What follows belongs to an exercise in optimizing a design on an open flow for small area; a production flow would make more cautious choices.
The RTL was checked by simulation tests, not by an equivalence proof against the original design.
Some runs may be left out. An edit can pass the tests and still lose a function that they never use.

Run 1, metal 1:
Supply wires on this layer in gray.
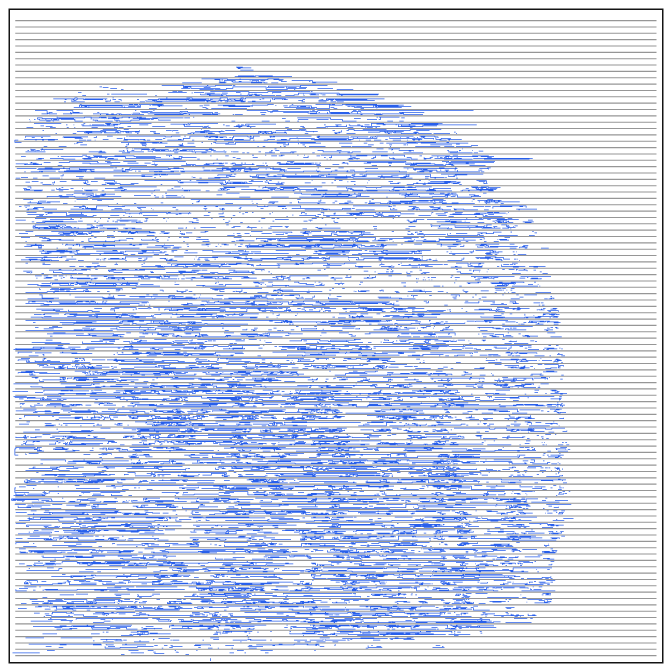
Run 1, I/O nets highlighted:
The bar under the picture is 100 µm long.
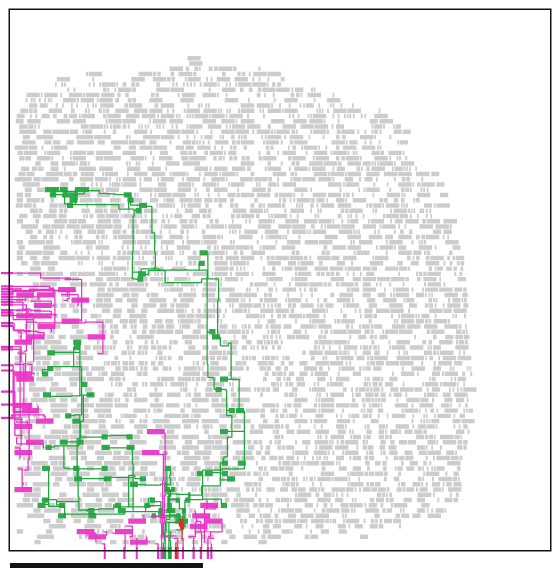
Run 1, CTS result over the die:
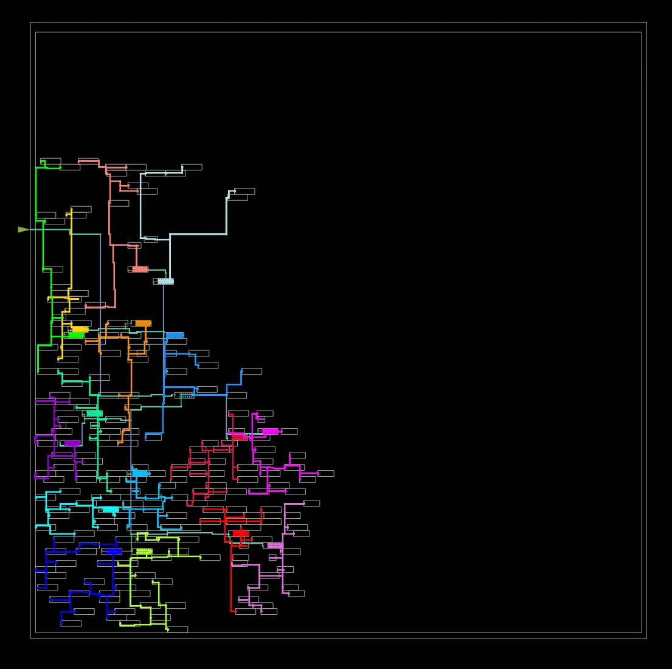
### design.v
module adder(
	input clk,
	input [3:0] control,
	input [31:0]a,
	input [31:0]b,
	input [31:0]c,
	input [31:0]d,
	output [1:0] status,
	output [31:0] ketqua
);
reg [1:0] status_r;
reg [31:0] ketqua_r;
assign status = control[2] ? status_r : 2'h0;
assign ketqua = control[2] ? ketqua_r : 32'h0;
always@(posedge clk)
	begin
		if(~control[2])
			begin 
			ketqua_r<= 32'h0;
			status_r<= 2'h0;
			end
		else 
			begin
				if (control[3])
					begin
						if(control[1:0]==2'b00)
							begin
							ketqua_r <= a[3:0]*c[3:0]+b[3:0]*d[3:0];
							status_r <= 2'b11;
							end
						else if (control[1:0]==2'b01)
								begin
								ketqua_r <= a[7:0]*c[7:0]+b[7:0]*d[7:0];
								status_r <= 2'b11;
								end
								else if (control[1:0]==2'b11)
										begin
										status_r <= 2'b10;
										ketqua_r <= a[15:0]*c[15:0]+b[15:0]*d[15:0];
										status_r <= 2'b11;
										end
					end
				else
					begin
					status_r <= 2'b00;
					ketqua_r <= 32'h0;
					end
			end
		end
endmodule
module multiple(
 input iClk,
 input iReset_n,
 input iChipSelect_n,
 input iWrite_n,
 input iRead_n,
 input [3:0] iAddress,
 input [31:0] iData,
 output reg [31:0] oData
 );
	reg [31:0]a , b, c, d;
	reg [3:0] control;
	wire [31:0] kt;
	wire [1:0] status;
	always@(posedge iClk, negedge iReset_n)
	begin
		if(~iReset_n)
			begin
			oData <= 32'd0;
			a <= 32'd0;
			b <= 32'd0;
			c <= 32'd0;
			d <= 32'd0;
			control<=4'd0;
			end
		else 		
			begin 
				if( ~iChipSelect_n & ~iWrite_n)
					begin
						case (iAddress)
						4'd0: a[31:0] <= iData[31:0];
						4'd1: b[31:0] <= iData[31:0];
						4'd2: c[31:0] <= iData[31:0];
						4'd3: d[31:0] <= iData[31:0];
						4'd4: control[3:0]<= iData[3:0];
						endcase 
					end
					if (~iChipSelect_n & ~iRead_n)
						 begin
							case (iAddress)
							 4'd0: oData <= a;
							 4'd1: oData <= b;
							 4'd2: oData <= c;
							 4'd3: oData <= d;
							 4'd4: oData[3:0] <= control[3:0];
							 4'd5: oData <= kt;
							 4'd6: oData[1:0] <= status[1:0];
							endcase
						 end
			end
	end
	adder adder1(
	.clk(iClk),
	.control(control),
	.a(a),
	.b(b),
	.c(c),
	.d(d),
	.status(status),
	.ketqua(kt)
	);
	endmodule
### run.sh
#!/bin/bash
# synth_recipe.tcl (not shown) runs the flow's synth.tcl, then flattens the netlist and writes it again
# the make line also repeats each setting of config.mk as NAME=value (left out here)
make -C /OpenROAD-flow-scripts/flow DESIGN_CONFIG=/design/flow/config.mk WORK_HOME=/design/flow/orfs CLKGATE_MAP_FILE= SYNTH_SCRIPT=/design/flow/synth_recipe.tcl finish
### config.mk
export PLATFORM = sky130hd
export DESIGN_NAME = multiple
export DESIGN_NICKNAME = multiple
export VERILOG_FILES = /design/flow/design.v
export SDC_FILE = /design/flow/constraint.sdc
export NUM_CORES = 4
export LEC_CHECK = 0
export CAP_MARGIN = 20
export CORE_MARGIN = 2
export CORE_UTILIZATION = 40
export SLEW_MARGIN = 20
### constraint.sdc
create_clock -name core_clock -period 9.0 [get_ports {iClk}]
set_input_delay 1.8000 -clock core_clock [delete_from_list [all_inputs] [get_ports {iClk}]]
set_output_delay 1.8000 -clock core_clock [all_outputs]
set_load 0.01 [all_outputs]
==> impl_metrics.env, run 1 <==
export IMPL_max_slew_margin_pct=29.4
export IMPL_synth_most_common_cell="inv_1"
export IMPL_wl_met1_mm=35.0
export IMPL_ys_seq_elements=197
export IMPL_cpMostUsedCell="fa_1"
export IMPL_grt_setup_unrepaired="no"
export IMPL_grtUsageTotal_pct=21.6
export IMPL_antenna_found_initial=2
export IMPL_ys_async_sr_fraction_pct=83.2
export IMPL_ys_seq_area_share_pct=15.7
export IMPL_ant_nets=0
export IMPL_fmax_mhz=130
export IMPL_clockBufferDepth=2
export IMPL_slew_viol_final=0
export IMPL_start_kind="register"
export IMPL_dpl_cell_count=4049
export IMPL_io_pins=73
export IMPL_cts_resized=0
export IMPL_postSynthCellCount=3111
export IMPL_max_stage_delay_ps=900
export IMPL_yosysTopAreaCellShare_pct=33.8
export IMPL_ys_types=61
export IMPL_cap_violations=0
export IMPL_mappedNetlistArea_um2=30300
export IMPL_wl_met2_mm=39.7
export IMPL_tritoncts="done"
export IMPL_tns_ps=0
export IMPL_grt_pass1_wl_mm=130
export IMPL_critical_path_max_fanout=18
export IMPL_worst_endpoint_arrival_ps=8040
export IMPL_timing_final_crit_period_ps=7710
export IMPL_layout_drive_gt1_share_pct=7.65
export IMPL_required_ps=9330
export IMPL_dpl_cell_area_um2=31900
export IMPL_tightestPinTransition_ps=1060
export IMPL_dieArea_um2=78000
export IMPL_place_congestion=0.903
export IMPL_layoutNonFillerInstCount=4081
export IMPL_top_layer="met4"
export IMPL_yosys_area_share_simple_pct=12.5
export IMPL_netlist_top_cells_count="674 x inv_1, 512 x fa_1, 298 x ha_1, 290 x and2_1, 289 x nand2_1"
export IMPL_path_buf_inv=3
export IMPL_grt_pass1_vias=22800
export IMPL_grt_busiest_layer="met2"
export IMPL_syn_mean_instance_area_um2=9.74
export IMPL_cp_end_kind="register"
export IMPL_layout_commonest_cell="inv_1"
export IMPL_wire_per_inst_um=19.7
export IMPL_nets=3950
export IMPL_synth_largest_area_cell="fa_1"
export IMPL_synth_top_family_by_area="adder cells"
export IMPL_antenna_cells=0
export IMPL_crit_chain="nand2_1 -> fa_1 -> inv_1 -> fa_1 -> inv_1 -> fa_1 -> inv_1 -> fa_1 -> fa_1 -> fa_1 -> fa_1 -> fa_1 -> ha_1 -> a21oi_4 -> o2111ai_1 -> a221o_1 -> a311oi_2 -> o31ai_1 -> a41oi_1 -> xor2_1 -> o21ai_0"
export IMPL_layout_common_cells="674 x inv_1, 512 x fa_1, 298 x ha_1"
export IMPL_grt_ovfl_total=0
export IMPL_timing_final_hold_violations=0
export IMPL_first_iter_violations=1211
export IMPL_die_x_um=279
export IMPL_finalClockSkew_ps=9.50
export IMPL_clk_latency_ps=460
export IMPL_grt_use_met3_pct=2.17
export IMPL_wl_met3_mm=3.92
export IMPL_hp_class="reg2reg"
export IMPL_cp_slowest_cell="dfrtp_1"
export IMPL_core_area_um2=74700
export IMPL_synth_xor_area_share_pct=2.05
export IMPL_use_met2_pct=37.4
export IMPL_dp_hpwl_mm=63.7
export IMPL_whs_ps=455
export IMPL_dp_slack_ps=1320
export IMPL_synth_nets=3962
export IMPL_synthMuxAreaShare_pct=6.64
export IMPL_synth_edff_count=0
export IMPL_final_area_um2=32500
export IMPL_dr_pass1_iters=9
export IMPL_crit_family="adder cells"
export IMPL_synth_compound_area_share_pct=7.04
export IMPL_status="timing/DRC/antenna clean"
export IMPL_start_util_pct=40.6
export IMPL_cts_hold_buf=0
export IMPL_ys_warn_count=2
export IMPL_fin_ws_ps=1290
export IMPL_port_buffers=72
export IMPL_areaGrowthSynthToFinish_pct=7.33
export IMPL_viasPerCell=5.23
export IMPL_grt_max_degree=92
export IMPL_route_detailed_drc=0
export IMPL_netlist_top_cells_area="fa_1 34%, dfrtp_1 14%, ha_1 12%, inv_1 8.3%, mux2_2 6.1%"
export IMPL_synth_ff_type="dfrtp_1"
export IMPL_cts_buffers=17
export IMPL_rows=100
export IMPL_period_share_pct=85.7
export IMPL_worstSetupPathType="reg2reg"
export IMPL_final_util_pct=43.5
export IMPL_clkTransAtPathRegs_ps=80
export IMPL_synthAdderAreaFrac_pct=46.1
export IMPL_finalSetupViolCount=0
export IMPL_die_h_um=279
export IMPL_cts_setup_buffers=0
Notes on 'metal 1' above:
share of all routed wire: 43%
longest straight run: 63.9 µm
wire length on this layer: 35.0 mm
main direction: horizontal
final wirelength: 80.5 mm
met1 Use GR: 29.1%
Vias: 21300

Notes on 'I/O nets highlighted' above:
legend:
  oData:
    color: magenta
    bits: 32
    direction: output
    edge: 21 west, 11 south
    end_cells: 32
    buffers: 32
    wire: 1230 µm
  iAddress:
    color: green
    bits: 4
    direction: input
    edge: south
    end_cells: 85
    buffers: 5
    wire: 1530 µm
  iRead_n:
    color: red
    bits: 1
    direction: input
    edge: south
    end_cells: 2
    buffers: 1
    wire: 14.8 µm

Notes on 'CTS result over the die' above:
Root Driver: clkbuf_16
Max H-tree Level: 4
clock sinks: 197

## run 1: worst paths after layout
kind | startpoint | end | slack [ps] | depth (start not counted)
setup / recovery | b[7] | adder1.ketqua_r[30] | 1290 | 21
hold / removal | adder1.ketqua_r[0] | adder1.ketqua_r[0] | 460 | 2
setup reg to reg | b[7] | adder1.ketqua_r[30] | 1290 | 21
hold reg to reg | adder1.ketqua_r[0] | adder1.ketqua_r[0] | 460 | 2
max in group asynchronous | iReset_n | oData[1] | 6060 | 2
min in group asynchronous | iReset_n | d[15] | 1440 | 1
## run 1: cell type report
class / count / area [µm²]
Sequential cell: 197 / 4760
Inverter: 674 / 2530
Clock buffer: 17 / 425
Timing Repair Buffer: 94 / 877
Clock inverter: 15 / 175
Fill cell: 7198 / 42200
Multi-Input combinational cell: 2115 / 22500
Tap cell: 969 / 1210
## run 1: worst min-delay path, stage by stage (launching register included)
cell     delay (ps)
dfxtp_1         310
nand2_1          50
a21oi_1          50
==> run 2, diff against run 1 <==
--- a/design.v
+++ b/design.v
@@ -1,52 +1,31 @@
 module adder(
 	input clk,
 	input [3:0] control,
-	input [31:0]a,
-	input [31:0]b,
-	input [31:0]c,
-	input [31:0]d,
+	input [31:0] a,
+	input [31:0] b,
+	input [31:0] c,
+	input [31:0] d,
 	output [1:0] status,
 	output [31:0] ketqua
 );
-reg [1:0] status_r;
+reg status_r;
 reg [31:0] ketqua_r;
-assign status = control[2] ? status_r : 2'h0;
+wire [15:0] m = {{8{control[1]}}, {4{control[0]}}, 4'hf};
+wire [15:0] am = a[15:0] & m;
+wire [15:0] bm = b[15:0] & m;
+wire [15:0] cm = c[15:0] & m;
+wire [15:0] dm = d[15:0] & m;
+assign status = {2{control[2] & status_r}};
 assign ketqua = control[2] ? ketqua_r : 32'h0;
-always@(posedge clk)
-	begin
-		if(~control[2])
-			begin 
-			ketqua_r<= 32'h0;
-			status_r<= 2'h0;
-			end
-		else 
-			begin
-				if (control[3])
-					begin
-						if(control[1:0]==2'b00)
-							begin
-							ketqua_r <= a[3:0]*c[3:0]+b[3:0]*d[3:0];
-							status_r <= 2'b11;
-							end
-						else if (control[1:0]==2'b01)
-								begin
-								ketqua_r <= a[7:0]*c[7:0]+b[7:0]*d[7:0];
-								status_r <= 2'b11;
-								end
-								else if (control[1:0]==2'b11)
-										begin
-										status_r <= 2'b10;
-										ketqua_r <= a[15:0]*c[15:0]+b[15:0]*d[15:0];
-										status_r <= 2'b11;
-										end
-					end
-				else
-					begin
-					status_r <= 2'b00;
-					ketqua_r <= 32'h0;
-					end
-			end
-		end
+always @(posedge clk) begin
+	if (~control[2] | ~control[3]) begin
+		ketqua_r <= 32'h0;
+		status_r <= 1'b0;
+	end else if (control[1:0] != 2'b10) begin
+		ketqua_r <= am * cm + bm * dm;
+		status_r <= 1'b1;
+	end
+end
 endmodule
 module multiple(
  input iClk,
==> impl_metrics.env, run 2 <==
export IMPL_status="timing/DRC/antenna clean"
export IMPL_timing_final_hold_violations=0
export IMPL_grt_pass1_wl_mm=127
export IMPL_ys_seq_area_share_pct=18.3
export IMPL_reg2regPathDepth=22
export IMPL_required_ps=9360
export IMPL_hp_class="reg2reg"
export IMPL_cts_setup_buffers=0
export IMPL_num_multi_input_gates=1818
export IMPL_critical_path_max_fanout=96
export IMPL_route_detailed_drc=0
export IMPL_start_kind="register"
export IMPL_antenna_cells=0
export IMPL_htreeDepth=4
export IMPL_root_buffer="clkbuf_16"
export IMPL_grt_ovfl_total=0
export IMPL_rows=93
export IMPL_met1_usage_pct=34.5
export IMPL_use_met2_pct=40.6
export IMPL_worstSetupPathType="reg2reg"
export IMPL_cap_violations=0
export IMPL_tap_cell_count=855
export IMPL_dr_pass1_iters=7
export IMPL_die_x_um=259
export IMPL_min_path_cells=2
export IMPL_grtUsageTotal_pct=24.9
export IMPL_synth_edff_count=0
export IMPL_seqAreaFraction_pct=17.0
export IMPL_postSynthCellCount=2678
export IMPL_fillers=6213
export IMPL_antenna_found_initial=11
export IMPL_num_clock_buffers=18
export IMPL_viasPerCell=5.54
export IMPL_final_area_um2=28100
export IMPL_tightestPinTransition_ps=1080
export IMPL_cts_buffers=17
export IMPL_timing_final_crit_period_ps=8310
export IMPL_syn_mean_instance_area_um2=9.71
export IMPL_synth_nets=3357
export IMPL_layout_commonest_cell="inv_1"
export IMPL_wl_met1_mm=34.2
export IMPL_cts_resized=0
export IMPL_register_area_um2=4770
export IMPL_path_buf_inv=3
export IMPL_wl_met2_mm=37.5
export IMPL_netlist_top_cells_count="491 x inv_1, 446 x fa_1, 277 x nand2_1, 200 x and3_1, 192 x ha_1"
export IMPL_whs_ps=467
export IMPL_ys_warn_count=2
export IMPL_dpl_cell_area_um2=27500
export IMPL_grt_setup_unrepaired="no"
export IMPL_slew_viol_final=0
export IMPL_finalSetupViolCount=0
export IMPL_start_util_pct=40.4
export IMPL_place_congestion=0.920
export IMPL_cp_end_kind="register"
export IMPL_cp_num_cells=22
export IMPL_dieArea_um2=67000
export IMPL_fin_ws_ps=690
export IMPL_synth_most_common_cell="inv_1"
export IMPL_core_area_um2=64300
export IMPL_layout_common_cells="491 x inv_1, 446 x fa_1, 277 x nand2_1"
export IMPL_grt_pass1_vias=21000
export IMPL_grt_busiest_layer="met2"
export IMPL_final_util_pct=43.7
export IMPL_finalClockSkew_ps=23.9
export IMPL_clk_share_pct=2.16
export IMPL_period_share_pct=92.3
export IMPL_nets=3319
export IMPL_grt_max_degree=100
export IMPL_cts_hold_buf=0
export IMPL_dp_slack_ps=800
export IMPL_clkTransAtPathRegs_ps=80
export IMPL_ys_seq_elements=197
export IMPL_num_nonclk_inverters=491
export IMPL_synth_largest_area_cell="fa_1"
export IMPL_ys_async_sr_fraction_pct=83.2
export IMPL_ant_nets=0
export IMPL_largest_class="multi-input gates"
export IMPL_tritoncts="done"
export IMPL_dpl_cell_count=3476
export IMPL_clkSinkCount=197
export IMPL_numSequentialCells=197
export IMPL_yosysTopAreaCellShare_pct=34.4
export IMPL_multi_input_area_share_pct=66.7
export IMPL_netlist_top_cells_area="fa_1 34%, dfrtp_1 16%, ha_1 9.2%, inv_1 7.1%, mux2_2 6.9%"
export IMPL_synth_ff_type="dfrtp_1"
export IMPL_tns_ps=0
export IMPL_dp_hpwl_mm=63.5
export IMPL_ys_types=64
export IMPL_cp_slowest_cell="dfrtp_4"
export IMPL_worst_endpoint_arrival_ps=8670
export IMPL_max_stage_delay_ps=1030
export IMPL_layoutNonFillerInstCount=3508
export IMPL_crit_family="adder cells"
export IMPL_n_all_buffers=115
export IMPL_wl_met3_mm=6.27
export IMPL_top_layer="met5"
export IMPL_clk_latency_ps=450
export IMPL_crit_chain="and2_1 -> nand3_1 -> fa_1 -> inv_1 -> fa_1 -> inv_1 -> fa_1 -> inv_1 -> fa_1 -> fa_1 -> fa_1 -> fa_1 -> fa_1 -> ha_1 -> a21o_1 -> a31o_2 -> a31oi_1 -> nor2_1 -> o311ai_1 -> o311ai_2 -> xnor2_1 -> a211oi_2"
export IMPL_max_slew_margin_pct=28.2
export IMPL_die_h_um=259
export IMPL_cpMostUsedCell="fa_1"
export IMPL_areaGrowthSynthToFinish_pct=8.07
export IMPL_first_iter_violations=1568
export IMPL_bufAreaShareNonClock_pct=3.73
export IMPL_multi_input_area_um2=18700
export IMPL_mappedNetlistArea_um2=26000
export IMPL_wire_per_inst_um=23.0
export IMPL_r2r_setup_slack_ps=690
export IMPL_clockBufferDepth=2
export IMPL_layout_drive_gt1_share_pct=9.65
export IMPL_fmax_mhz=120
==> run 2: cell types whose count changed in the layout (fill, tap and decap cells not counted), moves of 34 or more <==
| cell | previous run | this run |
|---|---|---|
| and2_1 | 290 | 66 |
| nand3_1 | 11 | 45 |
| fa_1 | 512 | 446 |
| xnor2_1 | 52 | 16 |
| nor2_1 | 71 | 133 |
| inv_1 | 674 | 491 |
| and3_1 | 7 | 199 |
| ha_1 | 298 | 192 |
==> run 2: final timing paths <==
kind | startpoint | endpoint
hold / removal | adder1.ketqua_r[0] | adder1.ketqua_r[0]
hold reg to reg | adder1.ketqua_r[0] | adder1.ketqua_r[0]
min in group asynchronous | iReset_n | c[25]
setup reg to reg | control[1] | adder1.ketqua_r[28]
setup / recovery | control[1] | adder1.ketqua_r[28]
max in group asynchronous | iReset_n | b[9]
==> run 2: cells by family after synthesis <==
family                     after synthesis  synth area share [%]
AOI/OAI and AO/OA                      219                  6.00
muxes                                  167                  7.20
xor gates and xnor gates                28                 0.944
and+or+nand+nor                        766                  14.3
adders and majority gates              638                  43.6
buffers and inverters                  663                  9.63
DFF                                    197                  18.3
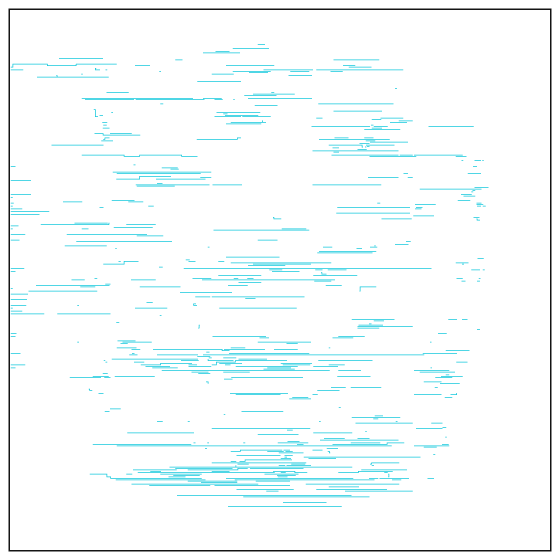
Run 2: signal wires on met3
wire length on this layer: 6270 µm
main direction: horizontal
Vias: 19400
final wirelength: 80.6 mm
met3 usage: 3.69%

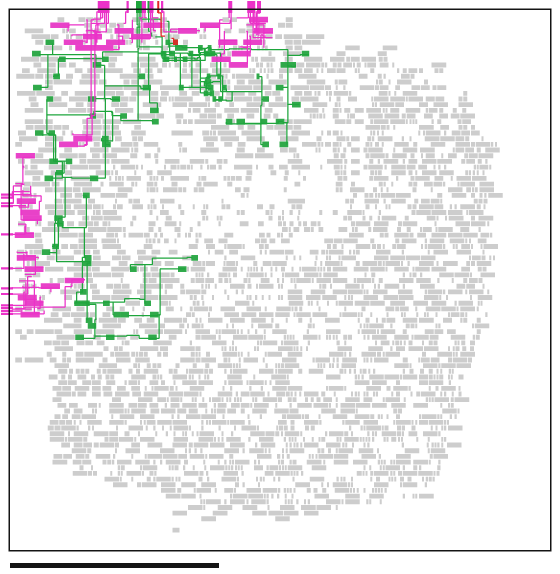
Run 2: I/O nets highlighted
The bar under the picture is 100 µm long.
Ports: 73
# port buffers: 72

==> run 3: too many edits to list; what changed since run 2 <==
design.v: 91 -> 2060 lines; modules unchanged: 0
  fa: new, 4 lines
  mul3: new, 1596 lines
  add32: new, 357 lines
  multiple: edited, 62 -> 103 lines
  removed: adder
==> module add32 as of run 3 <==
module add32(
  input [31:0] x, input [31:0] y,
  output [31:0] s
);
wire s1;
wire c2;
wire s3;
wire c4;
wire s5;
wire c6;
wire s7;
wire c8;
wire s9;
wire c10;
wire s11;
wire c12;
wire g13;
wire p14;
wire g15;
wire p16;
wire g17;
wire p18;
wire g19;
wire p20;
wire g21;
wire p22;
wire g23;
wire p24;
wire g25;
wire p26;
wire g27;
wire p28;
wire g29;
wire p30;
wire g31;
wire p32;
wire g33;
wire p34;
wire g35;
wire p36;
wire g37;
wire p38;
wire g39;
wire p40;
wire g41;
wire p42;
wire g43;
wire p44;
wire g45;
wire p46;
wire g47;
wire p48;
wire g49;
wire p50;
wire g51;
wire p52;
wire g53;
wire p54;
wire g55;
wire p56;
wire g57;
wire p58;
wire g59;
wire p60;
wire g61;
wire p62;
wire g63;
wire p64;
wire G65;
wire P66;
wire G67;
wire P68;
wire G69;
wire P70;
wire G71;
wire P72;
wire G73;
wire P74;
wire G75;
wire P76;
wire G77;
wire P78;
wire G79;
wire P80;
wire G81;
wire P82;
wire G83;
wire P84;
wire G85;
wire P86;
wire G87;
wire P88;
wire G89;
wire P90;
wire G91;
wire P92;
wire G93;
wire P94;
wire G95;
wire P96;
wire G97;
wire P98;
wire G99;
wire P100;
wire G101;
wire P102;
wire G103;
wire P104;
wire G105;
wire P106;
wire G107;
wire P108;
wire G109;
wire P110;
wire G111;
wire P112;
wire G113;
wire P114;
wire G115;
wire P116;
wire G117;
wire P118;
wire G119;
wire P120;
wire G121;
wire P122;
wire G123;
wire P124;
wire G125;
wire P126;
wire G127;
wire P128;
wire G129;
wire P130;
wire G131;
wire P132;
wire G133;
wire P134;
wire G135;
wire P136;
wire G137;
wire P138;
wire G139;
wire P140;
wire G141;
wire P142;
wire G143;
wire P144;
wire G145;
wire P146;
wire G147;
wire P148;
wire G149;
wire P150;
wire G151;
wire P152;
wire r153;
wire r154;
wire r155;
wire r156;
wire r157;
wire r158;
wire r159;
wire r160;
wire r161;
wire r162;
wire r163;
wire r164;
wire r165;
wire r166;
wire r167;
wire r168;
wire r169;
wire r170;
wire r171;
wire r172;
wire r173;
wire r174;
wire r175;
wire r176;
wire r177;
wire r178;
assign s1 = x[0] ^ y[0];
assign c2 = x[0] & y[0];
fa u4 (.a(x[1]), .b(y[1]), .c(c2), .s(s3), .co(c4));
fa u6 (.a(x[2]), .b(y[2]), .c(c4), .s(s5), .co(c6));
fa u8 (.a(x[3]), .b(y[3]), .c(c6), .s(s7), .co(c8));
fa u10 (.a(x[4]), .b(y[4]), .c(c8), .s(s9), .co(c10));
fa u12 (.a(x[5]), .b(y[5]), .c(c10), .s(s11), .co(c12));
assign g13 = x[6] & y[6];
assign p14 = x[6] ^ y[6];
assign g15 = x[7] & y[7];
assign p16 = x[7] ^ y[7];
assign g17 = x[8] & y[8];
assign p18 = x[8] ^ y[8];
assign g19 = x[9] & y[9];
assign p20 = x[9] ^ y[9];
assign g21 = x[10] & y[10];
assign p22 = x[10] ^ y[10];
assign g23 = x[11] & y[11];
assign p24 = x[11] ^ y[11];
assign g25 = x[12] & y[12];
assign p26 = x[12] ^ y[12];
assign g27 = x[13] & y[13];
assign p28 = x[13] ^ y[13];
assign g29 = x[14] & y[14];
assign p30 = x[14] ^ y[14];
assign g31 = x[15] & y[15];
assign p32 = x[15] ^ y[15];
assign g33 = x[16] & y[16];
assign p34 = x[16] ^ y[16];
assign g35 = x[17] & y[17];
assign p36 = x[17] ^ y[17];
assign g37 = x[18] & y[18];
assign p38 = x[18] ^ y[18];
assign g39 = x[19] & y[19];
assign p40 = x[19] ^ y[19];
assign g41 = x[20] & y[20];
assign p42 = x[20] ^ y[20];
assign g43 = x[21] & y[21];
assign p44 = x[21] ^ y[21];
assign g45 = x[22] & y[22];
assign p46 = x[22] ^ y[22];
assign g47 = x[23] & y[23];
assign p48 = x[23] ^ y[23];
assign g49 = x[24] & y[24];
assign p50 = x[24] ^ y[24];
assign g51 = x[25] & y[25];
assign p52 = x[25] ^ y[25];
assign g53 = x[26] & y[26];
assign p54 = x[26] ^ y[26];
assign g55 = x[27] & y[27];
assign p56 = x[27] ^ y[27];
assign g57 = x[28] & y[28];
assign p58 = x[28] ^ y[28];
assign g59 = x[29] & y[29];
assign p60 = x[29] ^ y[29];
assign g61 = x[30] & y[30];
assign p62 = x[30] ^ y[30];
assign g63 = x[31] & y[31];
assign p64 = x[31] ^ y[31];
assign G65 = g13 | (p14 & c12);
assign P66 = p14 & 1'b0;
assign G67 = g17 | (p18 & g15);
assign P68 = p18 & p16;
assign G69 = g21 | (p22 & g19);
assign P70 = p22 & p20;
assign G71 = g25 | (p26 & g23);
assign P72 = p26 & p24;
assign G73 = g29 | (p30 & g27);
assign P74 = p30 & p28;
assign G75 = g33 | (p34 & g31);
assign P76 = p34 & p32;
assign G77 = g37 | (p38 & g35);
assign P78 = p38 & p36;
assign G79 = g41 | (p42 & g39);
assign P80 = p42 & p40;
assign G81 = g45 | (p46 & g43);
assign P82 = p46 & p44;
assign G83 = g49 | (p50 & g47);
assign P84 = p50 & p48;
assign G85 = g53 | (p54 & g51);
assign P86 = p54 & p52;
assign G87 = g57 | (p58 & g55);
assign P88 = p58 & p56;
assign G89 = g61 | (p62 & g59);
assign P90 = p62 & p60;
assign G91 = G67 | (P68 & G65);
assign P92 = P68 & P66;
assign G93 = G71 | (P72 & G69);
assign P94 = P72 & P70;
assign G95 = G75 | (P76 & G73);
assign P96 = P76 & P74;
assign G97 = G79 | (P80 & G77);
assign P98 = P80 & P78;
assign G99 = G83 | (P84 & G81);
assign P100 = P84 & P82;
assign G101 = G87 | (P88 & G85);
assign P102 = P88 & P86;
assign G103 = G93 | (P94 & G91);
assign P104 = P94 & P92;
assign G105 = G97 | (P98 & G95);
assign P106 = P98 & P96;
assign G107 = G101 | (P102 & G99);
assign P108 = P102 & P100;
assign G109 = G105 | (P106 & G103);
assign P110 = P106 & P104;
assign G111 = G107 | (P108 & G109);
assign P112 = P108 & P110;
assign G113 = G95 | (P96 & G103);
assign P114 = P96 & P104;
assign G115 = G99 | (P100 & G109);
assign P116 = P100 & P110;
assign G117 = G69 | (P70 & G91);
assign P118 = P70 & P92;
assign G119 = G73 | (P74 & G103);
assign P120 = P74 & P104;
assign G121 = G77 | (P78 & G113);
assign P122 = P78 & P114;
assign G123 = G81 | (P82 & G109);
assign P124 = P82 & P110;
assign G125 = G85 | (P86 & G115);
assign P126 = P86 & P116;
assign G127 = G89 | (P90 & G111);
assign P128 = P90 & P112;
assign G129 = g15 | (p16 & G65);
assign P130 = p16 & P66;
assign G131 = g19 | (p20 & G91);
assign P132 = p20 & P92;
assign G133 = g23 | (p24 & G117);
assign P134 = p24 & P118;
assign G135 = g27 | (p28 & G103);
assign P136 = p28 & P104;
assign G137 = g31 | (p32 & G119);
assign P138 = p32 & P120;
assign G139 = g35 | (p36 & G113);
assign P140 = p36 & P114;
assign G141 = g39 | (p40 & G121);
assign P142 = p40 & P122;
assign G143 = g43 | (p44 & G109);
assign P144 = p44 & P110;
assign G145 = g47 | (p48 & G123);
assign P146 = p48 & P124;
assign G147 = g51 | (p52 & G115);
assign P148 = p52 & P116;
assign G149 = g55 | (p56 & G125);
assign P150 = p56 & P126;
assign G151 = g59 | (p60 & G111);
assign P152 = p60 & P112;
assign r153 = p14 ^ c12;
assign r154 = p16 ^ G65;
assign r155 = p18 ^ G129;
assign r156 = p20 ^ G91;
assign r157 = p22 ^ G131;
assign r158 = p24 ^ G117;
assign r159 = p26 ^ G133;
assign r160 = p28 ^ G103;
assign r161 = p30 ^ G135;
assign r162 = p32 ^ G119;
assign r163 = p34 ^ G137;
assign r164 = p36 ^ G113;
assign r165 = p38 ^ G139;
assign r166 = p40 ^ G121;
assign r167 = p42 ^ G141;
assign r168 = p44 ^ G109;
assign r169 = p46 ^ G143;
assign r170 = p48 ^ G123;
assign r171 = p50 ^ G145;
assign r172 = p52 ^ G115;
assign r173 = p54 ^ G147;
assign r174 = p56 ^ G125;
assign r175 = p58 ^ G149;
assign r176 = p60 ^ G111;
assign r177 = p62 ^ G151;
assign r178 = p64 ^ G127;
assign s = {r178, r177, r176, r175, r174, r173, r172, r171, r170, r169, r168, r167, r166, r165, r164, r163, r162, r161, r160, r159, r158, r157, r156, r155, r154, r153, s11, s9, s7, s5, s3, s1};
endmodule
==> module multiple as of run 3 <==
module multiple(
 input iClk,
 input iReset_n,
 input iChipSelect_n,
 input iWrite_n,
 input iRead_n,
 input [3:0] iAddress,
 input [31:0] iData,
 output reg [31:0] oData
 );
	reg [31:0] a, b, c, d;
	reg za, zb, zc, zd;
	reg [3:0] control;
	wire wr = ~iChipSelect_n & ~iWrite_n;
	wire rd = ~iChipSelect_n & ~iRead_n;
	always @(posedge iClk, negedge iReset_n)
		if (~iReset_n) begin
			za <= 1'b1; zb <= 1'b1; zc <= 1'b1; zd <= 1'b1;
			control <= 4'd0;
		end else if (wr) begin
			case (iAddress)
			4'd0: za <= 1'b0;
			4'd1: zb <= 1'b0;
			4'd2: zc <= 1'b0;
			4'd3: zd <= 1'b0;
			4'd4: control <= iData[3:0];
			default: ;
			endcase
		end
	reg pac;
	always @(posedge iClk)
		if (wr) begin
			case (iAddress)
			4'd0: begin a <= iData; pac <= 1'b1; end
			4'd1: begin b <= iData; pac <= 1'b0; end
			4'd2: begin c <= iData; pac <= 1'b1; end
			4'd3: begin d <= iData; pac <= 1'b0; end
			default: ;
			endcase
		end
	wire [15:0] nx = ~(pac ? a[15:0] : b[15:0]);
	wire [15:0] ny = ~(pac ? c[15:0] : d[15:0]);
	wire [31:0] m16;
	wire [7:0] m8h;
	wire [3:0] m4h;
	mul3 mul(.nx(nx), .ny(ny), .p16(m16), .p8h(m8h), .p4h(m4h));
	reg [31:0] ac16, bd16;
	reg [7:0] ac8h, bd8h;
	reg [3:0] ac4h, bd4h;
	reg zac, zbd;
	always @(posedge iClk) begin
		if (pac) begin
			ac16 <= m16; ac8h <= m8h; ac4h <= m4h;
		end else begin
			bd16 <= m16; bd8h <= m8h; bd4h <= m4h;
		end
	end
	always @(posedge iClk, negedge iReset_n)
		if (~iReset_n) begin
			zac <= 1'b1; zbd <= 1'b1;
		end else begin
			zac <= za | zc; zbd <= zb | zd;
		end
	reg hd, rn, md1, md0;
	always @(posedge iClk) begin
		hd <= control[2] & control[3] & control[1] & ~control[0];
		rn <= control[2] & control[3];
		md1 <= control[1];
		md0 <= control[0];
	end
	function [31:0] msel(input [31:0] p16, input [7:0] p8h, input [3:0] p4h, input z);
		msel = z ? 32'd0 : {p16[31:16] & {16{md1}},
		                    md0 ? (md1 ? p16[15:8] : p8h) : 8'd0,
		                    md0 ? p16[7:4] : p4h,
		                    p16[3:0]};
	endfunction
	wire [31:0] sum;
	add32 add(.x(msel(ac16, ac8h, ac4h, zac)), .y(msel(bd16, bd8h, bd4h, zbd)), .s(sum));
	reg [31:0] rst;
	reg vst;
	wire [31:0] res = hd ? rst : sum;
	wire val = hd ? vst : rn;
	always @(posedge iClk) begin
		rst <= res;
		vst <= val;
	end
	wire vis = control[2] & val;
	always @(posedge iClk, negedge iReset_n)
		if (~iReset_n)
			oData <= 32'd0;
		else if (rd) begin
			case (iAddress)
			4'd0: oData <= za ? 32'd0 : a;
			4'd1: oData <= zb ? 32'd0 : b;
			4'd2: oData <= zc ? 32'd0 : c;
			4'd3: oData <= zd ? 32'd0 : d;
			4'd4: oData[3:0] <= control;
			4'd5: oData <= vis ? res : 32'd0;
			4'd6: oData[1:0] <= {2{vis}};
			default: ;
			endcase
		end
endmodule
==> module fa as of run 3 <==
module fa(input a, input b, input c, output s, output co);
  assign s = a ^ b ^ c;
  assign co = (a & b) | (a & c) | (b & c);
endmodule
--- a/config.mk
+++ b/config.mk
@@ -10,2 +10,3 @@
 export CORE_UTILIZATION = 40
 export SLEW_MARGIN = 20
+export SYNTH_HIERARCHICAL = 1
==> impl_metrics.env, run 3 <==
export IMPL_layout_common_cells="324 x nor2_1, 238 x fa_1, 217 x edfxtp_1"
export IMPL_dpl_cell_area_um2=20600
export IMPL_start_util_pct=40.4
export IMPL_whs_ps=455
export IMPL_cap_violations=0
export IMPL_antenna_found_initial=2
export IMPL_syn_mean_instance_area_um2=12.5
export IMPL_worst_endpoint_arrival_ps=7790
export IMPL_layout_drive_gt1_share_pct=11.5
export IMPL_rows=81
export IMPL_fin_ws_ps=1520
export IMPL_cp_end_kind="register"
export IMPL_start_kind="register"
export IMPL_final_util_pct=44.4
export IMPL_final_area_um2=21600
export IMPL_htreeDepth=1
export IMPL_viasPerCell=5.35
export IMPL_ys_warn_count=7
export IMPL_wire_per_inst_um=21.9
export IMPL_mappedNetlistArea_um2=19700
export IMPL_worstSetupPathType="reg2reg"
export IMPL_cts_setup_buffers=0
export IMPL_grt_use_met3_pct=4.32
export IMPL_ant_nets=0
export IMPL_critical_path_max_fanout=10
export IMPL_synth_ff_type="edfxtp_1"
export IMPL_postSynthCellCount=1571
export IMPL_netlist_top_cells_area="edfxtp_1 33%, fa_1 24%, nor2_1 6.2%, dfrtp_1 4.6%, ha_1 4.5%"
export IMPL_first_iter_violations=864
export IMPL_use_met2_pct=31.6
export IMPL_die_h_um=226
export IMPL_ys_seq_area_share_pct=42.2
export IMPL_dieArea_um2=51000
export IMPL_grt_max_degree=46
export IMPL_clkSinkCount=296
export IMPL_netlist_top_cells_count="327 x nor2_1, 238 x fa_1, 217 x edfxtp_1, 78 x clkbuf_1, 76 x buf_4"
export IMPL_grtUsageTotal_pct=19.6
export IMPL_critical_path_startpoint="pac"
export IMPL_areaGrowthSynthToFinish_pct=9.89
export IMPL_nets=1890
export IMPL_dp_hpwl_mm=35.9
export IMPL_synth_nets=1921
export IMPL_max_slew_margin_pct=22.7
export IMPL_hp_class="reg2reg"
export IMPL_tritoncts="done"
export IMPL_status="timing/DRC/antenna clean"
export IMPL_core_area_um2=48700
export IMPL_layout_commonest_cell="nor2_1"
export IMPL_grt_pass1_wl_mm=74.7
export IMPL_slew_viol_final=0
export IMPL_finalSetupViolCount=0
export IMPL_grt_pass1_vias=12400
export IMPL_ys_seq_elements=296
export IMPL_ys_types=65
export IMPL_cts_hold_buf=0
export IMPL_io_pins=73
export IMPL_grt_setup_unrepaired="no"
export IMPL_clk_latency_ps=580
[run 3: logic make-up (layout without fill, tap and decap cells)]
family	count (synthesis)	after routing	synth area share (%)
compound gates	203	203	7.59
xor+xnor	28	28	1.25
fa+ha+maj	309	309	28.7
buf+inv	221	214	6.05
flops	296	296	42.2
mux	93	93	4.96
other cells	0	1	0
simple gates	421	421	9.22
[run 3: final cells by class]
class / instances / area, µm² / share of cell area (%)
Clock buffer: 40 / 830 / 3.83
Sequential cell: 296 / 8320 / 38.4
Clock inverter: 16 / 203 / 0.937
Timing Repair Buffer: 120 / 1090 / 5.05
Inverter: 38 / 143 / 0.659
Antenna cell: 1 / 2.50 / 0.0116
Tap cell: 664 / 831 / 3.84
Multi-Input combinational cell: 1054 / 10200 / 47.2
[run 3: path summary, 6_finish.rpt]
kind                              to  slack, ps  depth (start not counted)
min in group asynchronous  oData[23]       1340                          2
hold reg to reg                  md1        460                          0
hold / removal                   md1        460                          0
setup / recovery            bd16[28]       1520                         19
max in group asynchronous   oData[9]       7170                          2
setup reg to reg            bd16[28]       1520                         19
[run 3: per-layer routing]
metal,vias up,routed length [µm]
met2,444,23100
met5,-,0
met4,0,1020
li1,5238,-
met3,75,3630
met1,6175,21000
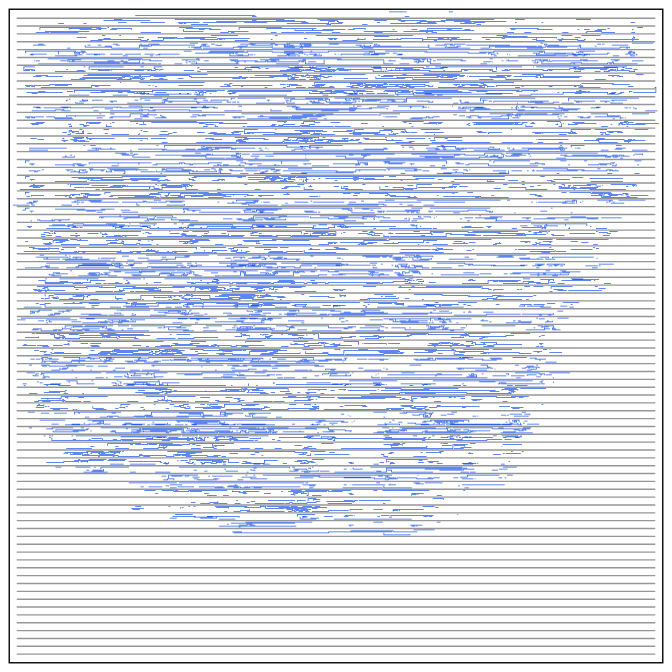
Run 3: metal 1
Supply wires on this layer in gray.
final wirelength: 48.8 mm
met1 Use GR: 27.1%
Vias: 11900

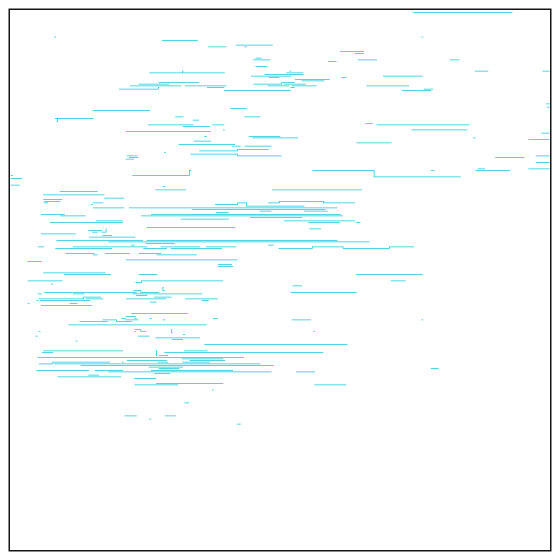
Run 3: signal wires on met3
share of all routed wire: 7.4%
longest straight run: 109 µm
wire length on this layer: 3630 µm

==> run 4, diff against run 3 <==
--- a/design.v
+++ b/design.v
@@ -1614,18 +1614,18 @@
 wire c10;
 wire s11;
 wire c12;
-wire g13;
-wire p14;
-wire g15;
-wire p16;
-wire g17;
-wire p18;
-wire g19;
-wire p20;
-wire g21;
-wire p22;
-wire g23;
-wire p24;
+wire s13;
+wire c14;
+wire s15;
+wire c16;
+wire s17;
+wire c18;
+wire s19;
+wire c20;
+wire s21;
+wire c22;
+wire s23;
+wire c24;
 wire g25;
 wire p26;
 wire g27;
@@ -1732,54 +1732,26 @@
 wire P128;
 wire G129;
 wire P130;
-wire G131;
-wire P132;
-wire G133;
-wire P134;
-wire G135;
-wire P136;
-wire G137;
-wire P138;
-wire G139;
-wire P140;
-wire G141;
-wire P142;
-wire G143;
-wire P144;
-wire G145;
-wire P146;
-wire G147;
-wire P148;
-wire G149;
-wire P150;
-wire G151;
-wire P152;
-wire r153;
-wire r154;
-wire r155;
-wire r156;
-wire r157;
-wire r158;
-wire r159;
-wire r160;
-wire r161;
-wire r162;
-wire r163;
-wire r164;
-wire r165;
-wire r166;
-wire r167;
-wire r168;
-wire r169;
-wire r170;
-wire r171;
-wire r172;
-wire r173;
-wire r174;
-wire r175;
-wire r176;
-wire r177;
-wire r178;
+wire r131;
+wire r132;
+wire r133;
+wire r134;
+wire r135;
+wire r136;
+wire r137;
+wire r138;
+wire r139;
+wire r140;
+wire r141;
+wire r142;
+wire r143;
+wire r144;
+wire r145;
+wire r146;
+wire r147;
+wire r148;
+wire r149;
+wire r150;
 assign s1 = x[0] ^ y[0];
 assign c2 = x[0] & y[0];
 fa u4 (.a(x[1]), .b(y[1]), .c(c2), .s(s3), .co(c4));
@@ -1787,18 +1759,12 @@
 fa u8 (.a(x[3]), .b(y[3]), .c(c6), .s(s7), .co(c8));
 fa u10 (.a(x[4]), .b(y[4]), .c(c8), .s(s9), .co(c10));
 fa u12 (.a(x[5]), .b(y[5]), .c(c10), .s(s11), .co(c12));
-assign g13 = x[6] & y[6];
-assign p14 = x[6] ^ y[6];
-assign g15 = x[7] & y[7];
-assign p16 = x[7] ^ y[7];
-assign g17 = x[8] & y[8];
-assign p18 = x[8] ^ y[8];
-assign g19 = x[9] & y[9];
-assign p20 = x[9] ^ y[9];
-assign g21 = x[10] & y[10];
-assign p22 = x[10] ^ y[10];
-assign g23 = x[11] & y[11];
-assign p24 = x[11] ^ y[11];
+fa u14 (.a(x[6]), .b(y[6]), .c(c12), .s(s13), .co(c14));
+fa u16 (.a(x[7]), .b(y[7]), .c(c14), .s(s15), .co(c16));
+fa u18 (.a(x[8]), .b(y[8]), .c(c16), .s(s17), .co(c18));
+fa u20 (.a(x[9]), .b(y[9]), .c(c18), .s(s19), .co(c20));
+fa u22 (.a(x[10]), .b(y[10]), .c(c20), .s(s21), .co(c22));
+fa u24 (.a(x[11]), .b(y[11]), .c(c22), .s(s23), .co(c24));
 assign g25 = x[12] & y[12];
 assign p26 = x[12] ^ y[12];
 assign g27 = x[13] & y[13];
@@ -1839,121 +1805,93 @@
 assign p62 = x[30] ^ y[30];
 assign g63 = x[31] & y[31];
 assign p64 = x[31] ^ y[31];
-assign G65 = g13 | (p14 & c12);
-assign P66 = p14 & 1'b0;
-assign G67 = g17 | (p18 & g15);
-assign P68 = p18 & p16;
-assign G69 = g21 | (p22 & g19);
-assign P70 = p22 & p20;
-assign G71 = g25 | (p26 & g23);
-assign P72 = p26 & p24;
-assign G73 = g29 | (p30 & g27);
-assign P74 = p30 & p28;
-assign G75 = g33 | (p34 & g31);
-assign P76 = p34 & p32;
-assign G77 = g37 | (p38 & g35);
-assign P78 = p38 & p36;
-assign G79 = g41 | (p42 & g39);
-assign P80 = p42 & p40;
-assign G81 = g45 | (p46 & g43);
-assign P82 = p46 & p44;
-assign G83 = g49 | (p50 & g47);
-assign P84 = p50 & p48;
-assign G85 = g53 | (p54 & g51);
-assign P86 = p54 & p52;
-assign G87 = g57 | (p58 & g55);
-assign P88 = p58 & p56;
-assign G89 = g61 | (p62 & g59);
-assign P90 = p62 & p60;
-assign G91 = G67 | (P68 & G65);
-assign P92 = P68 & P66;
-assign G93 = G71 | (P72 & G69);
-assign P94 = P72 & P70;
-assign G95 = G75 | (P76 & G73);
-assign P96 = P76 & P74;
-assign G97 = G79 | (P80 & G77);
-assign P98 = P80 & P78;
-assign G99 = G83 | (P84 & G81);
-assign P100 = P84 & P82;
-assign G101 = G87 | (P88 & G85);
-assign P102 = P88 & P86;
-assign G103 = G93 | (P94 & G91);
-assign P104 = P94 & P92;
-assign G105 = G97 | (P98 & G95);
-assign P106 = P98 & P96;
-assign G107 = G101 | (P102 & G99);
-assign P108 = P102 & P100;
-assign G109 = G105 | (P106 & G103);
-assign P110 = P106 & P104;
-assign G111 = G107 | (P108 & G109);
-assign P112 = P108 & P110;
-assign G113 = G95 | (P96 & G103);
-assign P114 = P96 & P104;
-assign G115 = G99 | (P100 & G109);
-assign P116 = P100 & P110;
-assign G117 = G69 | (P70 & G91);
-assign P118 = P70 & P92;
-assign G119 = G73 | (P74 & G103);
-assign P120 = P74 & P104;
-assign G121 = G77 | (P78 & G113);
-assign P122 = P78 & P114;
-assign G123 = G81 | (P82 & G109);
-assign P124 = P82 & P110;
-assign G125 = G85 | (P86 & G115);
-assign P126 = P86 & P116;
-assign G127 = G89 | (P90 & G111);
-assign P128 = P90 & P112;
-assign G129 = g15 | (p16 & G65);
-assign P130 = p16 & P66;
-assign G131 = g19 | (p20 & G91);
-assign P132 = p20 & P92;
-assign G133 = g23 | (p24 & G117);
-assign P134 = p24 & P118;
-assign G135 = g27 | (p28 & G103);
-assign P136 = p28 & P104;
-assign G137 = g31 | (p32 & G119);
-assign P138 = p32 & P120;
-assign G139 = g35 | (p36 & G113);
-assign P140 = p36 & P114;
-assign G141 = g39 | (p40 & G121);
-assign P142 = p40 & P122;
-assign G143 = g43 | (p44 & G109);
-assign P144 = p44 & P110;
-assign G145 = g47 | (p48 & G123);
-assign P146 = p48 & P124;
-assign G147 = g51 | (p52 & G115);
-assign P148 = p52 & P116;
-assign G149 = g55 | (p56 & G125);
-assign P150 = p56 & P126;
-assign G151 = g59 | (p60 & G111);
-assign P152 = p60 & P112;
-assign r153 = p14 ^ c12;
-assign r154 = p16 ^ G65;
-assign r155 = p18 ^ G129;
-assign r156 = p20 ^ G91;
-assign r157 = p22 ^ G131;
-assign r158 = p24 ^ G117;
-assign r159 = p26 ^ G133;
-assign r160 = p28 ^ G103;
-assign r161 = p30 ^ G135;
-assign r162 = p32 ^ G119;
-assign r163 = p34 ^ G137;
-assign r164 = p36 ^ G113;
-assign r165 = p38 ^ G139;
-assign r166 = p40 ^ G121;
-assign r167 = p42 ^ G141;
-assign r168 = p44 ^ G109;
-assign r169 = p46 ^ G143;
-assign r170 = p48 ^ G123;
-assign r171 = p50 ^ G145;
-assign r172 = p52 ^ G115;
-assign r173 = p54 ^ G147;
-assign r174 = p56 ^ G125;
-assign r175 = p58 ^ G149;
-assign r176 = p60 ^ G111;
-assign r177 = p62 ^ G151;
-assign r178 = p64 ^ G127;
-assign s = {r178, r177, r176, r175, r174, r173, r172, r171, r170, r169, r168, r167, r166, r165, r164, r163, r162, r161, r160, r159, r158, r157, r156, r155, r154, r153, s11, s9, s7, s5, s3, s1};
+assign G65 = g25 | (p26 & c24);
+assign P66 = p26 & 1'b0;
+assign G67 = g29 | (p30 & g27);
+assign P68 = p30 & p28;
+assign G69 = g33 | (p34 & g31);
+assign P70 = p34 & p32;
+assign G71 = g37 | (p38 & g35);
+assign P72 = p38 & p36;
+assign G73 = g41 | (p42 & g39);
+assign P74 = p42 & p40;
+assign G75 = g45 | (p46 & g43);
+assign P76 = p46 & p44;
+assign G77 = g49 | (p50 & g47);
+assign P78 = p50 & p48;
+assign G79 = g53 | (p54 & g51);
+assign P80 = p54 & p52;
+assign G81 = g57 | (p58 & g55);
+assign P82 = p58 & p56;
+assign G83 = g61 | (p62 & g59);
+assign P84 = p62 & p60;
+assign G85 = G67 | (P68 & G65);
+assign P86 = P68 & P66;
+assign G87 = G71 | (P72 & G69);
+assign P88 = P72 & P70;
+assign G89 = G75 | (P76 & G73);
+assign P90 = P76 & P74;
+assign G91 = G79 | (P80 & G77);
+assign P92 = P80 & P78;
+assign G93 = G83 | (P84 & G81);
+assign P94 = P84 & P82;
+assign G95 = G87 | (P88 & G85);
+assign P96 = P88 & P86;
+assign G97 = G91 | (P92 & G89);
+assign P98 = P92 & P90;
+assign G99 = G97 | (P98 & G95);
+assign P100 = P98 & P96;
+assign G101 = G89 | (P90 & G95);
+assign P102 = P90 & P96;
+assign G103 = G93 | (P94 & G99);
+assign P104 = P94 & P100;
+assign G105 = G69 | (P70 & G85);
+assign P106 = P70 & P86;
+assign G107 = G73 | (P74 & G95);
+assign P108 = P74 & P96;
+assign G109 = G77 | (P78 & G101);
+assign P110 = P78 & P102;
+assign G111 = G81 | (P82 & G99);
+assign P112 = P82 & P100;
+assign G113 = g27 | (p28 & G65);
+assign P114 = p28 & P66;
+assign G115 = g31 | (p32 & G85);
+assign P116 = p32 & P86;
+assign G117 = g35 | (p36 & G105);
+assign P118 = p36 & P106;
+assign G119 = g39 | (p40 & G95);
+assign P120 = p40 & P96;
+assign G121 = g43 | (p44 & G107);
+assign P122 = p44 & P108;
+assign G123 = g47 | (p48 & G101);
+assign P124 = p48 & P102;
+assign G125 = g51 | (p52 & G109);
+assign P126 = p52 & P110;
+assign G127 = g55 | (p56 & G99);
+assign P128 = p56 & P100;
+assign G129 = g59 | (p60 & G111);
+assign P130 = p60 & P112;
+assign r131 = p26 ^ c24;
+assign r132 = p28 ^ G65;
+assign r133 = p30 ^ G113;
+assign r134 = p32 ^ G85;
+assign r135 = p34 ^ G115;
+assign r136 = p36 ^ G105;
+assign r137 = p38 ^ G117;
+assign r138 = p40 ^ G95;
+assign r139 = p42 ^ G119;
+assign r140 = p44 ^ G107;
+assign r141 = p46 ^ G121;
+assign r142 = p48 ^ G101;
+assign r143 = p50 ^ G123;
+assign r144 = p52 ^ G109;
+assign r145 = p54 ^ G125;
+assign r146 = p56 ^ G99;
+assign r147 = p58 ^ G127;
+assign r148 = p60 ^ G111;
+assign r149 = p62 ^ G129;
+assign r150 = p64 ^ G103;
+assign s = {r150, r149, r148, r147, r146, r145, r144, r143, r142, r141, r140, r139, r138, r137, r136, r135, r134, r133, r132, r131, s23, s21, s19, s17, s15, s13, s11, s9, s7, s5, s3, s1};
 endmodule
 module multiple(
  input iClk,
@@ -2001,22 +1939,25 @@
 	wire [7:0] m8h;
 	wire [3:0] m4h;
 	mul3 mul(.nx(nx), .ny(ny), .p16(m16), .p8h(m8h), .p4h(m4h));
-	reg [31:0] ac16, bd16;
-	reg [7:0] ac8h, bd8h;
-	reg [3:0] ac4h, bd4h;
-	reg zac, zbd;
+	reg pacd;
+	reg [31:0] l16, o16;
+	reg [7:0] l8h, o8h;
+	reg [3:0] l4h, o4h;
+	wire sw = pac ^ pacd;
 	always @(posedge iClk) begin
-		if (pac) begin
-			ac16 <= m16; ac8h <= m8h; ac4h <= m4h;
-		end else begin
-			bd16 <= m16; bd8h <= m8h; bd4h <= m4h;
+		pacd <= pac;
+		l16 <= m16; l8h <= m8h; l4h <= m4h;
+		if (sw) begin
+			o16 <= l16; o8h <= l8h; o4h <= l4h;
 		end
 	end
+	reg zl, zo;
 	always @(posedge iClk, negedge iReset_n)
 		if (~iReset_n) begin
-			zac <= 1'b1; zbd <= 1'b1;
+			zl <= 1'b1; zo <= 1'b1;
 		end else begin
-			zac <= za | zc; zbd <= zb | zd;
+			zl <= pac ? (za | zc) : (zb | zd);
+			zo <= pac ? (zb | zd) : (za | zc);
 		end
 	reg hd, rn, md1, md0;
 	always @(posedge iClk) begin
@@ -2031,11 +1972,10 @@
 		                    md0 ? p16[7:4] : p4h,
 		                    p16[3:0]};
 	endfunction
-	wire [31:0] sum;
-	add32 add(.x(msel(ac16, ac8h, ac4h, zac)), .y(msel(bd16, bd8h, bd4h, zbd)), .s(sum));
 	reg [31:0] rst;
 	reg vst;
-	wire [31:0] res = hd ? rst : sum;
+	wire [31:0] res;
+	add32 add(.x(hd ? rst : msel(l16, l8h, l4h, zl)), .y(msel(o16, o8h, o4h, zo | hd)), .s(res));
 	wire val = hd ? vst : rn;
 	always @(posedge iClk) begin
 		rst <= res;
--- a/config.mk
+++ b/config.mk
@@ -8,5 +8,7 @@
 export CAP_MARGIN = 20
 export CORE_MARGIN = 2
 export CORE_UTILIZATION = 40
+export CTS_CLUSTER_DIAMETER = 120
+export CTS_CLUSTER_SIZE = 26
 export SLEW_MARGIN = 20
 export SYNTH_HIERARCHICAL = 1
==> impl_metrics.env, run 4 <==
export IMPL_die_x_um=221
export IMPL_mappedNetlistArea_um2=18900
export IMPL_layout_commonest_cell="nor2_1"
export IMPL_netlist_top_cells_area="edfxtp_1 27%, fa_1 26%, dfxtp_1 8.7%, nor2_1 6.2%, dfrtp_1 4.8%"
export IMPL_dp_hpwl_mm=35.4
export IMPL_htreeDepth=1
export IMPL_path_buf_inv=1
export IMPL_start_util_pct=40.6
export IMPL_synth_ff_type="edfxtp_1"
export IMPL_grt_use_met3_pct=2.22
export IMPL_synth_most_common_cell="nor2_1"
export IMPL_ys_warn_count=7
export IMPL_critical_path_max_fanout=21
export IMPL_root_buffer="clkbuf_16"
export IMPL_start_kind="register"
export IMPL_netlist_top_cells_count="311 x nor2_1, 241 x fa_1, 173 x edfxtp_1, 82 x dfxtp_1, 77 x buf_4"
export IMPL_tightestPinTransition_ps=976
export IMPL_synth_largest_area_cell="edfxtp_1"
export IMPL_grtUsageTotal_pct=19.9
export IMPL_route_detailed_drc=0
export IMPL_clk_latency_ps=490
export IMPL_max_slew_margin_pct=34.8
export IMPL_grt_max_degree=57
export IMPL_synth_edff_count=173
export IMPL_clkSinkCount=297
export IMPL_required_ps=9410
export IMPL_yosysTopAreaCellShare_pct=27.5
export IMPL_fmax_mhz=125
export IMPL_nets=1824
export IMPL_status="timing/DRC/antenna clean"
export IMPL_final_util_pct=43.4
export IMPL_core_area_um2=46600
export IMPL_grt_busiest_layer="met2"
export IMPL_grt_setup_unrepaired="no"
export IMPL_cap_violations=0
export IMPL_whs_ps=427
export IMPL_top_layer="met5"
export IMPL_layoutNonFillerInstCount=2092
export IMPL_num_vias=11600
export IMPL_clkTransAtPathRegs_ps=100
export IMPL_first_iter_violations=776
export IMPL_place_congestion=0.834
export IMPL_finalSetupViolCount=0
export IMPL_wl_met3_mm=2.47
export IMPL_ys_types=63
export IMPL_worstSetupPathType="reg2reg"
export IMPL_io_pins=73
export IMPL_grt_ovfl_total=0
export IMPL_dieArea_um2=49000
export IMPL_fin_ws_ps=1020
export IMPL_postSynthCellCount=1516
export IMPL_cts_buffers=15
export IMPL_dpl_cell_area_um2=19800
export IMPL_rows=79
export IMPL_viasPerCell=5.55
export IMPL_cp_end_kind="register"
export IMPL_dp_slack_ps=881
export IMPL_antenna_found_initial=3
export IMPL_dr_pass1_iters=8
export IMPL_syn_mean_instance_area_um2=12.5
export IMPL_finalClockSkew_ps=10.1
export IMPL_wl_met2_mm=23.4
export IMPL_ys_async_sr_fraction_pct=14.1
export IMPL_synth_nets=1863
export IMPL_fillers=4233
export IMPL_grt_pass1_wl_mm=75.6
export IMPL_die_h_um=221
export IMPL_timing_final_crit_period_ps=7980
export IMPL_ys_seq_elements=297
export IMPL_tns_ps=0
export IMPL_clockBufferDepth=3
export IMPL_slew_viol_final=0
export IMPL_ys_seq_area_share_pct=41.8
export IMPL_met1_usage_pct=26.9
export IMPL_max_stage_delay_ps=440
export IMPL_ant_nets=0
export IMPL_cts_setup_buffers=0
export IMPL_cts_resized=0
export IMPL_layout_drive_gt1_share_pct=7.81
export IMPL_crit_family="adder cells"
export IMPL_worst_endpoint_arrival_ps=8380
export IMPL_antenna_cells=0
export IMPL_hp_class="reg2reg"
export IMPL_grt_pass1_vias=12800
export IMPL_cpMostUsedCell="fa_1"
export IMPL_layout_common_cells="306 x nor2_1, 241 x fa_1, 173 x edfxtp_1"
export IMPL_tritoncts="done"
export IMPL_cts_hold_buf=0
export IMPL_final_area_um2=20200
export IMPL_dpl_cell_count=2067
export IMPL_period_share_pct=88.6
export IMPL_wire_per_inst_um=22.7
export IMPL_wl_met1_mm=20.2
export IMPL_port_buffers=72
export IMPL_cp_slowest_cell="fa_1"
export IMPL_timing_final_hold_violations=0
export IMPL_areaGrowthSynthToFinish_pct=6.87
run 4: kinds of logic after synthesis:
| kind of cell | count (synthesis) | synth area share (%) |
|---|---|---|
| compound gates | 206 | 8.48 |
| fa+ha+maj | 306 | 29.8 |
| xor+xnor | 25 | 1.16 |
| simple gates | 402 | 9.17 |
| mux | 61 | 3.26 |
| buf+inv | 219 | 6.35 |
| flops | 297 | 41.8 |
run 4: path summary, 6_finish.rpt:
check / start / endpoint / slack (ps) / cells after the start
min in group asynchronous: iReset_n / oData[7] / 1430 / 2
worst min-delay path: control[0] / md0 / 430 / 0
worst max-delay path: hd / oData[26] / 1020 / 26
worst min register to register: control[0] / md0 / 430 / 0
worst max register to register: hd / oData[26] / 1020 / 26
max in group asynchronous: iReset_n / oData[12] / 7130 / 2
run 4: layout make-up:
cell class                      count  area [µm²]  area share (%)
Timing Repair Buffer              123        1100            5.44
Sequential cell                   297        7900            39.1
Clock buffer                       23         405            2.01
Inverter                           40         150           0.743
Clock inverter                      2        20.0          0.0991
Multi-Input combinational cell   1000        9870            48.9
Tap cell                          607         759            3.76
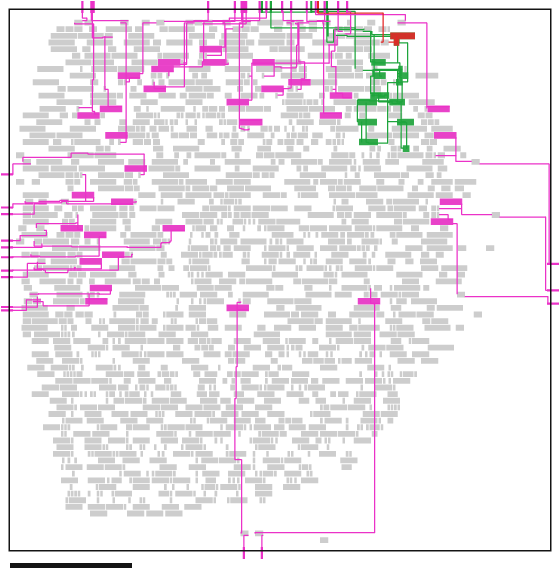
Run 4: I/O nets highlighted
The bar under the picture is 50 µm long.
legend:
  iRead_n:
    color: red
    bits: 1
    direction: input
    edge: north
    end_cells: 2
    buffers: 1
    wire: 46.1 µm
  iAddress:
    color: green
    bits: 4
    direction: input
    edge: north
    end_cells: 19
    buffers: 4
    wire: 534 µm
  oData:
    color: magenta
    bits: 32
    direction: output
    edge: 17 north, 10 west, 3 east, 2 south
    end_cells: 32
    buffers: 32
    wire: 2090 µm

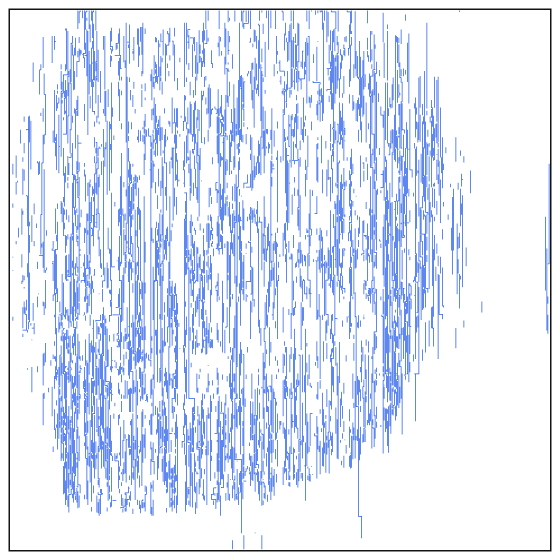
Run 4: met2 routing
share of all routed wire: 49%
nets with wire on the layer: 1619
wire length on this layer: 23.4 mm
final wirelength: 47.4 mm
met2 usage: 34.1%

==> run 5, diff against run 4 <==
--- a/config.mk
+++ b/config.mk
@@ -10,5 +10,6 @@
 export CORE_UTILIZATION = 40
 export CTS_CLUSTER_DIAMETER = 120
 export CTS_CLUSTER_SIZE = 26
+export GPL_TIMING_DRIVEN = 0
 export SLEW_MARGIN = 20
 export SYNTH_HIERARCHICAL = 1
==> impl_metrics.env, run 5 <==
export IMPL_fmax_mhz=118
export IMPL_wl_met3_mm=2.29
export IMPL_hp_class="reg2reg"
export IMPL_mappedNetlistArea_um2=18900
export IMPL_antenna_found_initial=0
export IMPL_cp_end_kind="register"
export IMPL_wire_per_inst_um=22.3
export IMPL_largest_class="multi-input gates"
export IMPL_crit_chain="buf_2 -> mux2i_1 -> clkbuf_1 -> clkbuf_1 -> nor2_1 -> fa_1 -> fa_1 -> fa_1 -> fa_1 -> fa_1 -> fa_1 -> fa_1 -> ha_1 -> a21oi_1 -> o21ai_2 -> o2111ai_2 -> o21ai_2 -> a211oi_2 -> o21ai_1 -> fa_1 -> xor2_1 -> buf_4"
export IMPL_layout_commonest_cell="nor2_1"
export IMPL_port_buffers=71
export IMPL_numSequentialCells=297
export IMPL_worst_endpoint_arrival_ps=8870
export IMPL_status="timing/DRC/antenna clean"
export IMPL_crit_family="adder cells"
export IMPL_final_area_um2=21000
export IMPL_num_nonclk_inverters=40
export IMPL_path_buf_inv=4
export IMPL_dpl_cell_count=2201
export IMPL_root_buffer="clkbuf_16"
export IMPL_multi_input_area_um2=9860
export IMPL_timing_final_hold_violations=0
export IMPL_layout_common_cells="307 x nor2_1, 241 x fa_1, 173 x edfxtp_1"
export IMPL_use_met2_pct=35.0
export IMPL_tns_ps=0
export IMPL_synth_most_common_cell="nor2_1"
export IMPL_io_pins=73
export IMPL_postSynthCellCount=1516
export IMPL_num_clock_buffers=23
export IMPL_route_detailed_drc=0
export IMPL_hp_start="l16[10]"
export IMPL_worstHoldEndpoint="o16[10]"
export IMPL_register_area_um2=7900
export IMPL_areaGrowthSynthToFinish_pct=11.1
export IMPL_multi_input_area_share_pct=46.9
export IMPL_num_multi_input_gates=1000
export IMPL_worstSetupPathType="reg2reg"
export IMPL_timing_final_crit_period_ps=8460
export IMPL_finalSetupViolCount=0
export IMPL_ant_nets=0
export IMPL_wl_met1_mm=21.2
export IMPL_reg2regPathDepth=22
export IMPL_dieArea_um2=49000
export IMPL_grt_ovfl_total=0
export IMPL_bufAreaShareNonClock_pct=9.10
export IMPL_netlist_top_cells_count="311 x nor2_1, 241 x fa_1, 173 x edfxtp_1, 82 x dfxtp_1, 77 x buf_4"
export IMPL_fillers=4171
export IMPL_final_util_pct=45.1
export IMPL_min_path_cells=0
export IMPL_cpMostUsedCell="fa_1"
export IMPL_grtUsageTotal_pct=20.5
export IMPL_clockBufferDepth=3
export IMPL_netlist_top_cells_area="edfxtp_1 27%, fa_1 26%, dfxtp_1 8.7%, nor2_1 6.2%, dfrtp_1 4.8%"
export IMPL_finalClockSkew_ps=14.6
export IMPL_wl_met2_mm=24.6
export IMPL_grt_pass1_wl_mm=77.5
export IMPL_die_x_um=221
export IMPL_tritoncts="done"
export IMPL_ys_types=63
export IMPL_cts_buffers=15
export IMPL_fin_ws_ps=544
export IMPL_start_util_pct=40.6
export IMPL_dp_slack_ps=335
export IMPL_die_h_um=221
export IMPL_n_all_buffers=256
export IMPL_cap_violations=0
export IMPL_place_congestion=0.886
export IMPL_tightestPinTransition_ps=784
export IMPL_clkSinkCount=297
export IMPL_antenna_cells=0
export IMPL_start_kind="register"
export IMPL_r2r_start="pac"
export IMPL_cp_slowest_cell="edfxtp_1"
export IMPL_clk_share_pct=2.03
export IMPL_top_layer="met4"
export IMPL_period_share_pct=94.0
export IMPL_dpl_cell_area_um2=20600
export IMPL_max_slew_margin_pct=47.8
export IMPL_seqAreaFraction_pct=37.6
export IMPL_synth_largest_area_cell="edfxtp_1"
export IMPL_grt_pass1_vias=13400
export IMPL_dp_hpwl_mm=38.8
export IMPL_grt_max_degree=43
export IMPL_ys_seq_elements=297
export IMPL_tap_cell_count=607
export IMPL_grt_setup_unrepaired="no"
export IMPL_htreeDepth=1
export IMPL_max_stage_delay_ps=860
export IMPL_ys_seq_area_share_pct=41.8
export IMPL_clkTransAtPathRegs_ps=100
export IMPL_viasPerCell=5.45
export IMPL_nets=1957
export IMPL_layout_drive_gt1_share_pct=10.8
export IMPL_core_area_um2=46600
export IMPL_critical_path_max_fanout=11
export IMPL_layoutNonFillerInstCount=2225
export IMPL_whs_ps=436
export IMPL_clk_latency_ps=500
export IMPL_synth_edff_count=173
export IMPL_syn_mean_instance_area_um2=12.5
export IMPL_ys_warn_count=7
export IMPL_r2r_setup_slack_ps=540
export IMPL_ys_async_sr_fraction_pct=14.1
export IMPL_yosysTopAreaCellShare_pct=27.5
export IMPL_dr_pass1_iters=8
export IMPL_slew_viol_final=0
export IMPL_synth_nets=1863
export IMPL_reg2reg_to="l16[30]"
export IMPL_synth_ff_type="edfxtp_1"
export IMPL_rows=79
export IMPL_required_ps=9410
export IMPL_first_iter_violations=952
export IMPL_grt_busiest_layer="met2"
-- run 5: cell counts after synthesis --
Identical to the previous run, type by type.
-- run 5: worst max-delay path by stage --
stage / depth (start not counted) / from / slack, ps / endpoint
final: 22 / pac / 540 / l16[30]
after global routing: 22 / pac / 170 / l16[30]
after CTS: 23 / pac / 290 / l16[30]
after detailed placement: 23 / pac / 340 / l16[30]
after global placement: 23 / pac / 450 / l16[30]
after floorplan: 27 / zo / 1470 / oData[26]
-- run 5: cells by family after synthesis --
family | count (synthesis) | share of synthesized area (%)
and+or+nand+nor | 402 | 9.17
adders and majority gates | 306 | 29.8
DFF | 297 | 41.8
buffers and inverters | 219 | 6.35
AOI/OAI and AO/OA | 206 | 8.48
muxes | 61 | 3.26
xor gates and xnor gates | 25 | 1.16
-- run 5: repair_timing --
action                     in CTS  in global routing
setup endpoints to repair       0                  5
gates resized for setup         0                  0
setup buffers                   0                  0
hold buffers                    0                  0
-- run 5: modules after synthesis (local to each module, per instance) --
module | cells | copies in the design | cell area, µm² | flops+latches
multiple | 665 | 1 | 10500 | 297
mul3 | 505 | 1 | 2940 | 0
add32 | 131 | 1 | 1120 | 0
fa | 1 | 215 | 20.0 | 0
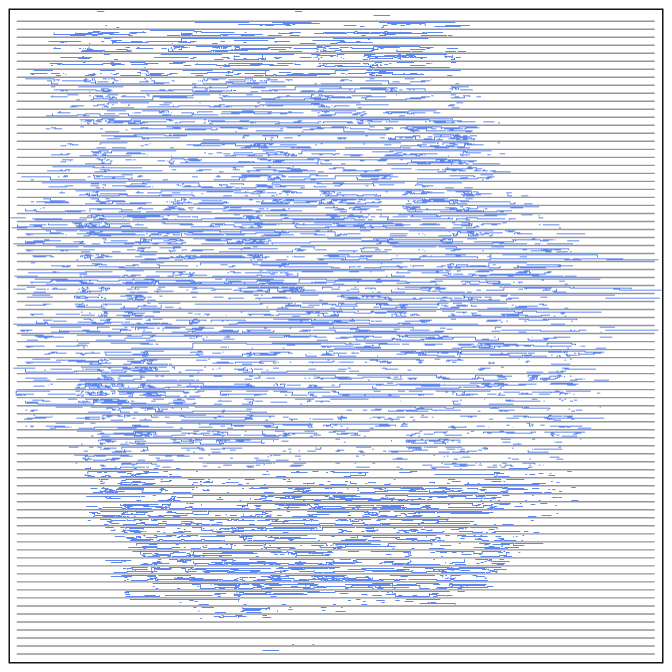
Run 5: metal 1
Supply wires on this layer in gray.
wire length on this layer: 21.2 mm
main direction: horizontal
nets with wire on the layer: 1796
met1 Use GR: 27.4%
Vias: 12100
final wirelength: 49.7 mm

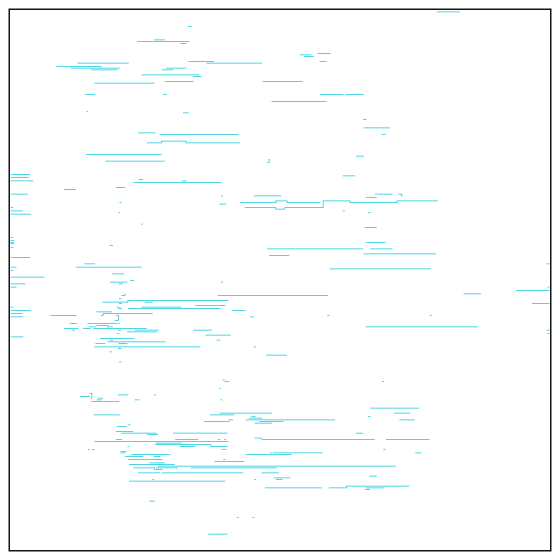
Run 5: signal wires on met3
met3 usage: 2.46%

==> run 6, diff against run 5 <==
--- a/config.mk
+++ b/config.mk
@@ -7,9 +7,9 @@
 export LEC_CHECK = 0
 export CAP_MARGIN = 20
 export CORE_MARGIN = 2
-export CORE_UTILIZATION = 40
+export CORE_UTILIZATION = 60
 export CTS_CLUSTER_DIAMETER = 120
 export CTS_CLUSTER_SIZE = 26
-export GPL_TIMING_DRIVEN = 0
+export PLACE_DENSITY = 0.72
 export SLEW_MARGIN = 20
 export SYNTH_HIERARCHICAL = 1
==> impl_metrics.env, run 6 <==
export IMPL_worstSetupPathType="reg2reg"
export IMPL_worstHoldEndpoint="md0"
export IMPL_dr_pass1_iters=6
export IMPL_cap_violations=0
export IMPL_num_clock_buffers=24
export IMPL_layout_common_cells="307 x nor2_1, 241 x fa_1, 173 x edfxtp_1"
export IMPL_netlist_top_cells_count="311 x nor2_1, 241 x fa_1, 173 x edfxtp_1, 82 x dfxtp_1, 77 x buf_4"
export IMPL_antenna_found_initial=2
export IMPL_cts_buffers=15
export IMPL_final_area_um2=20000
export IMPL_n_all_buffers=121
export IMPL_register_area_um2=7900
export IMPL_ys_types=63
export IMPL_clk_latency_ps=500
export IMPL_bufAreaShareNonClock_pct=5.67
export IMPL_start_kind="register"
export IMPL_synthMuxAreaShare_pct=3.26
export IMPL_worst_endpoint_arrival_ps=8470
export IMPL_synth_ff_type="edfxtp_1"
export IMPL_cts_hold_buf=0
export IMPL_root_buffer="clkbuf_16"
export IMPL_timing_final_hold_violations=0
export IMPL_nets=1822
export IMPL_synth_top_family_by_area="adder cells"
export IMPL_postSynthCellCount=1516
export IMPL_wire_per_inst_um=24.3
export IMPL_netlist_top_cells_area="edfxtp_1 27%, fa_1 26%, dfxtp_1 8.7%, nor2_1 6.2%, dfrtp_1 4.8%"
export IMPL_seqAreaFraction_pct=39.5
export IMPL_min_path_cells=0
export IMPL_layout_commonest_cell="nor2_1"
export IMPL_ys_seq_elements=297
export IMPL_critical_path_endpoint="oData[26]"
export IMPL_synthAdderAreaFrac_pct=29.8
export IMPL_dieArea_um2=32900
export IMPL_tap_cell_count=396
export IMPL_dpl_cell_area_um2=19500
export IMPL_clk_share_pct=2.13
export IMPL_status="timing/DRC/antenna clean"
export IMPL_place_congestion=0.924
export IMPL_finalSetupViolCount=0
export IMPL_finalClockSkew_ps=13.3
export IMPL_whs_ps=438
export IMPL_layout_drive_gt1_share_pct=7.62
export IMPL_io_pins=73
export IMPL_critical_path_startpoint="zo"
export IMPL_numSequentialCells=297
export IMPL_multi_input_area_share_pct=49.4
export IMPL_num_vias=11800
export IMPL_wl_mm=45.6
export IMPL_cts_resized=0
export IMPL_fillers=2241
export IMPL_ys_async_sr_fraction_pct=14.1
export IMPL_largest_class="multi-input gates"
export IMPL_tns_ps=0
export IMPL_hp_start="control[0]"
export IMPL_fmax_mhz=124
export IMPL_r2r_start="zo"
export IMPL_ys_seq_area_share_pct=41.8
export IMPL_max_slew_margin_pct=28.4
export IMPL_htreeDepth=1
export IMPL_first_iter_violations=1068
export IMPL_synth_edff_count=173
export IMPL_clockBufferDepth=3
export IMPL_cts_setup_buffers=0
run 6: per-layer routing:
layer  vias to the layer above  wire (µm)  global-route usage (%)
met1                      6070      18400                    40.3
met3                       103       3890                    5.68
met5                         -         13                       0
met2                       549      22000                    47.5
met4                         2       1340                    8.42
li1                       5044          -                       -
run 6: worst max-delay path, cell delays in order, from the launching register on:
cell,delay [ps]
dfstp_2,580
nor2_1,90
buf_4,200
and2_1,180
ha_1,200
fa_1,400
fa_1,400
fa_1,400
fa_1,400
fa_1,400
fa_1,390
fa_1,390
fa_1,400
fa_1,400
fa_1,390
fa_1,390
fa_1,420
a211oi_2,290
o211ai_1,160
nand2_1,120
o21ai_1,90
a21o_1,200
a21o_1,190
fa_1,370
xor2_1,170
a22oi_1,110
a31oi_1,230
run 6: Yosys stat by module, one instance, submodules excluded:
module | flops+latches | copies in the design | cells
fa | 0 | 215 | 1
mul3 | 0 | 1 | 505
multiple | 297 | 1 | 665
add32 | 0 | 1 | 131
run 6: per-stage QoR:
stage,setup slack (ps),std cells
floorplan,1470,1516
global placement,1150,1849
detailed placement,965,1852
CTS,958,1877
global route,639,1880
finish,951,1880
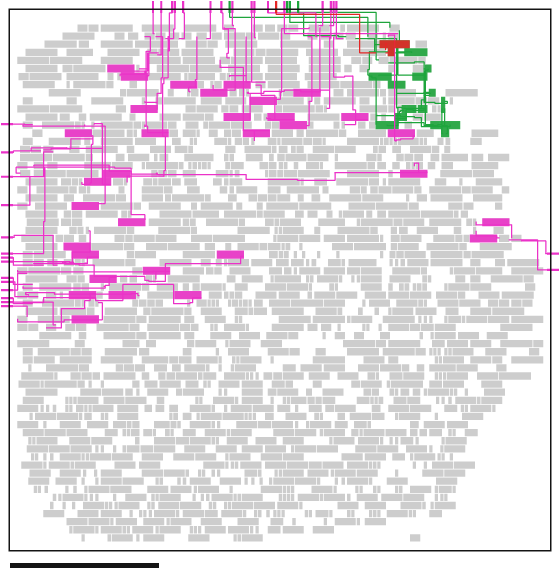
Run 6: I/O nets highlighted
The bar under the picture is 50 µm long.
legend:
  oData:
    color: magenta
    bits: 32
    direction: output
    edge: 16 north, 14 west, 2 east
    end_cells: 32
    buffers: 32
    wire: 1870 µm
  iAddress:
    color: green
    bits: 4
    direction: input
    edge: north
    end_cells: 19
    buffers: 4
    wire: 468 µm
  iRead_n:
    color: red
    bits: 1
    direction: input
    edge: north
    end_cells: 2
    buffers: 1
    wire: 51.1 µm

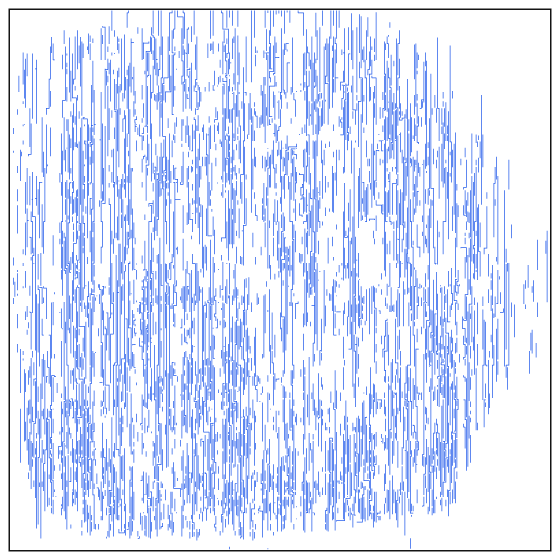
Run 6: met2 routing
longest straight run: 67.5 µm
wire length on this layer: 22.0 mm
share of all routed wire: 48%

==> run 7, diff against run 6 <==
--- a/config.mk
+++ b/config.mk
@@ -7,9 +7,6 @@
 export LEC_CHECK = 0
 export CAP_MARGIN = 20
 export CORE_MARGIN = 2
-export CORE_UTILIZATION = 60
-export CTS_CLUSTER_DIAMETER = 120
-export CTS_CLUSTER_SIZE = 26
-export PLACE_DENSITY = 0.72
+export CORE_UTILIZATION = 40
 export SLEW_MARGIN = 20
 export SYNTH_HIERARCHICAL = 1
==> impl_metrics.env, run 7 <==
export IMPL_status="timing/DRC/antenna clean"
export IMPL_cts_resized=0
export IMPL_tap_cell_count=607
export IMPL_wl_met2_mm=23.4
export IMPL_start_kind="register"
export IMPL_max_slew_margin_pct=35.0
export IMPL_use_met2_pct=34.3
export IMPL_tritoncts="done"
export IMPL_reg2reg_to="oData[26]"
export IMPL_grt_busiest_layer="met2"
export IMPL_multi_input_area_share_pct=47.4
export IMPL_multi_input_area_um2=9870
export IMPL_seqAreaFraction_pct=37.9
export IMPL_dr_pass1_iters=6
export IMPL_ys_types=63
export IMPL_worstSetupPathType="reg2reg"
export IMPL_timing_final_hold_violations=0
export IMPL_die_x_um=221
export IMPL_num_nonclk_inverters=40
export IMPL_wire_per_inst_um=22.6
export IMPL_n_all_buffers=123
export IMPL_ant_nets=0
export IMPL_ys_seq_elements=297
export IMPL_final_util_pct=44.7
export IMPL_viasPerCell=5.51
export IMPL_tightestPinTransition_ps=948
export IMPL_synth_most_common_cell="nor2_1"
export IMPL_layout_drive_gt1_share_pct=9.50
export IMPL_final_area_um2=20800
export IMPL_cp_end_kind="register"
export IMPL_syn_mean_instance_area_um2=12.5
export IMPL_io_pins=73
export IMPL_first_iter_violations=802
export IMPL_num_clock_buffers=46
export IMPL_synth_xor_area_share_pct=1.16
export IMPL_rows=79
export IMPL_top_layer="met5"
export IMPL_place_congestion=0.834
export IMPL_dp_hpwl_mm=35.4
export IMPL_hp_start="control[0]"
export IMPL_die_h_um=221
export IMPL_num_multi_input_gates=1000
export IMPL_yosys_area_share_simple_pct=9.17
export IMPL_grt_ovfl_total=0
export IMPL_clk_latency_ps=550
export IMPL_fillers=4191
export IMPL_largest_class="multi-input gates"
export IMPL_netlist_top_cells_area="edfxtp_1 27%, fa_1 26%, dfxtp_1 8.7%, nor2_1 6.2%, dfrtp_1 4.8%"
export IMPL_reg2regPathDepth=26
export IMPL_areaGrowthSynthToFinish_pct=10.1
export IMPL_antenna_cells=0
export IMPL_clockBufferDepth=3
export IMPL_start_util_pct=40.6
export IMPL_min_path_cells=0
export IMPL_synth_nets=1863
export IMPL_timing_final_crit_period_ps=7960
export IMPL_register_area_um2=7900
export IMPL_synthAdderAreaFrac_pct=29.8
export IMPL_grt_pass1_wl_mm=76.2
export IMPL_layout_common_cells="306 x nor2_1, 241 x fa_1, 173 x edfxtp_1"
export IMPL_wl_met3_mm=2.66
export IMPL_mappedNetlistArea_um2=18900
export IMPL_hp_class="reg2reg"
export IMPL_synth_compound_area_share_pct=8.48
export IMPL_layout_commonest_cell="nor2_1"
export IMPL_slew_viol_final=0
export IMPL_yosysTopAreaCellShare_pct=27.5
export IMPL_ys_warn_count=7
export IMPL_critical_path_endpoint="oData[26]"
export IMPL_worst_endpoint_arrival_ps=8360
export IMPL_met1_usage_pct=26.9
export IMPL_synth_largest_area_cell="edfxtp_1"
export IMPL_fmax_mhz=126
export IMPL_root_buffer="clkbuf_16"
export IMPL_netlist_top_cells_count="311 x nor2_1, 241 x fa_1, 173 x edfxtp_1, 82 x dfxtp_1, 77 x buf_4"
export IMPL_antenna_found_initial=2
export IMPL_dpl_cell_area_um2=19800
export IMPL_grtUsageTotal_pct=20.1
export IMPL_ys_async_sr_fraction_pct=14.1
export IMPL_tns_ps=0
export IMPL_synthMuxAreaShare_pct=3.26
export IMPL_cap_violations=0
export IMPL_synth_top_family_by_area="adder cells"
export IMPL_period_share_pct=88.5
export IMPL_critical_path_startpoint="hd"
export IMPL_dieArea_um2=49000
export IMPL_postSynthCellCount=1516
export IMPL_grt_setup_unrepaired="no"
export IMPL_cts_setup_buffers=0
export IMPL_r2r_start="hd"
export IMPL_finalClockSkew_ps=16.7
## run 7: cell counts after synthesis
Identical to the previous run, type by type.
## run 7: per-module statistics from Yosys, one instance, submodules excluded
module    cells inside  flops+latches  area (µm²)  times used
fa                   1              0        20.0         215
multiple           665            297       10500           1
mul3               505              0        2940           1
add32              131              0        1120           1
## run 7: critical path, cell delays in order (launching register included)
cell and delay, ps:
dfxtp_1 330, buf_4 260, nor2_2 200, and2_1 210, ha_1 200, fa_1 380
fa_1 400, fa_1 400, fa_1 400, fa_1 400, fa_1 390, fa_1 380
fa_1 390, fa_1 390, fa_1 390, fa_1 390, fa_1 440, a211oi_2 290
o211ai_1 150, nand2_1 110, o21ai_1 100, a21o_1 210, a21o_1 190, fa_1 370
xor2_1 160, a22oi_1 180, a31oi_1 120
## run 7: per-stage QoR
stage / setup WS (ps) / hold WS (ps) / std cells
detailed placement: 881 / 407 / 2067
global placement: 1050 / 414 / 2067
finish: 1040 / 419 / 2123
floorplan: 1470 / 346 / 1516
global route: 688 / 421 / 2123
CTS: 880 / 419 / 2123
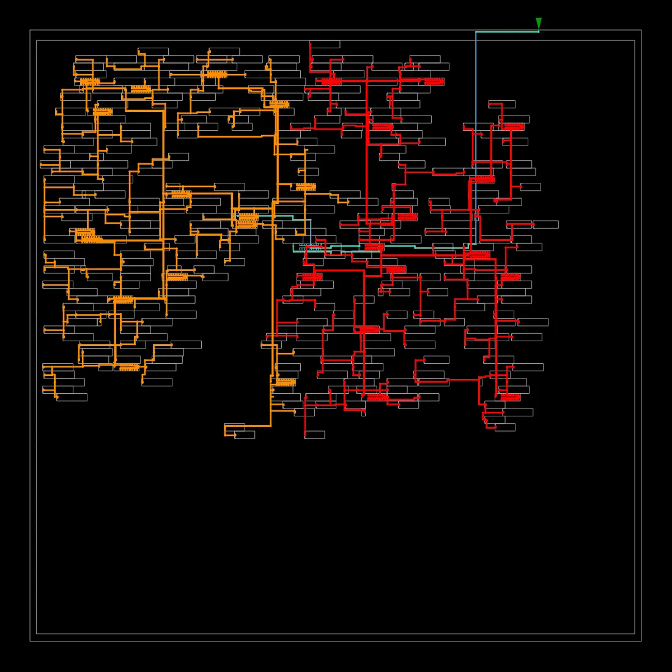
Run 7: CTS result over the die
number of sequential cells: 297
total CTS buffers: 30
Max H-tree Level: 1
clock sinks: 297

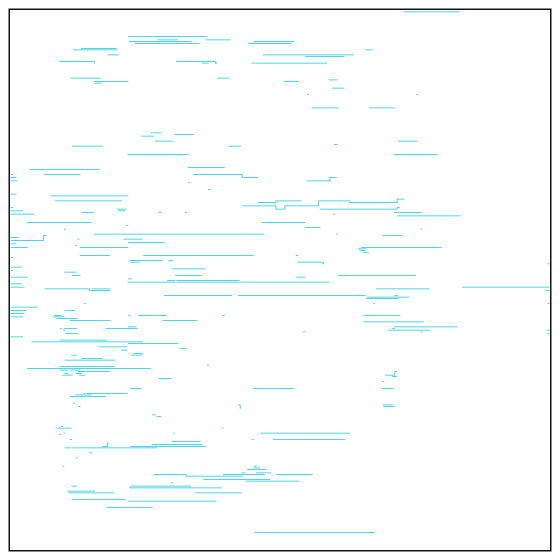
Run 7: signal wires on met3
share of all routed wire: 5.6%
nets with wire on the layer: 124
main direction: horizontal
wire length on this layer: 2660 µm
met3 usage: 2.48%
final wirelength: 47.9 mm
Vias: 11700

==> run 8, diff against run 7 <==
--- a/config.mk
+++ b/config.mk
@@ -8,5 +8,7 @@
 export CAP_MARGIN = 20
 export CORE_MARGIN = 2
 export CORE_UTILIZATION = 40
+export CTS_CLUSTER_DIAMETER = 100
+export CTS_CLUSTER_SIZE = 20
 export SLEW_MARGIN = 20
 export SYNTH_HIERARCHICAL = 1
==> impl_metrics.env, run 8 <==
export IMPL_status="timing/DRC/antenna clean"
export IMPL_period_share_pct=88.3
export IMPL_wl_met1_mm=20.1
export IMPL_grt_pass1_wl_mm=75.9
export IMPL_top_layer="met5"
export IMPL_worstSetupPathType="reg2reg"
export IMPL_postSynthCellCount=1516
export IMPL_start_kind="register"
export IMPL_dpl_cell_area_um2=19800
export IMPL_antenna_cells=0
export IMPL_clkSinkCount=297
export IMPL_tritoncts="done"
export IMPL_multi_input_area_um2=9870
export IMPL_io_pins=73
export IMPL_grt_max_degree=57
export IMPL_htreeDepth=1
export IMPL_cap_violations=0
export IMPL_yosysTopAreaCellShare_pct=27.5
export IMPL_ant_nets=0
export IMPL_fillers=4243
export IMPL_cp_end_kind="register"
export IMPL_netlist_top_cells_area="edfxtp_1 27%, fa_1 26%, dfxtp_1 8.7%, nor2_1 6.2%, dfrtp_1 4.8%"
export IMPL_ys_warn_count=7
export IMPL_tns_ps=0
export IMPL_worst_endpoint_arrival_ps=8310
export IMPL_ys_seq_area_share_pct=41.8
export IMPL_hp_class="reg2reg"
export IMPL_fin_ws_ps=1060
export IMPL_mappedNetlistArea_um2=18900
export IMPL_grt_pass1_vias=12900
export IMPL_core_area_um2=46600
export IMPL_wl_met2_mm=23.4
export IMPL_layout_common_cells="306 x nor2_1, 241 x fa_1, 173 x edfxtp_1"
export IMPL_min_path_cells=0
export IMPL_worstHoldEndpoint="md0"
export IMPL_whs_ps=425
export IMPL_required_ps=9360
export IMPL_nets=1827
export IMPL_clkTransAtPathRegs_ps=90
export IMPL_cpMostUsedCell="fa_1"
export IMPL_dr_pass1_iters=5
export IMPL_cp_slowest_cell="fa_1"
export IMPL_root_buffer="clkbuf_16"
export IMPL_port_buffers=72
export IMPL_fmax_mhz=126
export IMPL_cts_setup_buffers=0
export IMPL_dieArea_um2=49000
export IMPL_grtUsageTotal_pct=20.0
export IMPL_antenna_found_initial=2
export IMPL_place_congestion=0.834
export IMPL_route_detailed_drc=0
export IMPL_cp_num_cells=26
export IMPL_first_iter_violations=947
export IMPL_synth_nets=1863
export IMPL_max_slew_margin_pct=34.0
export IMPL_path_buf_inv=1
export IMPL_final_area_um2=20300
export IMPL_ys_async_sr_fraction_pct=14.1
export IMPL_hp_start="control[0]"
export IMPL_areaGrowthSynthToFinish_pct=7.40
export IMPL_cts_buffers=18
export IMPL_max_stage_delay_ps=440
export IMPL_synth_largest_area_cell="edfxtp_1"
export IMPL_reg2reg_to="oData[26]"
export IMPL_crit_family="adder cells"
export IMPL_met1_usage_pct=26.8
export IMPL_slew_viol_final=0
export IMPL_die_x_um=221
export IMPL_layoutNonFillerInstCount=2099
export IMPL_dp_hpwl_mm=35.4
export IMPL_final_util_pct=43.6
export IMPL_reg2regPathDepth=26
export IMPL_grt_setup_unrepaired="no"
export IMPL_ys_types=63
export IMPL_clockBufferDepth=3
export IMPL_layout_commonest_cell="nor2_1"
export IMPL_r2r_setup_slack_ps=1060
export IMPL_dpl_cell_count=2067
export IMPL_rows=79
export IMPL_syn_mean_instance_area_um2=12.5
export IMPL_layout_drive_gt1_share_pct=7.98
## run 8: cell count changes in the layout (fill, tap and decap cells not counted)
cell,change
clkinv_1,-4
clkbuf_1,+5
clkinv_2,-1
clkbuf_8,-8
clkbuf_16,-12
bufinv_16,-3
clkinv_4,-1
## run 8: layout make-up
type,instances,share of cell area [%]
multi-input combinational,1000,48.6
inverter,40,0.740
clock inverter,1,0.0247
tap,607,3.74
sequential,297,38.9
clock buffer,31,2.56
timing repair buffer,123,5.41
## run 8: modules after synthesis (local to each module, per instance)
module / area [µm²] / copies in the design
multiple: 10500 / 1
add32: 1120 / 1
fa: 20.0 / 215
mul3: 2940 / 1
## run 8: cells by family (layout without fill, tap and decap cells)
group	after synthesis	count (layout)	share of synthesized area, %
simple gates	402	402	9.17
fa+ha+maj	306	306	29.8
flops	297	297	41.8
buf+inv	219	195	6.35
compound gates	206	206	8.48
mux	61	61	3.26
xor+xnor	25	25	1.16
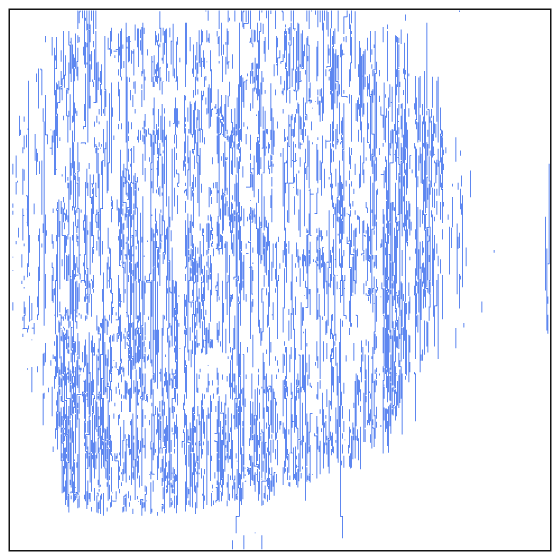
Run 8: met2 routing
Vias: 11700
final wirelength: 47.6 mm
met2 usage: 34.2%

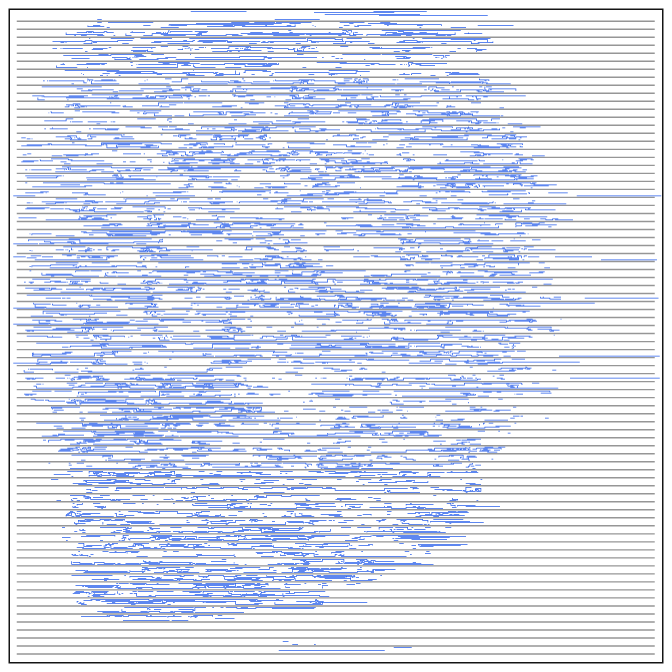
Run 8: metal 1
Supply wires on this layer in gray.
main direction: horizontal
wire length on this layer: 20.1 mm
share of all routed wire: 42%
nets with wire on the layer: 1631

==> run 9, diff against run 8 <==
--- a/design.v
+++ b/design.v
@@ -750,12 +750,12 @@
 wire c742;
 wire s743;
 wire c744;
-wire g745;
-wire p746;
-wire g747;
-wire p748;
-wire g749;
-wire p750;
+wire s745;
+wire c746;
+wire s747;
+wire c748;
+wire s749;
+wire c750;
 wire g751;
 wire p752;
 wire g753;
@@ -864,20 +864,20 @@
 wire P856;
 wire G857;
 wire P858;
-wire G859;
-wire P860;
-wire G861;
-wire P862;
-wire G863;
-wire P864;
-wire G865;
-wire P866;
-wire G867;
-wire P868;
-wire G869;
-wire P870;
-wire G871;
-wire P872;
+wire r859;
+wire r860;
+wire r861;
+wire r862;
+wire r863;
+wire r864;
+wire r865;
+wire r866;
+wire r867;
+wire r868;
+wire r869;
+wire r870;
+wire r871;
+wire r872;
 wire r873;
 wire r874;
 wire r875;
@@ -885,23 +885,6 @@
 wire r877;
 wire r878;
 wire r879;
-wire r880;
-wire r881;
-wire r882;
-wire r883;
-wire r884;
-wire r885;
-wire r886;
-wire r887;
-wire r888;
-wire r889;
-wire r890;
-wire r891;
-wire r892;
-wire r893;
-wire r894;
-wire r895;
-wire r896;
 assign pp1 = ~(nx[0] | ny[0]);
 assign pp2 = ~(nx[0] | ny[1]);
 assign pp3 = ~(nx[0] | ny[2]);
@@ -1442,12 +1425,9 @@
 fa u740 (.a(c656), .b(s697), .c(c696), .s(s739), .co(c740));
 fa u742 (.a(c658), .b(s699), .c(c698), .s(s741), .co(c742));
 fa u744 (.a(pp240), .b(pp255), .c(c700), .s(s743), .co(c744));
-assign g745 = s701 & s343;
-assign p746 = s701 ^ s343;
-assign g747 = s703 & c702;
-assign p748 = s703 ^ c702;
-assign g749 = s705 & c704;
-assign p750 = s705 ^ c704;
+fa u746 (.a(s701), .b(s343), .c(c362), .s(s745), .co(c746));
+fa u748 (.a(s703), .b(c702), .c(c746), .s(s747), .co(c748));
+fa u750 (.a(s705), .b(c704), .c(c748), .s(s749), .co(c750));
 assign g751 = s707 & c706;
 assign p752 = s707 ^ c706;
 assign g753 = s709 & c708;
@@ -1488,113 +1468,96 @@
 assign p788 = s743 ^ c742;
 assign g789 = pp256 & c744;
 assign p790 = pp256 ^ c744;
-assign G791 = g745 | (p746 & c362);
-assign P792 = p746 & 1'b0;
-assign G793 = g749 | (p750 & g747);
-assign P794 = p750 & p748;
-assign G795 = g753 | (p754 & g751);
-assign P796 = p754 & p752;
-assign G797 = g757 | (p758 & g755);
-assign P798 = p758 & p756;
-assign G799 = g761 | (p762 & g759);
-assign P800 = p762 & p760;
-assign G801 = g765 | (p766 & g763);
-assign P802 = p766 & p764;
-assign G803 = g769 | (p770 & g767);
-assign P804 = p770 & p768;
-assign G805 = g773 | (p774 & g771);
-assign P806 = p774 & p772;
-assign G807 = g777 | (p778 & g775);
-assign P808 = p778 & p776;
-assign G809 = g781 | (p782 & g779);
-assign P810 = p782 & p780;
-assign G811 = g785 | (p786 & g783);
-assign P812 = p786 & p784;
-assign G813 = g789 | (p790 & g787);
-assign P814 = p790 & p788;
-assign G815 = G793 | (P794 & G791);
-assign P816 = P794 & P792;
-assign G817 = G797 | (P798 & G795);
-assign P818 = P798 & P796;
-assign G819 = G801 | (P802 & G799);
-assign P820 = P802 & P800;
-assign G821 = G805 | (P806 & G803);
-assign P822 = P806 & P804;
-assign G823 = G809 | (P810 & G807);
-assign P824 = P810 & P808;
-assign G825 = G813 | (P814 & G811);
-assign P826 = P814 & P812;
-assign G827 = G817 | (P818 & G815);
-assign P828 = P818 & P816;
-assign G829 = G821 | (P822 & G819);
-assign P830 = P822 & P820;
-assign G831 = G825 | (P826 & G823);
-assign P832 = P826 & P824;
-assign G833 = G829 | (P830 & G827);
-assign P834 = P830 & P828;
-assign G835 = G831 | (P832 & G833);
-assign P836 = P832 & P834;
-assign G837 = G819 | (P820 & G827);
-assign P838 = P820 & P828;
-assign G839 = G823 | (P824 & G833);
-assign P840 = P824 & P834;
-assign G841 = G795 | (P796 & G815);
-assign P842 = P796 & P816;
-assign G843 = G799 | (P800 & G827);
-assign P844 = P800 & P828;
-assign G845 = G803 | (P804 & G837);
-assign P846 = P804 & P838;
-assign G847 = G807 | (P808 & G833);
-assign P848 = P808 & P834;
-assign G849 = G811 | (P812 & G839);
-assign P850 = P812 & P840;
-assign G851 = g747 | (p748 & G791);
-assign P852 = p748 & P792;
-assign G853 = g751 | (p752 & G815);
-assign P854 = p752 & P816;
-assign G855 = g755 | (p756 & G841);
-assign P856 = p756 & P842;
-assign G857 = g759 | (p760 & G827);
-assign P858 = p760 & P828;
-assign G859 = g763 | (p764 & G843);
-assign P860 = p764 & P844;
-assign G861 = g767 | (p768 & G837);
-assign P862 = p768 & P838;
-assign G863 = g771 | (p772 & G845);
-assign P864 = p772 & P846;
-assign G865 = g775 | (p776 & G833);
-assign P866 = p776 & P834;
-assign G867 = g779 | (p780 & G847);
-assign P868 = p780 & P848;
-assign G869 = g783 | (p784 & G839);
-assign P870 = p784 & P840;
-assign G871 = g787 | (p788 & G849);
-assign P872 = p788 & P850;
-assign r873 = p746 ^ c362;
-assign r874 = p748 ^ G791;
-assign r875 = p750 ^ G851;
-assign r876 = p752 ^ G815;
-assign r877 = p754 ^ G853;
-assign r878 = p756 ^ G841;
-assign r879 = p758 ^ G855;
-assign r880 = p760 ^ G827;
-assign r881 = p762 ^ G857;
-assign r882 = p764 ^ G843;
-assign r883 = p766 ^ G859;
-assign r884 = p768 ^ G837;
-assign r885 = p770 ^ G861;
-assign r886 = p772 ^ G845;
-assign r887 = p774 ^ G863;
-assign r888 = p776 ^ G833;
-assign r889 = p778 ^ G865;
-assign r890 = p780 ^ G847;
-assign r891 = p782 ^ G867;
-assign r892 = p784 ^ G839;
-assign r893 = p786 ^ G869;
-assign r894 = p788 ^ G849;
-assign r895 = p790 ^ G871;
-assign r896 = 1'b0 ^ G835;
-assign p16 = {r896, r895, r894, r893, r892, r891, r890, r889, r888, r887, r886, r885, r884, r883, r882, r881, r880, r879, r878, r877, r876, r875, r874, r873, s361, s359, s357, s355, s273, s271, s269, pp1};
+assign G791 = g751 | (p752 & c750);
+assign P792 = p752 & 1'b0;
+assign G793 = g755 | (p756 & g753);
+assign P794 = p756 & p754;
+assign G795 = g759 | (p760 & g757);
+assign P796 = p760 & p758;
+assign G797 = g763 | (p764 & g761);
+assign P798 = p764 & p762;
+assign G799 = g767 | (p768 & g765);
+assign P800 = p768 & p766;
+assign G801 = g771 | (p772 & g769);
+assign P802 = p772 & p770;
+assign G803 = g775 | (p776 & g773);
+assign P804 = p776 & p774;
+assign G805 = g779 | (p780 & g777);
+assign P806 = p780 & p778;
+assign G807 = g783 | (p784 & g781);
+assign P808 = p784 & p782;
+assign G809 = g787 | (p788 & g785);
+assign P810 = p788 & p786;
+assign G811 = G793 | (P794 & G791);
+assign P812 = P794 & P792;
+assign G813 = G797 | (P798 & G795);
+assign P814 = P798 & P796;
+assign G815 = G801 | (P802 & G799);
+assign P816 = P802 & P800;
+assign G817 = G805 | (P806 & G803);
+assign P818 = P806 & P804;
+assign G819 = G809 | (P810 & G807);
+assign P820 = P810 & P808;
+assign G821 = G813 | (P814 & G811);
+assign P822 = P814 & P812;
+assign G823 = G817 | (P818 & G815);
+assign P824 = P818 & P816;
+assign G825 = G823 | (P824 & G821);
+assign P826 = P824 & P822;
+assign G827 = G815 | (P816 & G821);
+assign P828 = P816 & P822;
+assign G829 = G819 | (P820 & G825);
+assign P830 = P820 & P826;
+assign G831 = G795 | (P796 & G811);
+assign P832 = P796 & P812;
+assign G833 = G799 | (P800 & G821);
+assign P834 = P800 & P822;
+assign G835 = G803 | (P804 & G827);
+assign P836 = P804 & P828;
+assign G837 = G807 | (P808 & G825);
+assign P838 = P808 & P826;
+assign G839 = g753 | (p754 & G791);
+assign P840 = p754 & P792;
+assign G841 = g757 | (p758 & G811);
+assign P842 = p758 & P812;
+assign G843 = g761 | (p762 & G831);
+assign P844 = p762 & P832;
+assign G845 = g765 | (p766 & G821);
+assign P846 = p766 & P822;
+assign G847 = g769 | (p770 & G833);
+assign P848 = p770 & P834;
+assign G849 = g773 | (p774 & G827);
+assign P850 = p774 & P828;
+assign G851 = g777 | (p778 & G835);
+assign P852 = p778 & P836;
+assign G853 = g781 | (p782 & G825);
+assign P854 = p782 & P826;
+assign G855 = g785 | (p786 & G837);
+assign P856 = p786 & P838;
+assign G857 = g789 | (p790 & G829);
+assign P858 = p790 & P830;
+assign r859 = p752 ^ c750;
+assign r860 = p754 ^ G791;
+assign r861 = p756 ^ G839;
+assign r862 = p758 ^ G811;
+assign r863 = p760 ^ G841;
+assign r864 = p762 ^ G831;
+assign r865 = p764 ^ G843;
+assign r866 = p766 ^ G821;
+assign r867 = p768 ^ G845;
+assign r868 = p770 ^ G833;
+assign r869 = p772 ^ G847;
+assign r870 = p774 ^ G827;
+assign r871 = p776 ^ G849;
+assign r872 = p778 ^ G835;
+assign r873 = p780 ^ G851;
+assign r874 = p782 ^ G825;
+assign r875 = p784 ^ G853;
+assign r876 = p786 ^ G837;
+assign r877 = p788 ^ G855;
+assign r878 = p790 ^ G829;
+assign r879 = 1'b0 ^ G857;
+assign p16 = {r879, r878, r877, r876, r875, r874, r873, r872, r871, r870, r869, r868, r867, r866, r865, r864, r863, r862, r861, r860, r859, s749, s747, s745, s361, s359, s357, s355, s273, s271, s269, pp1};
 assign p8h = {r406, r405, r404, r403, r402, r401, r400, r399};
 assign p4h = {c280, s279, s277, s275};
 endmodule
@@ -1626,8 +1589,8 @@
 wire c22;
 wire s23;
 wire c24;
-wire g25;
-wire p26;
+wire s25;
+wire c26;
 wire g27;
 wire p28;
 wire g29;
@@ -1726,12 +1689,12 @@
 wire P122;
 wire G123;
 wire P124;
-wire G125;
-wire P126;
-wire G127;
-wire P128;
-wire G129;
-wire P130;
+wire r125;
+wire r126;
+wire r127;
+wire r128;
+wire r129;
+wire r130;
 wire r131;
 wire r132;
 wire r133;
@@ -1745,13 +1708,6 @@
 wire r141;
 wire r142;
 wire r143;
-wire r144;
-wire r145;
-wire r146;
-wire r147;
-wire r148;
-wire r149;
-wire r150;
 assign s1 = x[0] ^ y[0];
 assign c2 = x[0] & y[0];
 fa u4 (.a(x[1]), .b(y[1]), .c(c2), .s(s3), .co(c4));
@@ -1765,8 +1721,7 @@
 fa u20 (.a(x[9]), .b(y[9]), .c(c18), .s(s19), .co(c20));
 fa u22 (.a(x[10]), .b(y[10]), .c(c20), .s(s21), .co(c22));
 fa u24 (.a(x[11]), .b(y[11]), .c(c22), .s(s23), .co(c24));
-assign g25 = x[12] & y[12];
-assign p26 = x[12] ^ y[12];
+fa u26 (.a(x[12]), .b(y[12]), .c(c24), .s(s25), .co(c26));
 assign g27 = x[13] & y[13];
 assign p28 = x[13] ^ y[13];
 assign g29 = x[14] & y[14];
@@ -1805,93 +1760,86 @@
 assign p62 = x[30] ^ y[30];
 assign g63 = x[31] & y[31];
 assign p64 = x[31] ^ y[31];
-assign G65 = g25 | (p26 & c24);
-assign P66 = p26 & 1'b0;
-assign G67 = g29 | (p30 & g27);
-assign P68 = p30 & p28;
-assign G69 = g33 | (p34 & g31);
-assign P70 = p34 & p32;
-assign G71 = g37 | (p38 & g35);
-assign P72 = p38 & p36;
-assign G73 = g41 | (p42 & g39);
-assign P74 = p42 & p40;
-assign G75 = g45 | (p46 & g43);
-assign P76 = p46 & p44;
-assign G77 = g49 | (p50 & g47);
-assign P78 = p50 & p48;
-assign G79 = g53 | (p54 & g51);
-assign P80 = p54 & p52;
-assign G81 = g57 | (p58 & g55);
-assign P82 = p58 & p56;
-assign G83 = g61 | (p62 & g59);
-assign P84 = p62 & p60;
-assign G85 = G67 | (P68 & G65);
-assign P86 = P68 & P66;
-assign G87 = G71 | (P72 & G69);
-assign P88 = P72 & P70;
-assign G89 = G75 | (P76 & G73);
-assign P90 = P76 & P74;
-assign G91 = G79 | (P80 & G77);
-assign P92 = P80 & P78;
-assign G93 = G83 | (P84 & G81);
-assign P94 = P84 & P82;
-assign G95 = G87 | (P88 & G85);
-assign P96 = P88 & P86;
-assign G97 = G91 | (P92 & G89);
-assign P98 = P92 & P90;
-assign G99 = G97 | (P98 & G95);
-assign P100 = P98 & P96;
-assign G101 = G89 | (P90 & G95);
-assign P102 = P90 & P96;
-assign G103 = G93 | (P94 & G99);
-assign P104 = P94 & P100;
-assign G105 = G69 | (P70 & G85);
-assign P106 = P70 & P86;
-assign G107 = G73 | (P74 & G95);
-assign P108 = P74 & P96;
-assign G109 = G77 | (P78 & G101);
-assign P110 = P78 & P102;
-assign G111 = G81 | (P82 & G99);
-assign P112 = P82 & P100;
-assign G113 = g27 | (p28 & G65);
-assign P114 = p28 & P66;
-assign G115 = g31 | (p32 & G85);
-assign P116 = p32 & P86;
-assign G117 = g35 | (p36 & G105);
-assign P118 = p36 & P106;
-assign G119 = g39 | (p40 & G95);
-assign P120 = p40 & P96;
-assign G121 = g43 | (p44 & G107);
-assign P122 = p44 & P108;
-assign G123 = g47 | (p48 & G101);
-assign P124 = p48 & P102;
-assign G125 = g51 | (p52 & G109);
-assign P126 = p52 & P110;
-assign G127 = g55 | (p56 & G99);
-assign P128 = p56 & P100;
-assign G129 = g59 | (p60 & G111);
-assign P130 = p60 & P112;
-assign r131 = p26 ^ c24;
-assign r132 = p28 ^ G65;
-assign r133 = p30 ^ G113;
-assign r134 = p32 ^ G85;
-assign r135 = p34 ^ G115;
-assign r136 = p36 ^ G105;
-assign r137 = p38 ^ G117;
-assign r138 = p40 ^ G95;
-assign r139 = p42 ^ G119;
-assign r140 = p44 ^ G107;
-assign r141 = p46 ^ G121;
-assign r142 = p48 ^ G101;
-assign r143 = p50 ^ G123;
-assign r144 = p52 ^ G109;
-assign r145 = p54 ^ G125;
-assign r146 = p56 ^ G99;
-assign r147 = p58 ^ G127;
-assign r148 = p60 ^ G111;
-assign r149 = p62 ^ G129;
-assign r150 = p64 ^ G103;
-assign s = {r150, r149, r148, r147, r146, r145, r144, r143, r142, r141, r140, r139, r138, r137, r136, r135, r134, r133, r132, r131, s23, s21, s19, s17, s15, s13, s11, s9, s7, s5, s3, s1};
+assign G65 = g27 | (p28 & c26);
+assign P66 = p28 & 1'b0;
+assign G67 = g31 | (p32 & g29);
+assign P68 = p32 & p30;
+assign G69 = g35 | (p36 & g33);
+assign P70 = p36 & p34;
+assign G71 = g39 | (p40 & g37);
+assign P72 = p40 & p38;
+assign G73 = g43 | (p44 & g41);
+assign P74 = p44 & p42;
+assign G75 = g47 | (p48 & g45);
+assign P76 = p48 & p46;
+assign G77 = g51 | (p52 & g49);
+assign P78 = p52 & p50;
+assign G79 = g55 | (p56 & g53);
+assign P80 = p56 & p54;
+assign G81 = g59 | (p60 & g57);
+assign P82 = p60 & p58;
+assign G83 = G67 | (P68 & G65);
+assign P84 = P68 & P66;
+assign G85 = G71 | (P72 & G69);
+assign P86 = P72 & P70;
+assign G87 = G75 | (P76 & G73);
+assign P88 = P76 & P74;
+assign G89 = G79 | (P80 & G77);
+assign P90 = P80 & P78;
+assign G91 = G85 | (P86 & G83);
+assign P92 = P86 & P84;
+assign G93 = G89 | (P90 & G87);
+assign P94 = P90 & P88;
+assign G95 = G93 | (P94 & G91);
+assign P96 = P94 & P92;
+assign G97 = G87 | (P88 & G91);
+assign P98 = P88 & P92;
+assign G99 = G69 | (P70 & G83);
+assign P100 = P70 & P84;
+assign G101 = G73 | (P74 & G91);
+assign P102 = P74 & P92;
+assign G103 = G77 | (P78 & G97);
+assign P104 = P78 & P98;
+assign G105 = G81 | (P82 & G95);
+assign P106 = P82 & P96;
+assign G107 = g29 | (p30 & G65);
+assign P108 = p30 & P66;
+assign G109 = g33 | (p34 & G83);
+assign P110 = p34 & P84;
+assign G111 = g37 | (p38 & G99);
+assign P112 = p38 & P100;
+assign G113 = g41 | (p42 & G91);
+assign P114 = p42 & P92;
+assign G115 = g45 | (p46 & G101);
+assign P116 = p46 & P102;
+assign G117 = g49 | (p50 & G97);
+assign P118 = p50 & P98;
+assign G119 = g53 | (p54 & G103);
+assign P120 = p54 & P104;
+assign G121 = g57 | (p58 & G95);
+assign P122 = p58 & P96;
+assign G123 = g61 | (p62 & G105);
+assign P124 = p62 & P106;
+assign r125 = p28 ^ c26;
+assign r126 = p30 ^ G65;
+assign r127 = p32 ^ G107;
+assign r128 = p34 ^ G83;
+assign r129 = p36 ^ G109;
+assign r130 = p38 ^ G99;
+assign r131 = p40 ^ G111;
+assign r132 = p42 ^ G91;
+assign r133 = p44 ^ G113;
+assign r134 = p46 ^ G101;
+assign r135 = p48 ^ G115;
+assign r136 = p50 ^ G97;
+assign r137 = p52 ^ G117;
+assign r138 = p54 ^ G103;
+assign r139 = p56 ^ G119;
+assign r140 = p58 ^ G95;
+assign r141 = p60 ^ G121;
+assign r142 = p62 ^ G105;
+assign r143 = p64 ^ G123;
+assign s = {r143, r142, r141, r140, r139, r138, r137, r136, r135, r134, r133, r132, r131, r130, r129, r128, r127, r126, r125, s25, s23, s21, s19, s17, s15, s13, s11, s9, s7, s5, s3, s1};
 endmodule
 module multiple(
  input iClk,
--- a/config.mk
+++ b/config.mk
@@ -8,7 +8,7 @@
 export CAP_MARGIN = 20
 export CORE_MARGIN = 2
 export CORE_UTILIZATION = 40
-export CTS_CLUSTER_DIAMETER = 100
-export CTS_CLUSTER_SIZE = 20
+export CTS_CLUSTER_DIAMETER = 120
+export CTS_CLUSTER_SIZE = 26
 export SLEW_MARGIN = 20
 export SYNTH_HIERARCHICAL = 1
==> impl_metrics.env, run 9 <==
export IMPL_synth_most_common_cell="nor2_1"
export IMPL_ys_async_sr_fraction_pct=14.1
export IMPL_die_x_um=221
export IMPL_grt_ovfl_total=0
export IMPL_largest_class="multi-input gates"
export IMPL_min_path_cells=0
export IMPL_synth_edff_count=173
export IMPL_dp_hpwl_mm=35.0
export IMPL_grt_pass1_wl_mm=73.4
export IMPL_worstHoldEndpoint="o16[12]"
export IMPL_cap_violations=0
export IMPL_dp_slack_ps=705
export IMPL_reg2reg_to="oData[31]"
export IMPL_grt_setup_unrepaired="no"
export IMPL_finalClockSkew_ps=27.5
export IMPL_r2r_start="zo"
export IMPL_worstSetupPathType="reg2reg"
export IMPL_tritoncts="done"
export IMPL_grt_max_degree=45
export IMPL_synth_ff_type="edfxtp_1"
export IMPL_clkSinkCount=297
export IMPL_clkTransAtPathRegs_ps=100
export IMPL_status="timing/DRC/antenna clean"
export IMPL_final_area_um2=20000
export IMPL_mappedNetlistArea_um2=18800
export IMPL_clk_latency_ps=510
export IMPL_fin_ws_ps=800
export IMPL_viasPerCell=5.45
export IMPL_num_nonclk_inverters=50
export IMPL_ys_warn_count=7
export IMPL_dr_pass1_iters=6
export IMPL_cp_end_kind="register"
export IMPL_slew_viol_final=0
export IMPL_core_area_um2=46500
export IMPL_die_h_um=221
export IMPL_layout_drive_gt1_share_pct=6.85
export IMPL_tap_cell_count=607
export IMPL_cts_resized=0
export IMPL_wl_mm=47.0
export IMPL_clk_share_pct=2.17
export IMPL_max_slew_margin_pct=23.1
export IMPL_crit_family="adder cells"
export IMPL_num_multi_input_gates=981
export IMPL_reg2regPathDepth=25
export IMPL_hp_class="reg2reg"
export IMPL_grt_pass1_vias=12200
export IMPL_multi_input_area_um2=9690
export IMPL_worst_endpoint_arrival_ps=8640
export IMPL_n_all_buffers=120
export IMPL_path_buf_inv=1
export IMPL_numSequentialCells=297
export IMPL_tightestPinTransition_ps=1140
export IMPL_antenna_cells=0
export IMPL_place_congestion=0.880
export IMPL_whs_ps=421
export IMPL_timing_final_crit_period_ps=8200
export IMPL_layoutNonFillerInstCount=2081
export IMPL_layout_common_cells="306 x nor2_1, 244 x fa_1, 173 x edfxtp_1"
export IMPL_start_util_pct=40.4
export IMPL_first_iter_violations=916
export IMPL_required_ps=9440
export IMPL_port_buffers=72
export IMPL_yosysTopAreaCellShare_pct=27.7
export IMPL_bufAreaShareNonClock_pct=5.37
export IMPL_tns_ps=0
export IMPL_start_kind="register"
export IMPL_io_pins=73
export IMPL_root_buffer="clkbuf_16"
export IMPL_layout_commonest_cell="nor2_1"
export IMPL_fmax_mhz=122
export IMPL_timing_final_hold_violations=0
export IMPL_cts_setup_buffers=0
export IMPL_seqAreaFraction_pct=39.4
export IMPL_rows=79
export IMPL_hp_start="l16[12]"
export IMPL_r2r_setup_slack_ps=800
export IMPL_syn_mean_instance_area_um2=12.5
export IMPL_synth_largest_area_cell="edfxtp_1"
export IMPL_htreeDepth=1
export IMPL_dpl_cell_count=2055
export IMPL_postSynthCellCount=1505
export IMPL_finalSetupViolCount=0
export IMPL_wire_per_inst_um=22.6
export IMPL_grtUsageTotal_pct=20.2
export IMPL_route_detailed_drc=0
export IMPL_ys_seq_elements=297
export IMPL_netlist_top_cells_count="310 x nor2_1, 244 x fa_1, 173 x edfxtp_1, 82 x dfxtp_1, 77 x buf_4"
export IMPL_ys_types=61
export IMPL_antenna_found_initial=2
export IMPL_register_area_um2=7900
export IMPL_max_stage_delay_ps=580
export IMPL_ant_nets=0
export IMPL_cp_slowest_cell="dfstp_2"
export IMPL_dieArea_um2=48600
export IMPL_num_clock_buffers=24
export IMPL_ys_seq_area_share_pct=42.1
export IMPL_nets=1809
export IMPL_areaGrowthSynthToFinish_pct=6.90
export IMPL_clockBufferDepth=3
export IMPL_period_share_pct=91.1
export IMPL_cpMostUsedCell="fa_1"
export IMPL_critical_path_max_fanout=20
export IMPL_dpl_cell_area_um2=19600
export IMPL_fillers=4341
export IMPL_cts_hold_buf=0
export IMPL_multi_input_area_share_pct=48.4
export IMPL_final_util_pct=43.1
export IMPL_netlist_top_cells_area="edfxtp_1 28%, fa_1 26%, dfxtp_1 8.8%, nor2_1 6.2%, dfrtp_1 4.8%"
export IMPL_synth_nets=1849
export IMPL_num_vias=11300
[run 9: layer usage]
layer / global-route usage (%) / wire length (µm) / part of all wire, % / vias up
met3: 2.82 / 2400 / 5.1 / 81
met5: 0 / 27 / 0.057 / -
met1: 26.0 / 19200 / 41 / 5942
met4: 6.20 / 1620 / 3.5 / 4
li1: - / - / - / 4984
met2: 35.3 / 23700 / 50 / 338
[run 9: how the worst max path moves through the flow]
| stage | slack, ps | cells after the start | startpoint | end |
|---|---|---|---|---|
| after global placement | 880 | 25 | zo | oData[31] |
| after detailed placement | 710 | 25 | zo | oData[31] |
| final | 800 | 25 | zo | oData[31] |
| after global routing | 360 | 25 | hd | oData[31] |
| after floorplan | 1140 | 27 | zo | oData[31] |
| after CTS | 760 | 25 | zo | oData[31] |
[run 9: cells by family (layout without fill, tap and decap cells)]
group	count (synthesis)	after routing	share of synthesized area [%]
flops	297	297	42.1
xor+xnor	23	23	1.07
simple gates	405	405	9.42
compound gates	189	189	7.57
fa+ha+maj	303	303	30.0
mux	61	61	3.28
buf+inv	227	196	6.56
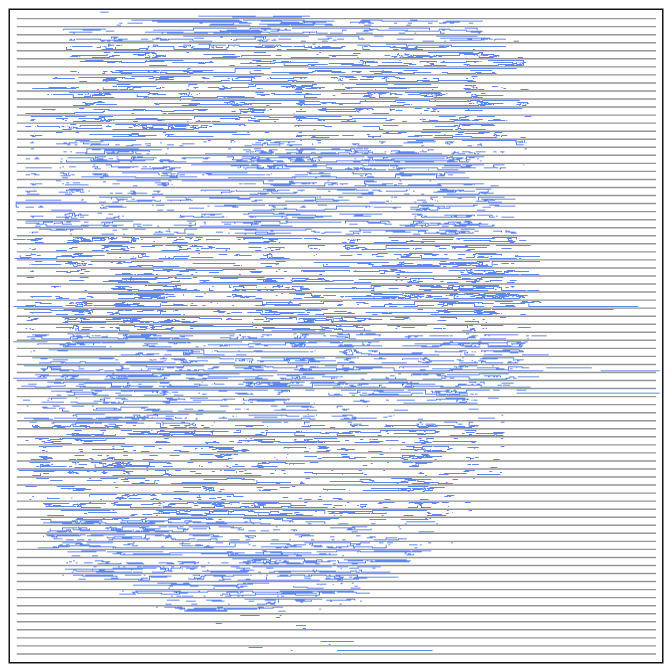
Run 9: metal 1
Supply wires on this layer in gray.
wire length on this layer: 19200 µm
nets with wire on the layer: 1614

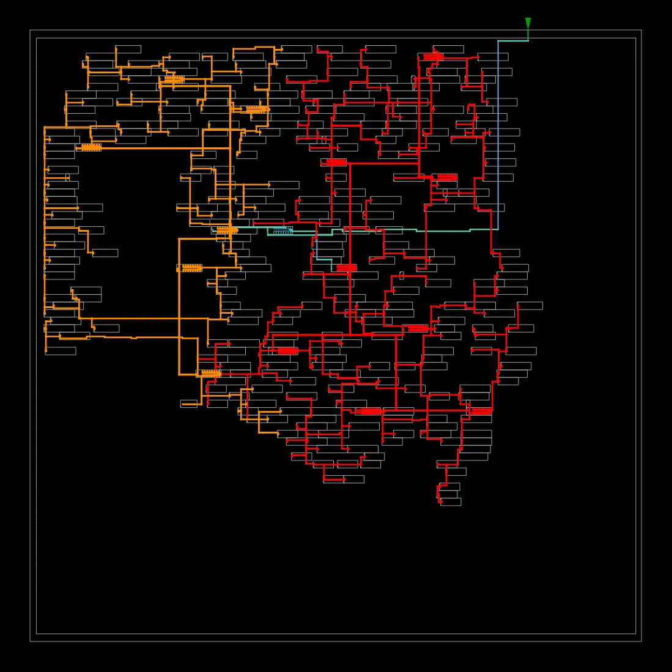
Run 9: CTS result over the die
total CTS buffers: 15


==> layout pictures side by side <==
Metal 1.
Supply wires on this layer in gray.
image #1
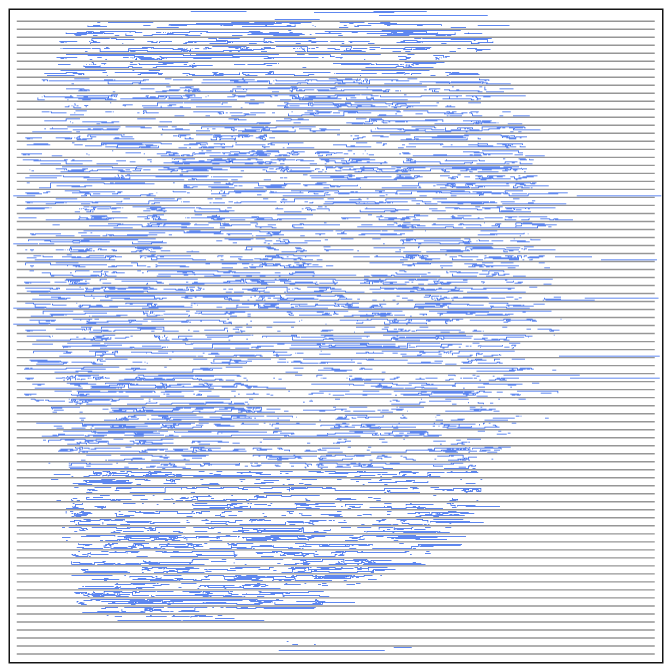
image #2
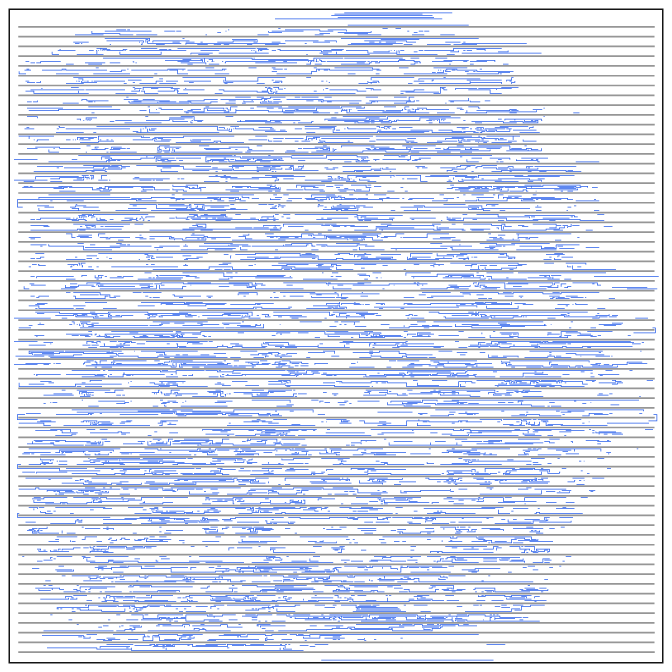
image #3
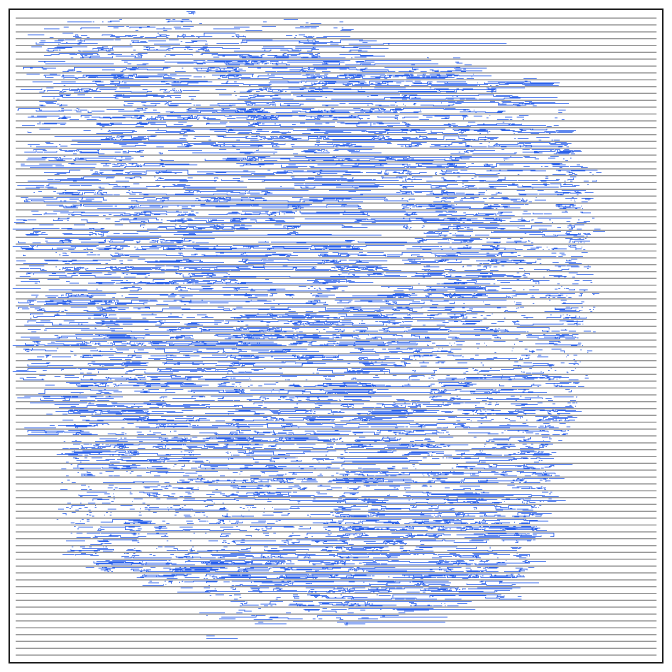
image #3 -> run 2
image #1 -> run 7
image #2 -> run 6

Key to image #1:
main direction: horizontal
wire length on this layer: 20.2 mm
nets with wire on the layer: 1647
longest straight run: 59.6 µm
share of all routed wire: 42%

-- afterwards: timing with drivers on the ports --
No port has a modelled driver above. Below, the same layouts with a new extraction and two added sets of constraints. Step 1 (the two cells are an assumption about what drives the block):
set clk [get_ports {iClk}]
set_driving_cell -lib_cell sky130_fd_sc_hd__clkbuf_16 $clk
set_driving_cell -lib_cell sky130_fd_sc_hd__buf_2 [delete_from_list [all_inputs] $clk]
Step 2 also shifts input and output timing later by t, the mid clock arrival at the registers, as if the neighbouring blocks saw the same clock. Three values: no drivers, after step 1, after step 2; two values: the first two.
run	t, ns	slack for setup (ns)	hold slack, ns	worst setup path after step 2	slew at the worst register clock pin (ns)
run 1	0.503	1.287 / 1.287 / 1.287	0.455 / 0.455 / 0.455	register to register	0.09 / 0.09
run 2	0.482	0.690 / 0.690 / 0.690	0.467 / 0.467 / 0.467	register to register	0.09 / 0.09
run 3	0.619	1.523 / 1.523 / 1.523	0.455 / 0.455 / 0.455	register to register	0.07 / 0.07
run 4	0.536	1.024 / 1.024 / 1.024	0.427 / 0.427 / 0.427	register to register	0.10 / 0.10
run 5	0.544	0.544 / 0.544 / 0.544	0.436 / 0.436 / 0.436	register to register	0.10 / 0.10
run 6	0.538	0.951 / 0.951 / 0.951	0.438 / 0.438 / 0.438	register to register	0.11 / 0.11
run 7	0.595	1.036 / 1.036 / 1.036	0.419 / 0.419 / 0.419	register to register	0.06 / 0.06
run 8	0.555	1.057 / 1.057 / 1.057	0.425 / 0.425 / 0.425	register to register	0.09 / 0.09
run 9	0.549	0.800 / 0.800 / 0.800	0.421 / 0.421 / 0.421	register to register	0.11 / 0.11
After both steps setup and hold are still met in every run listed.
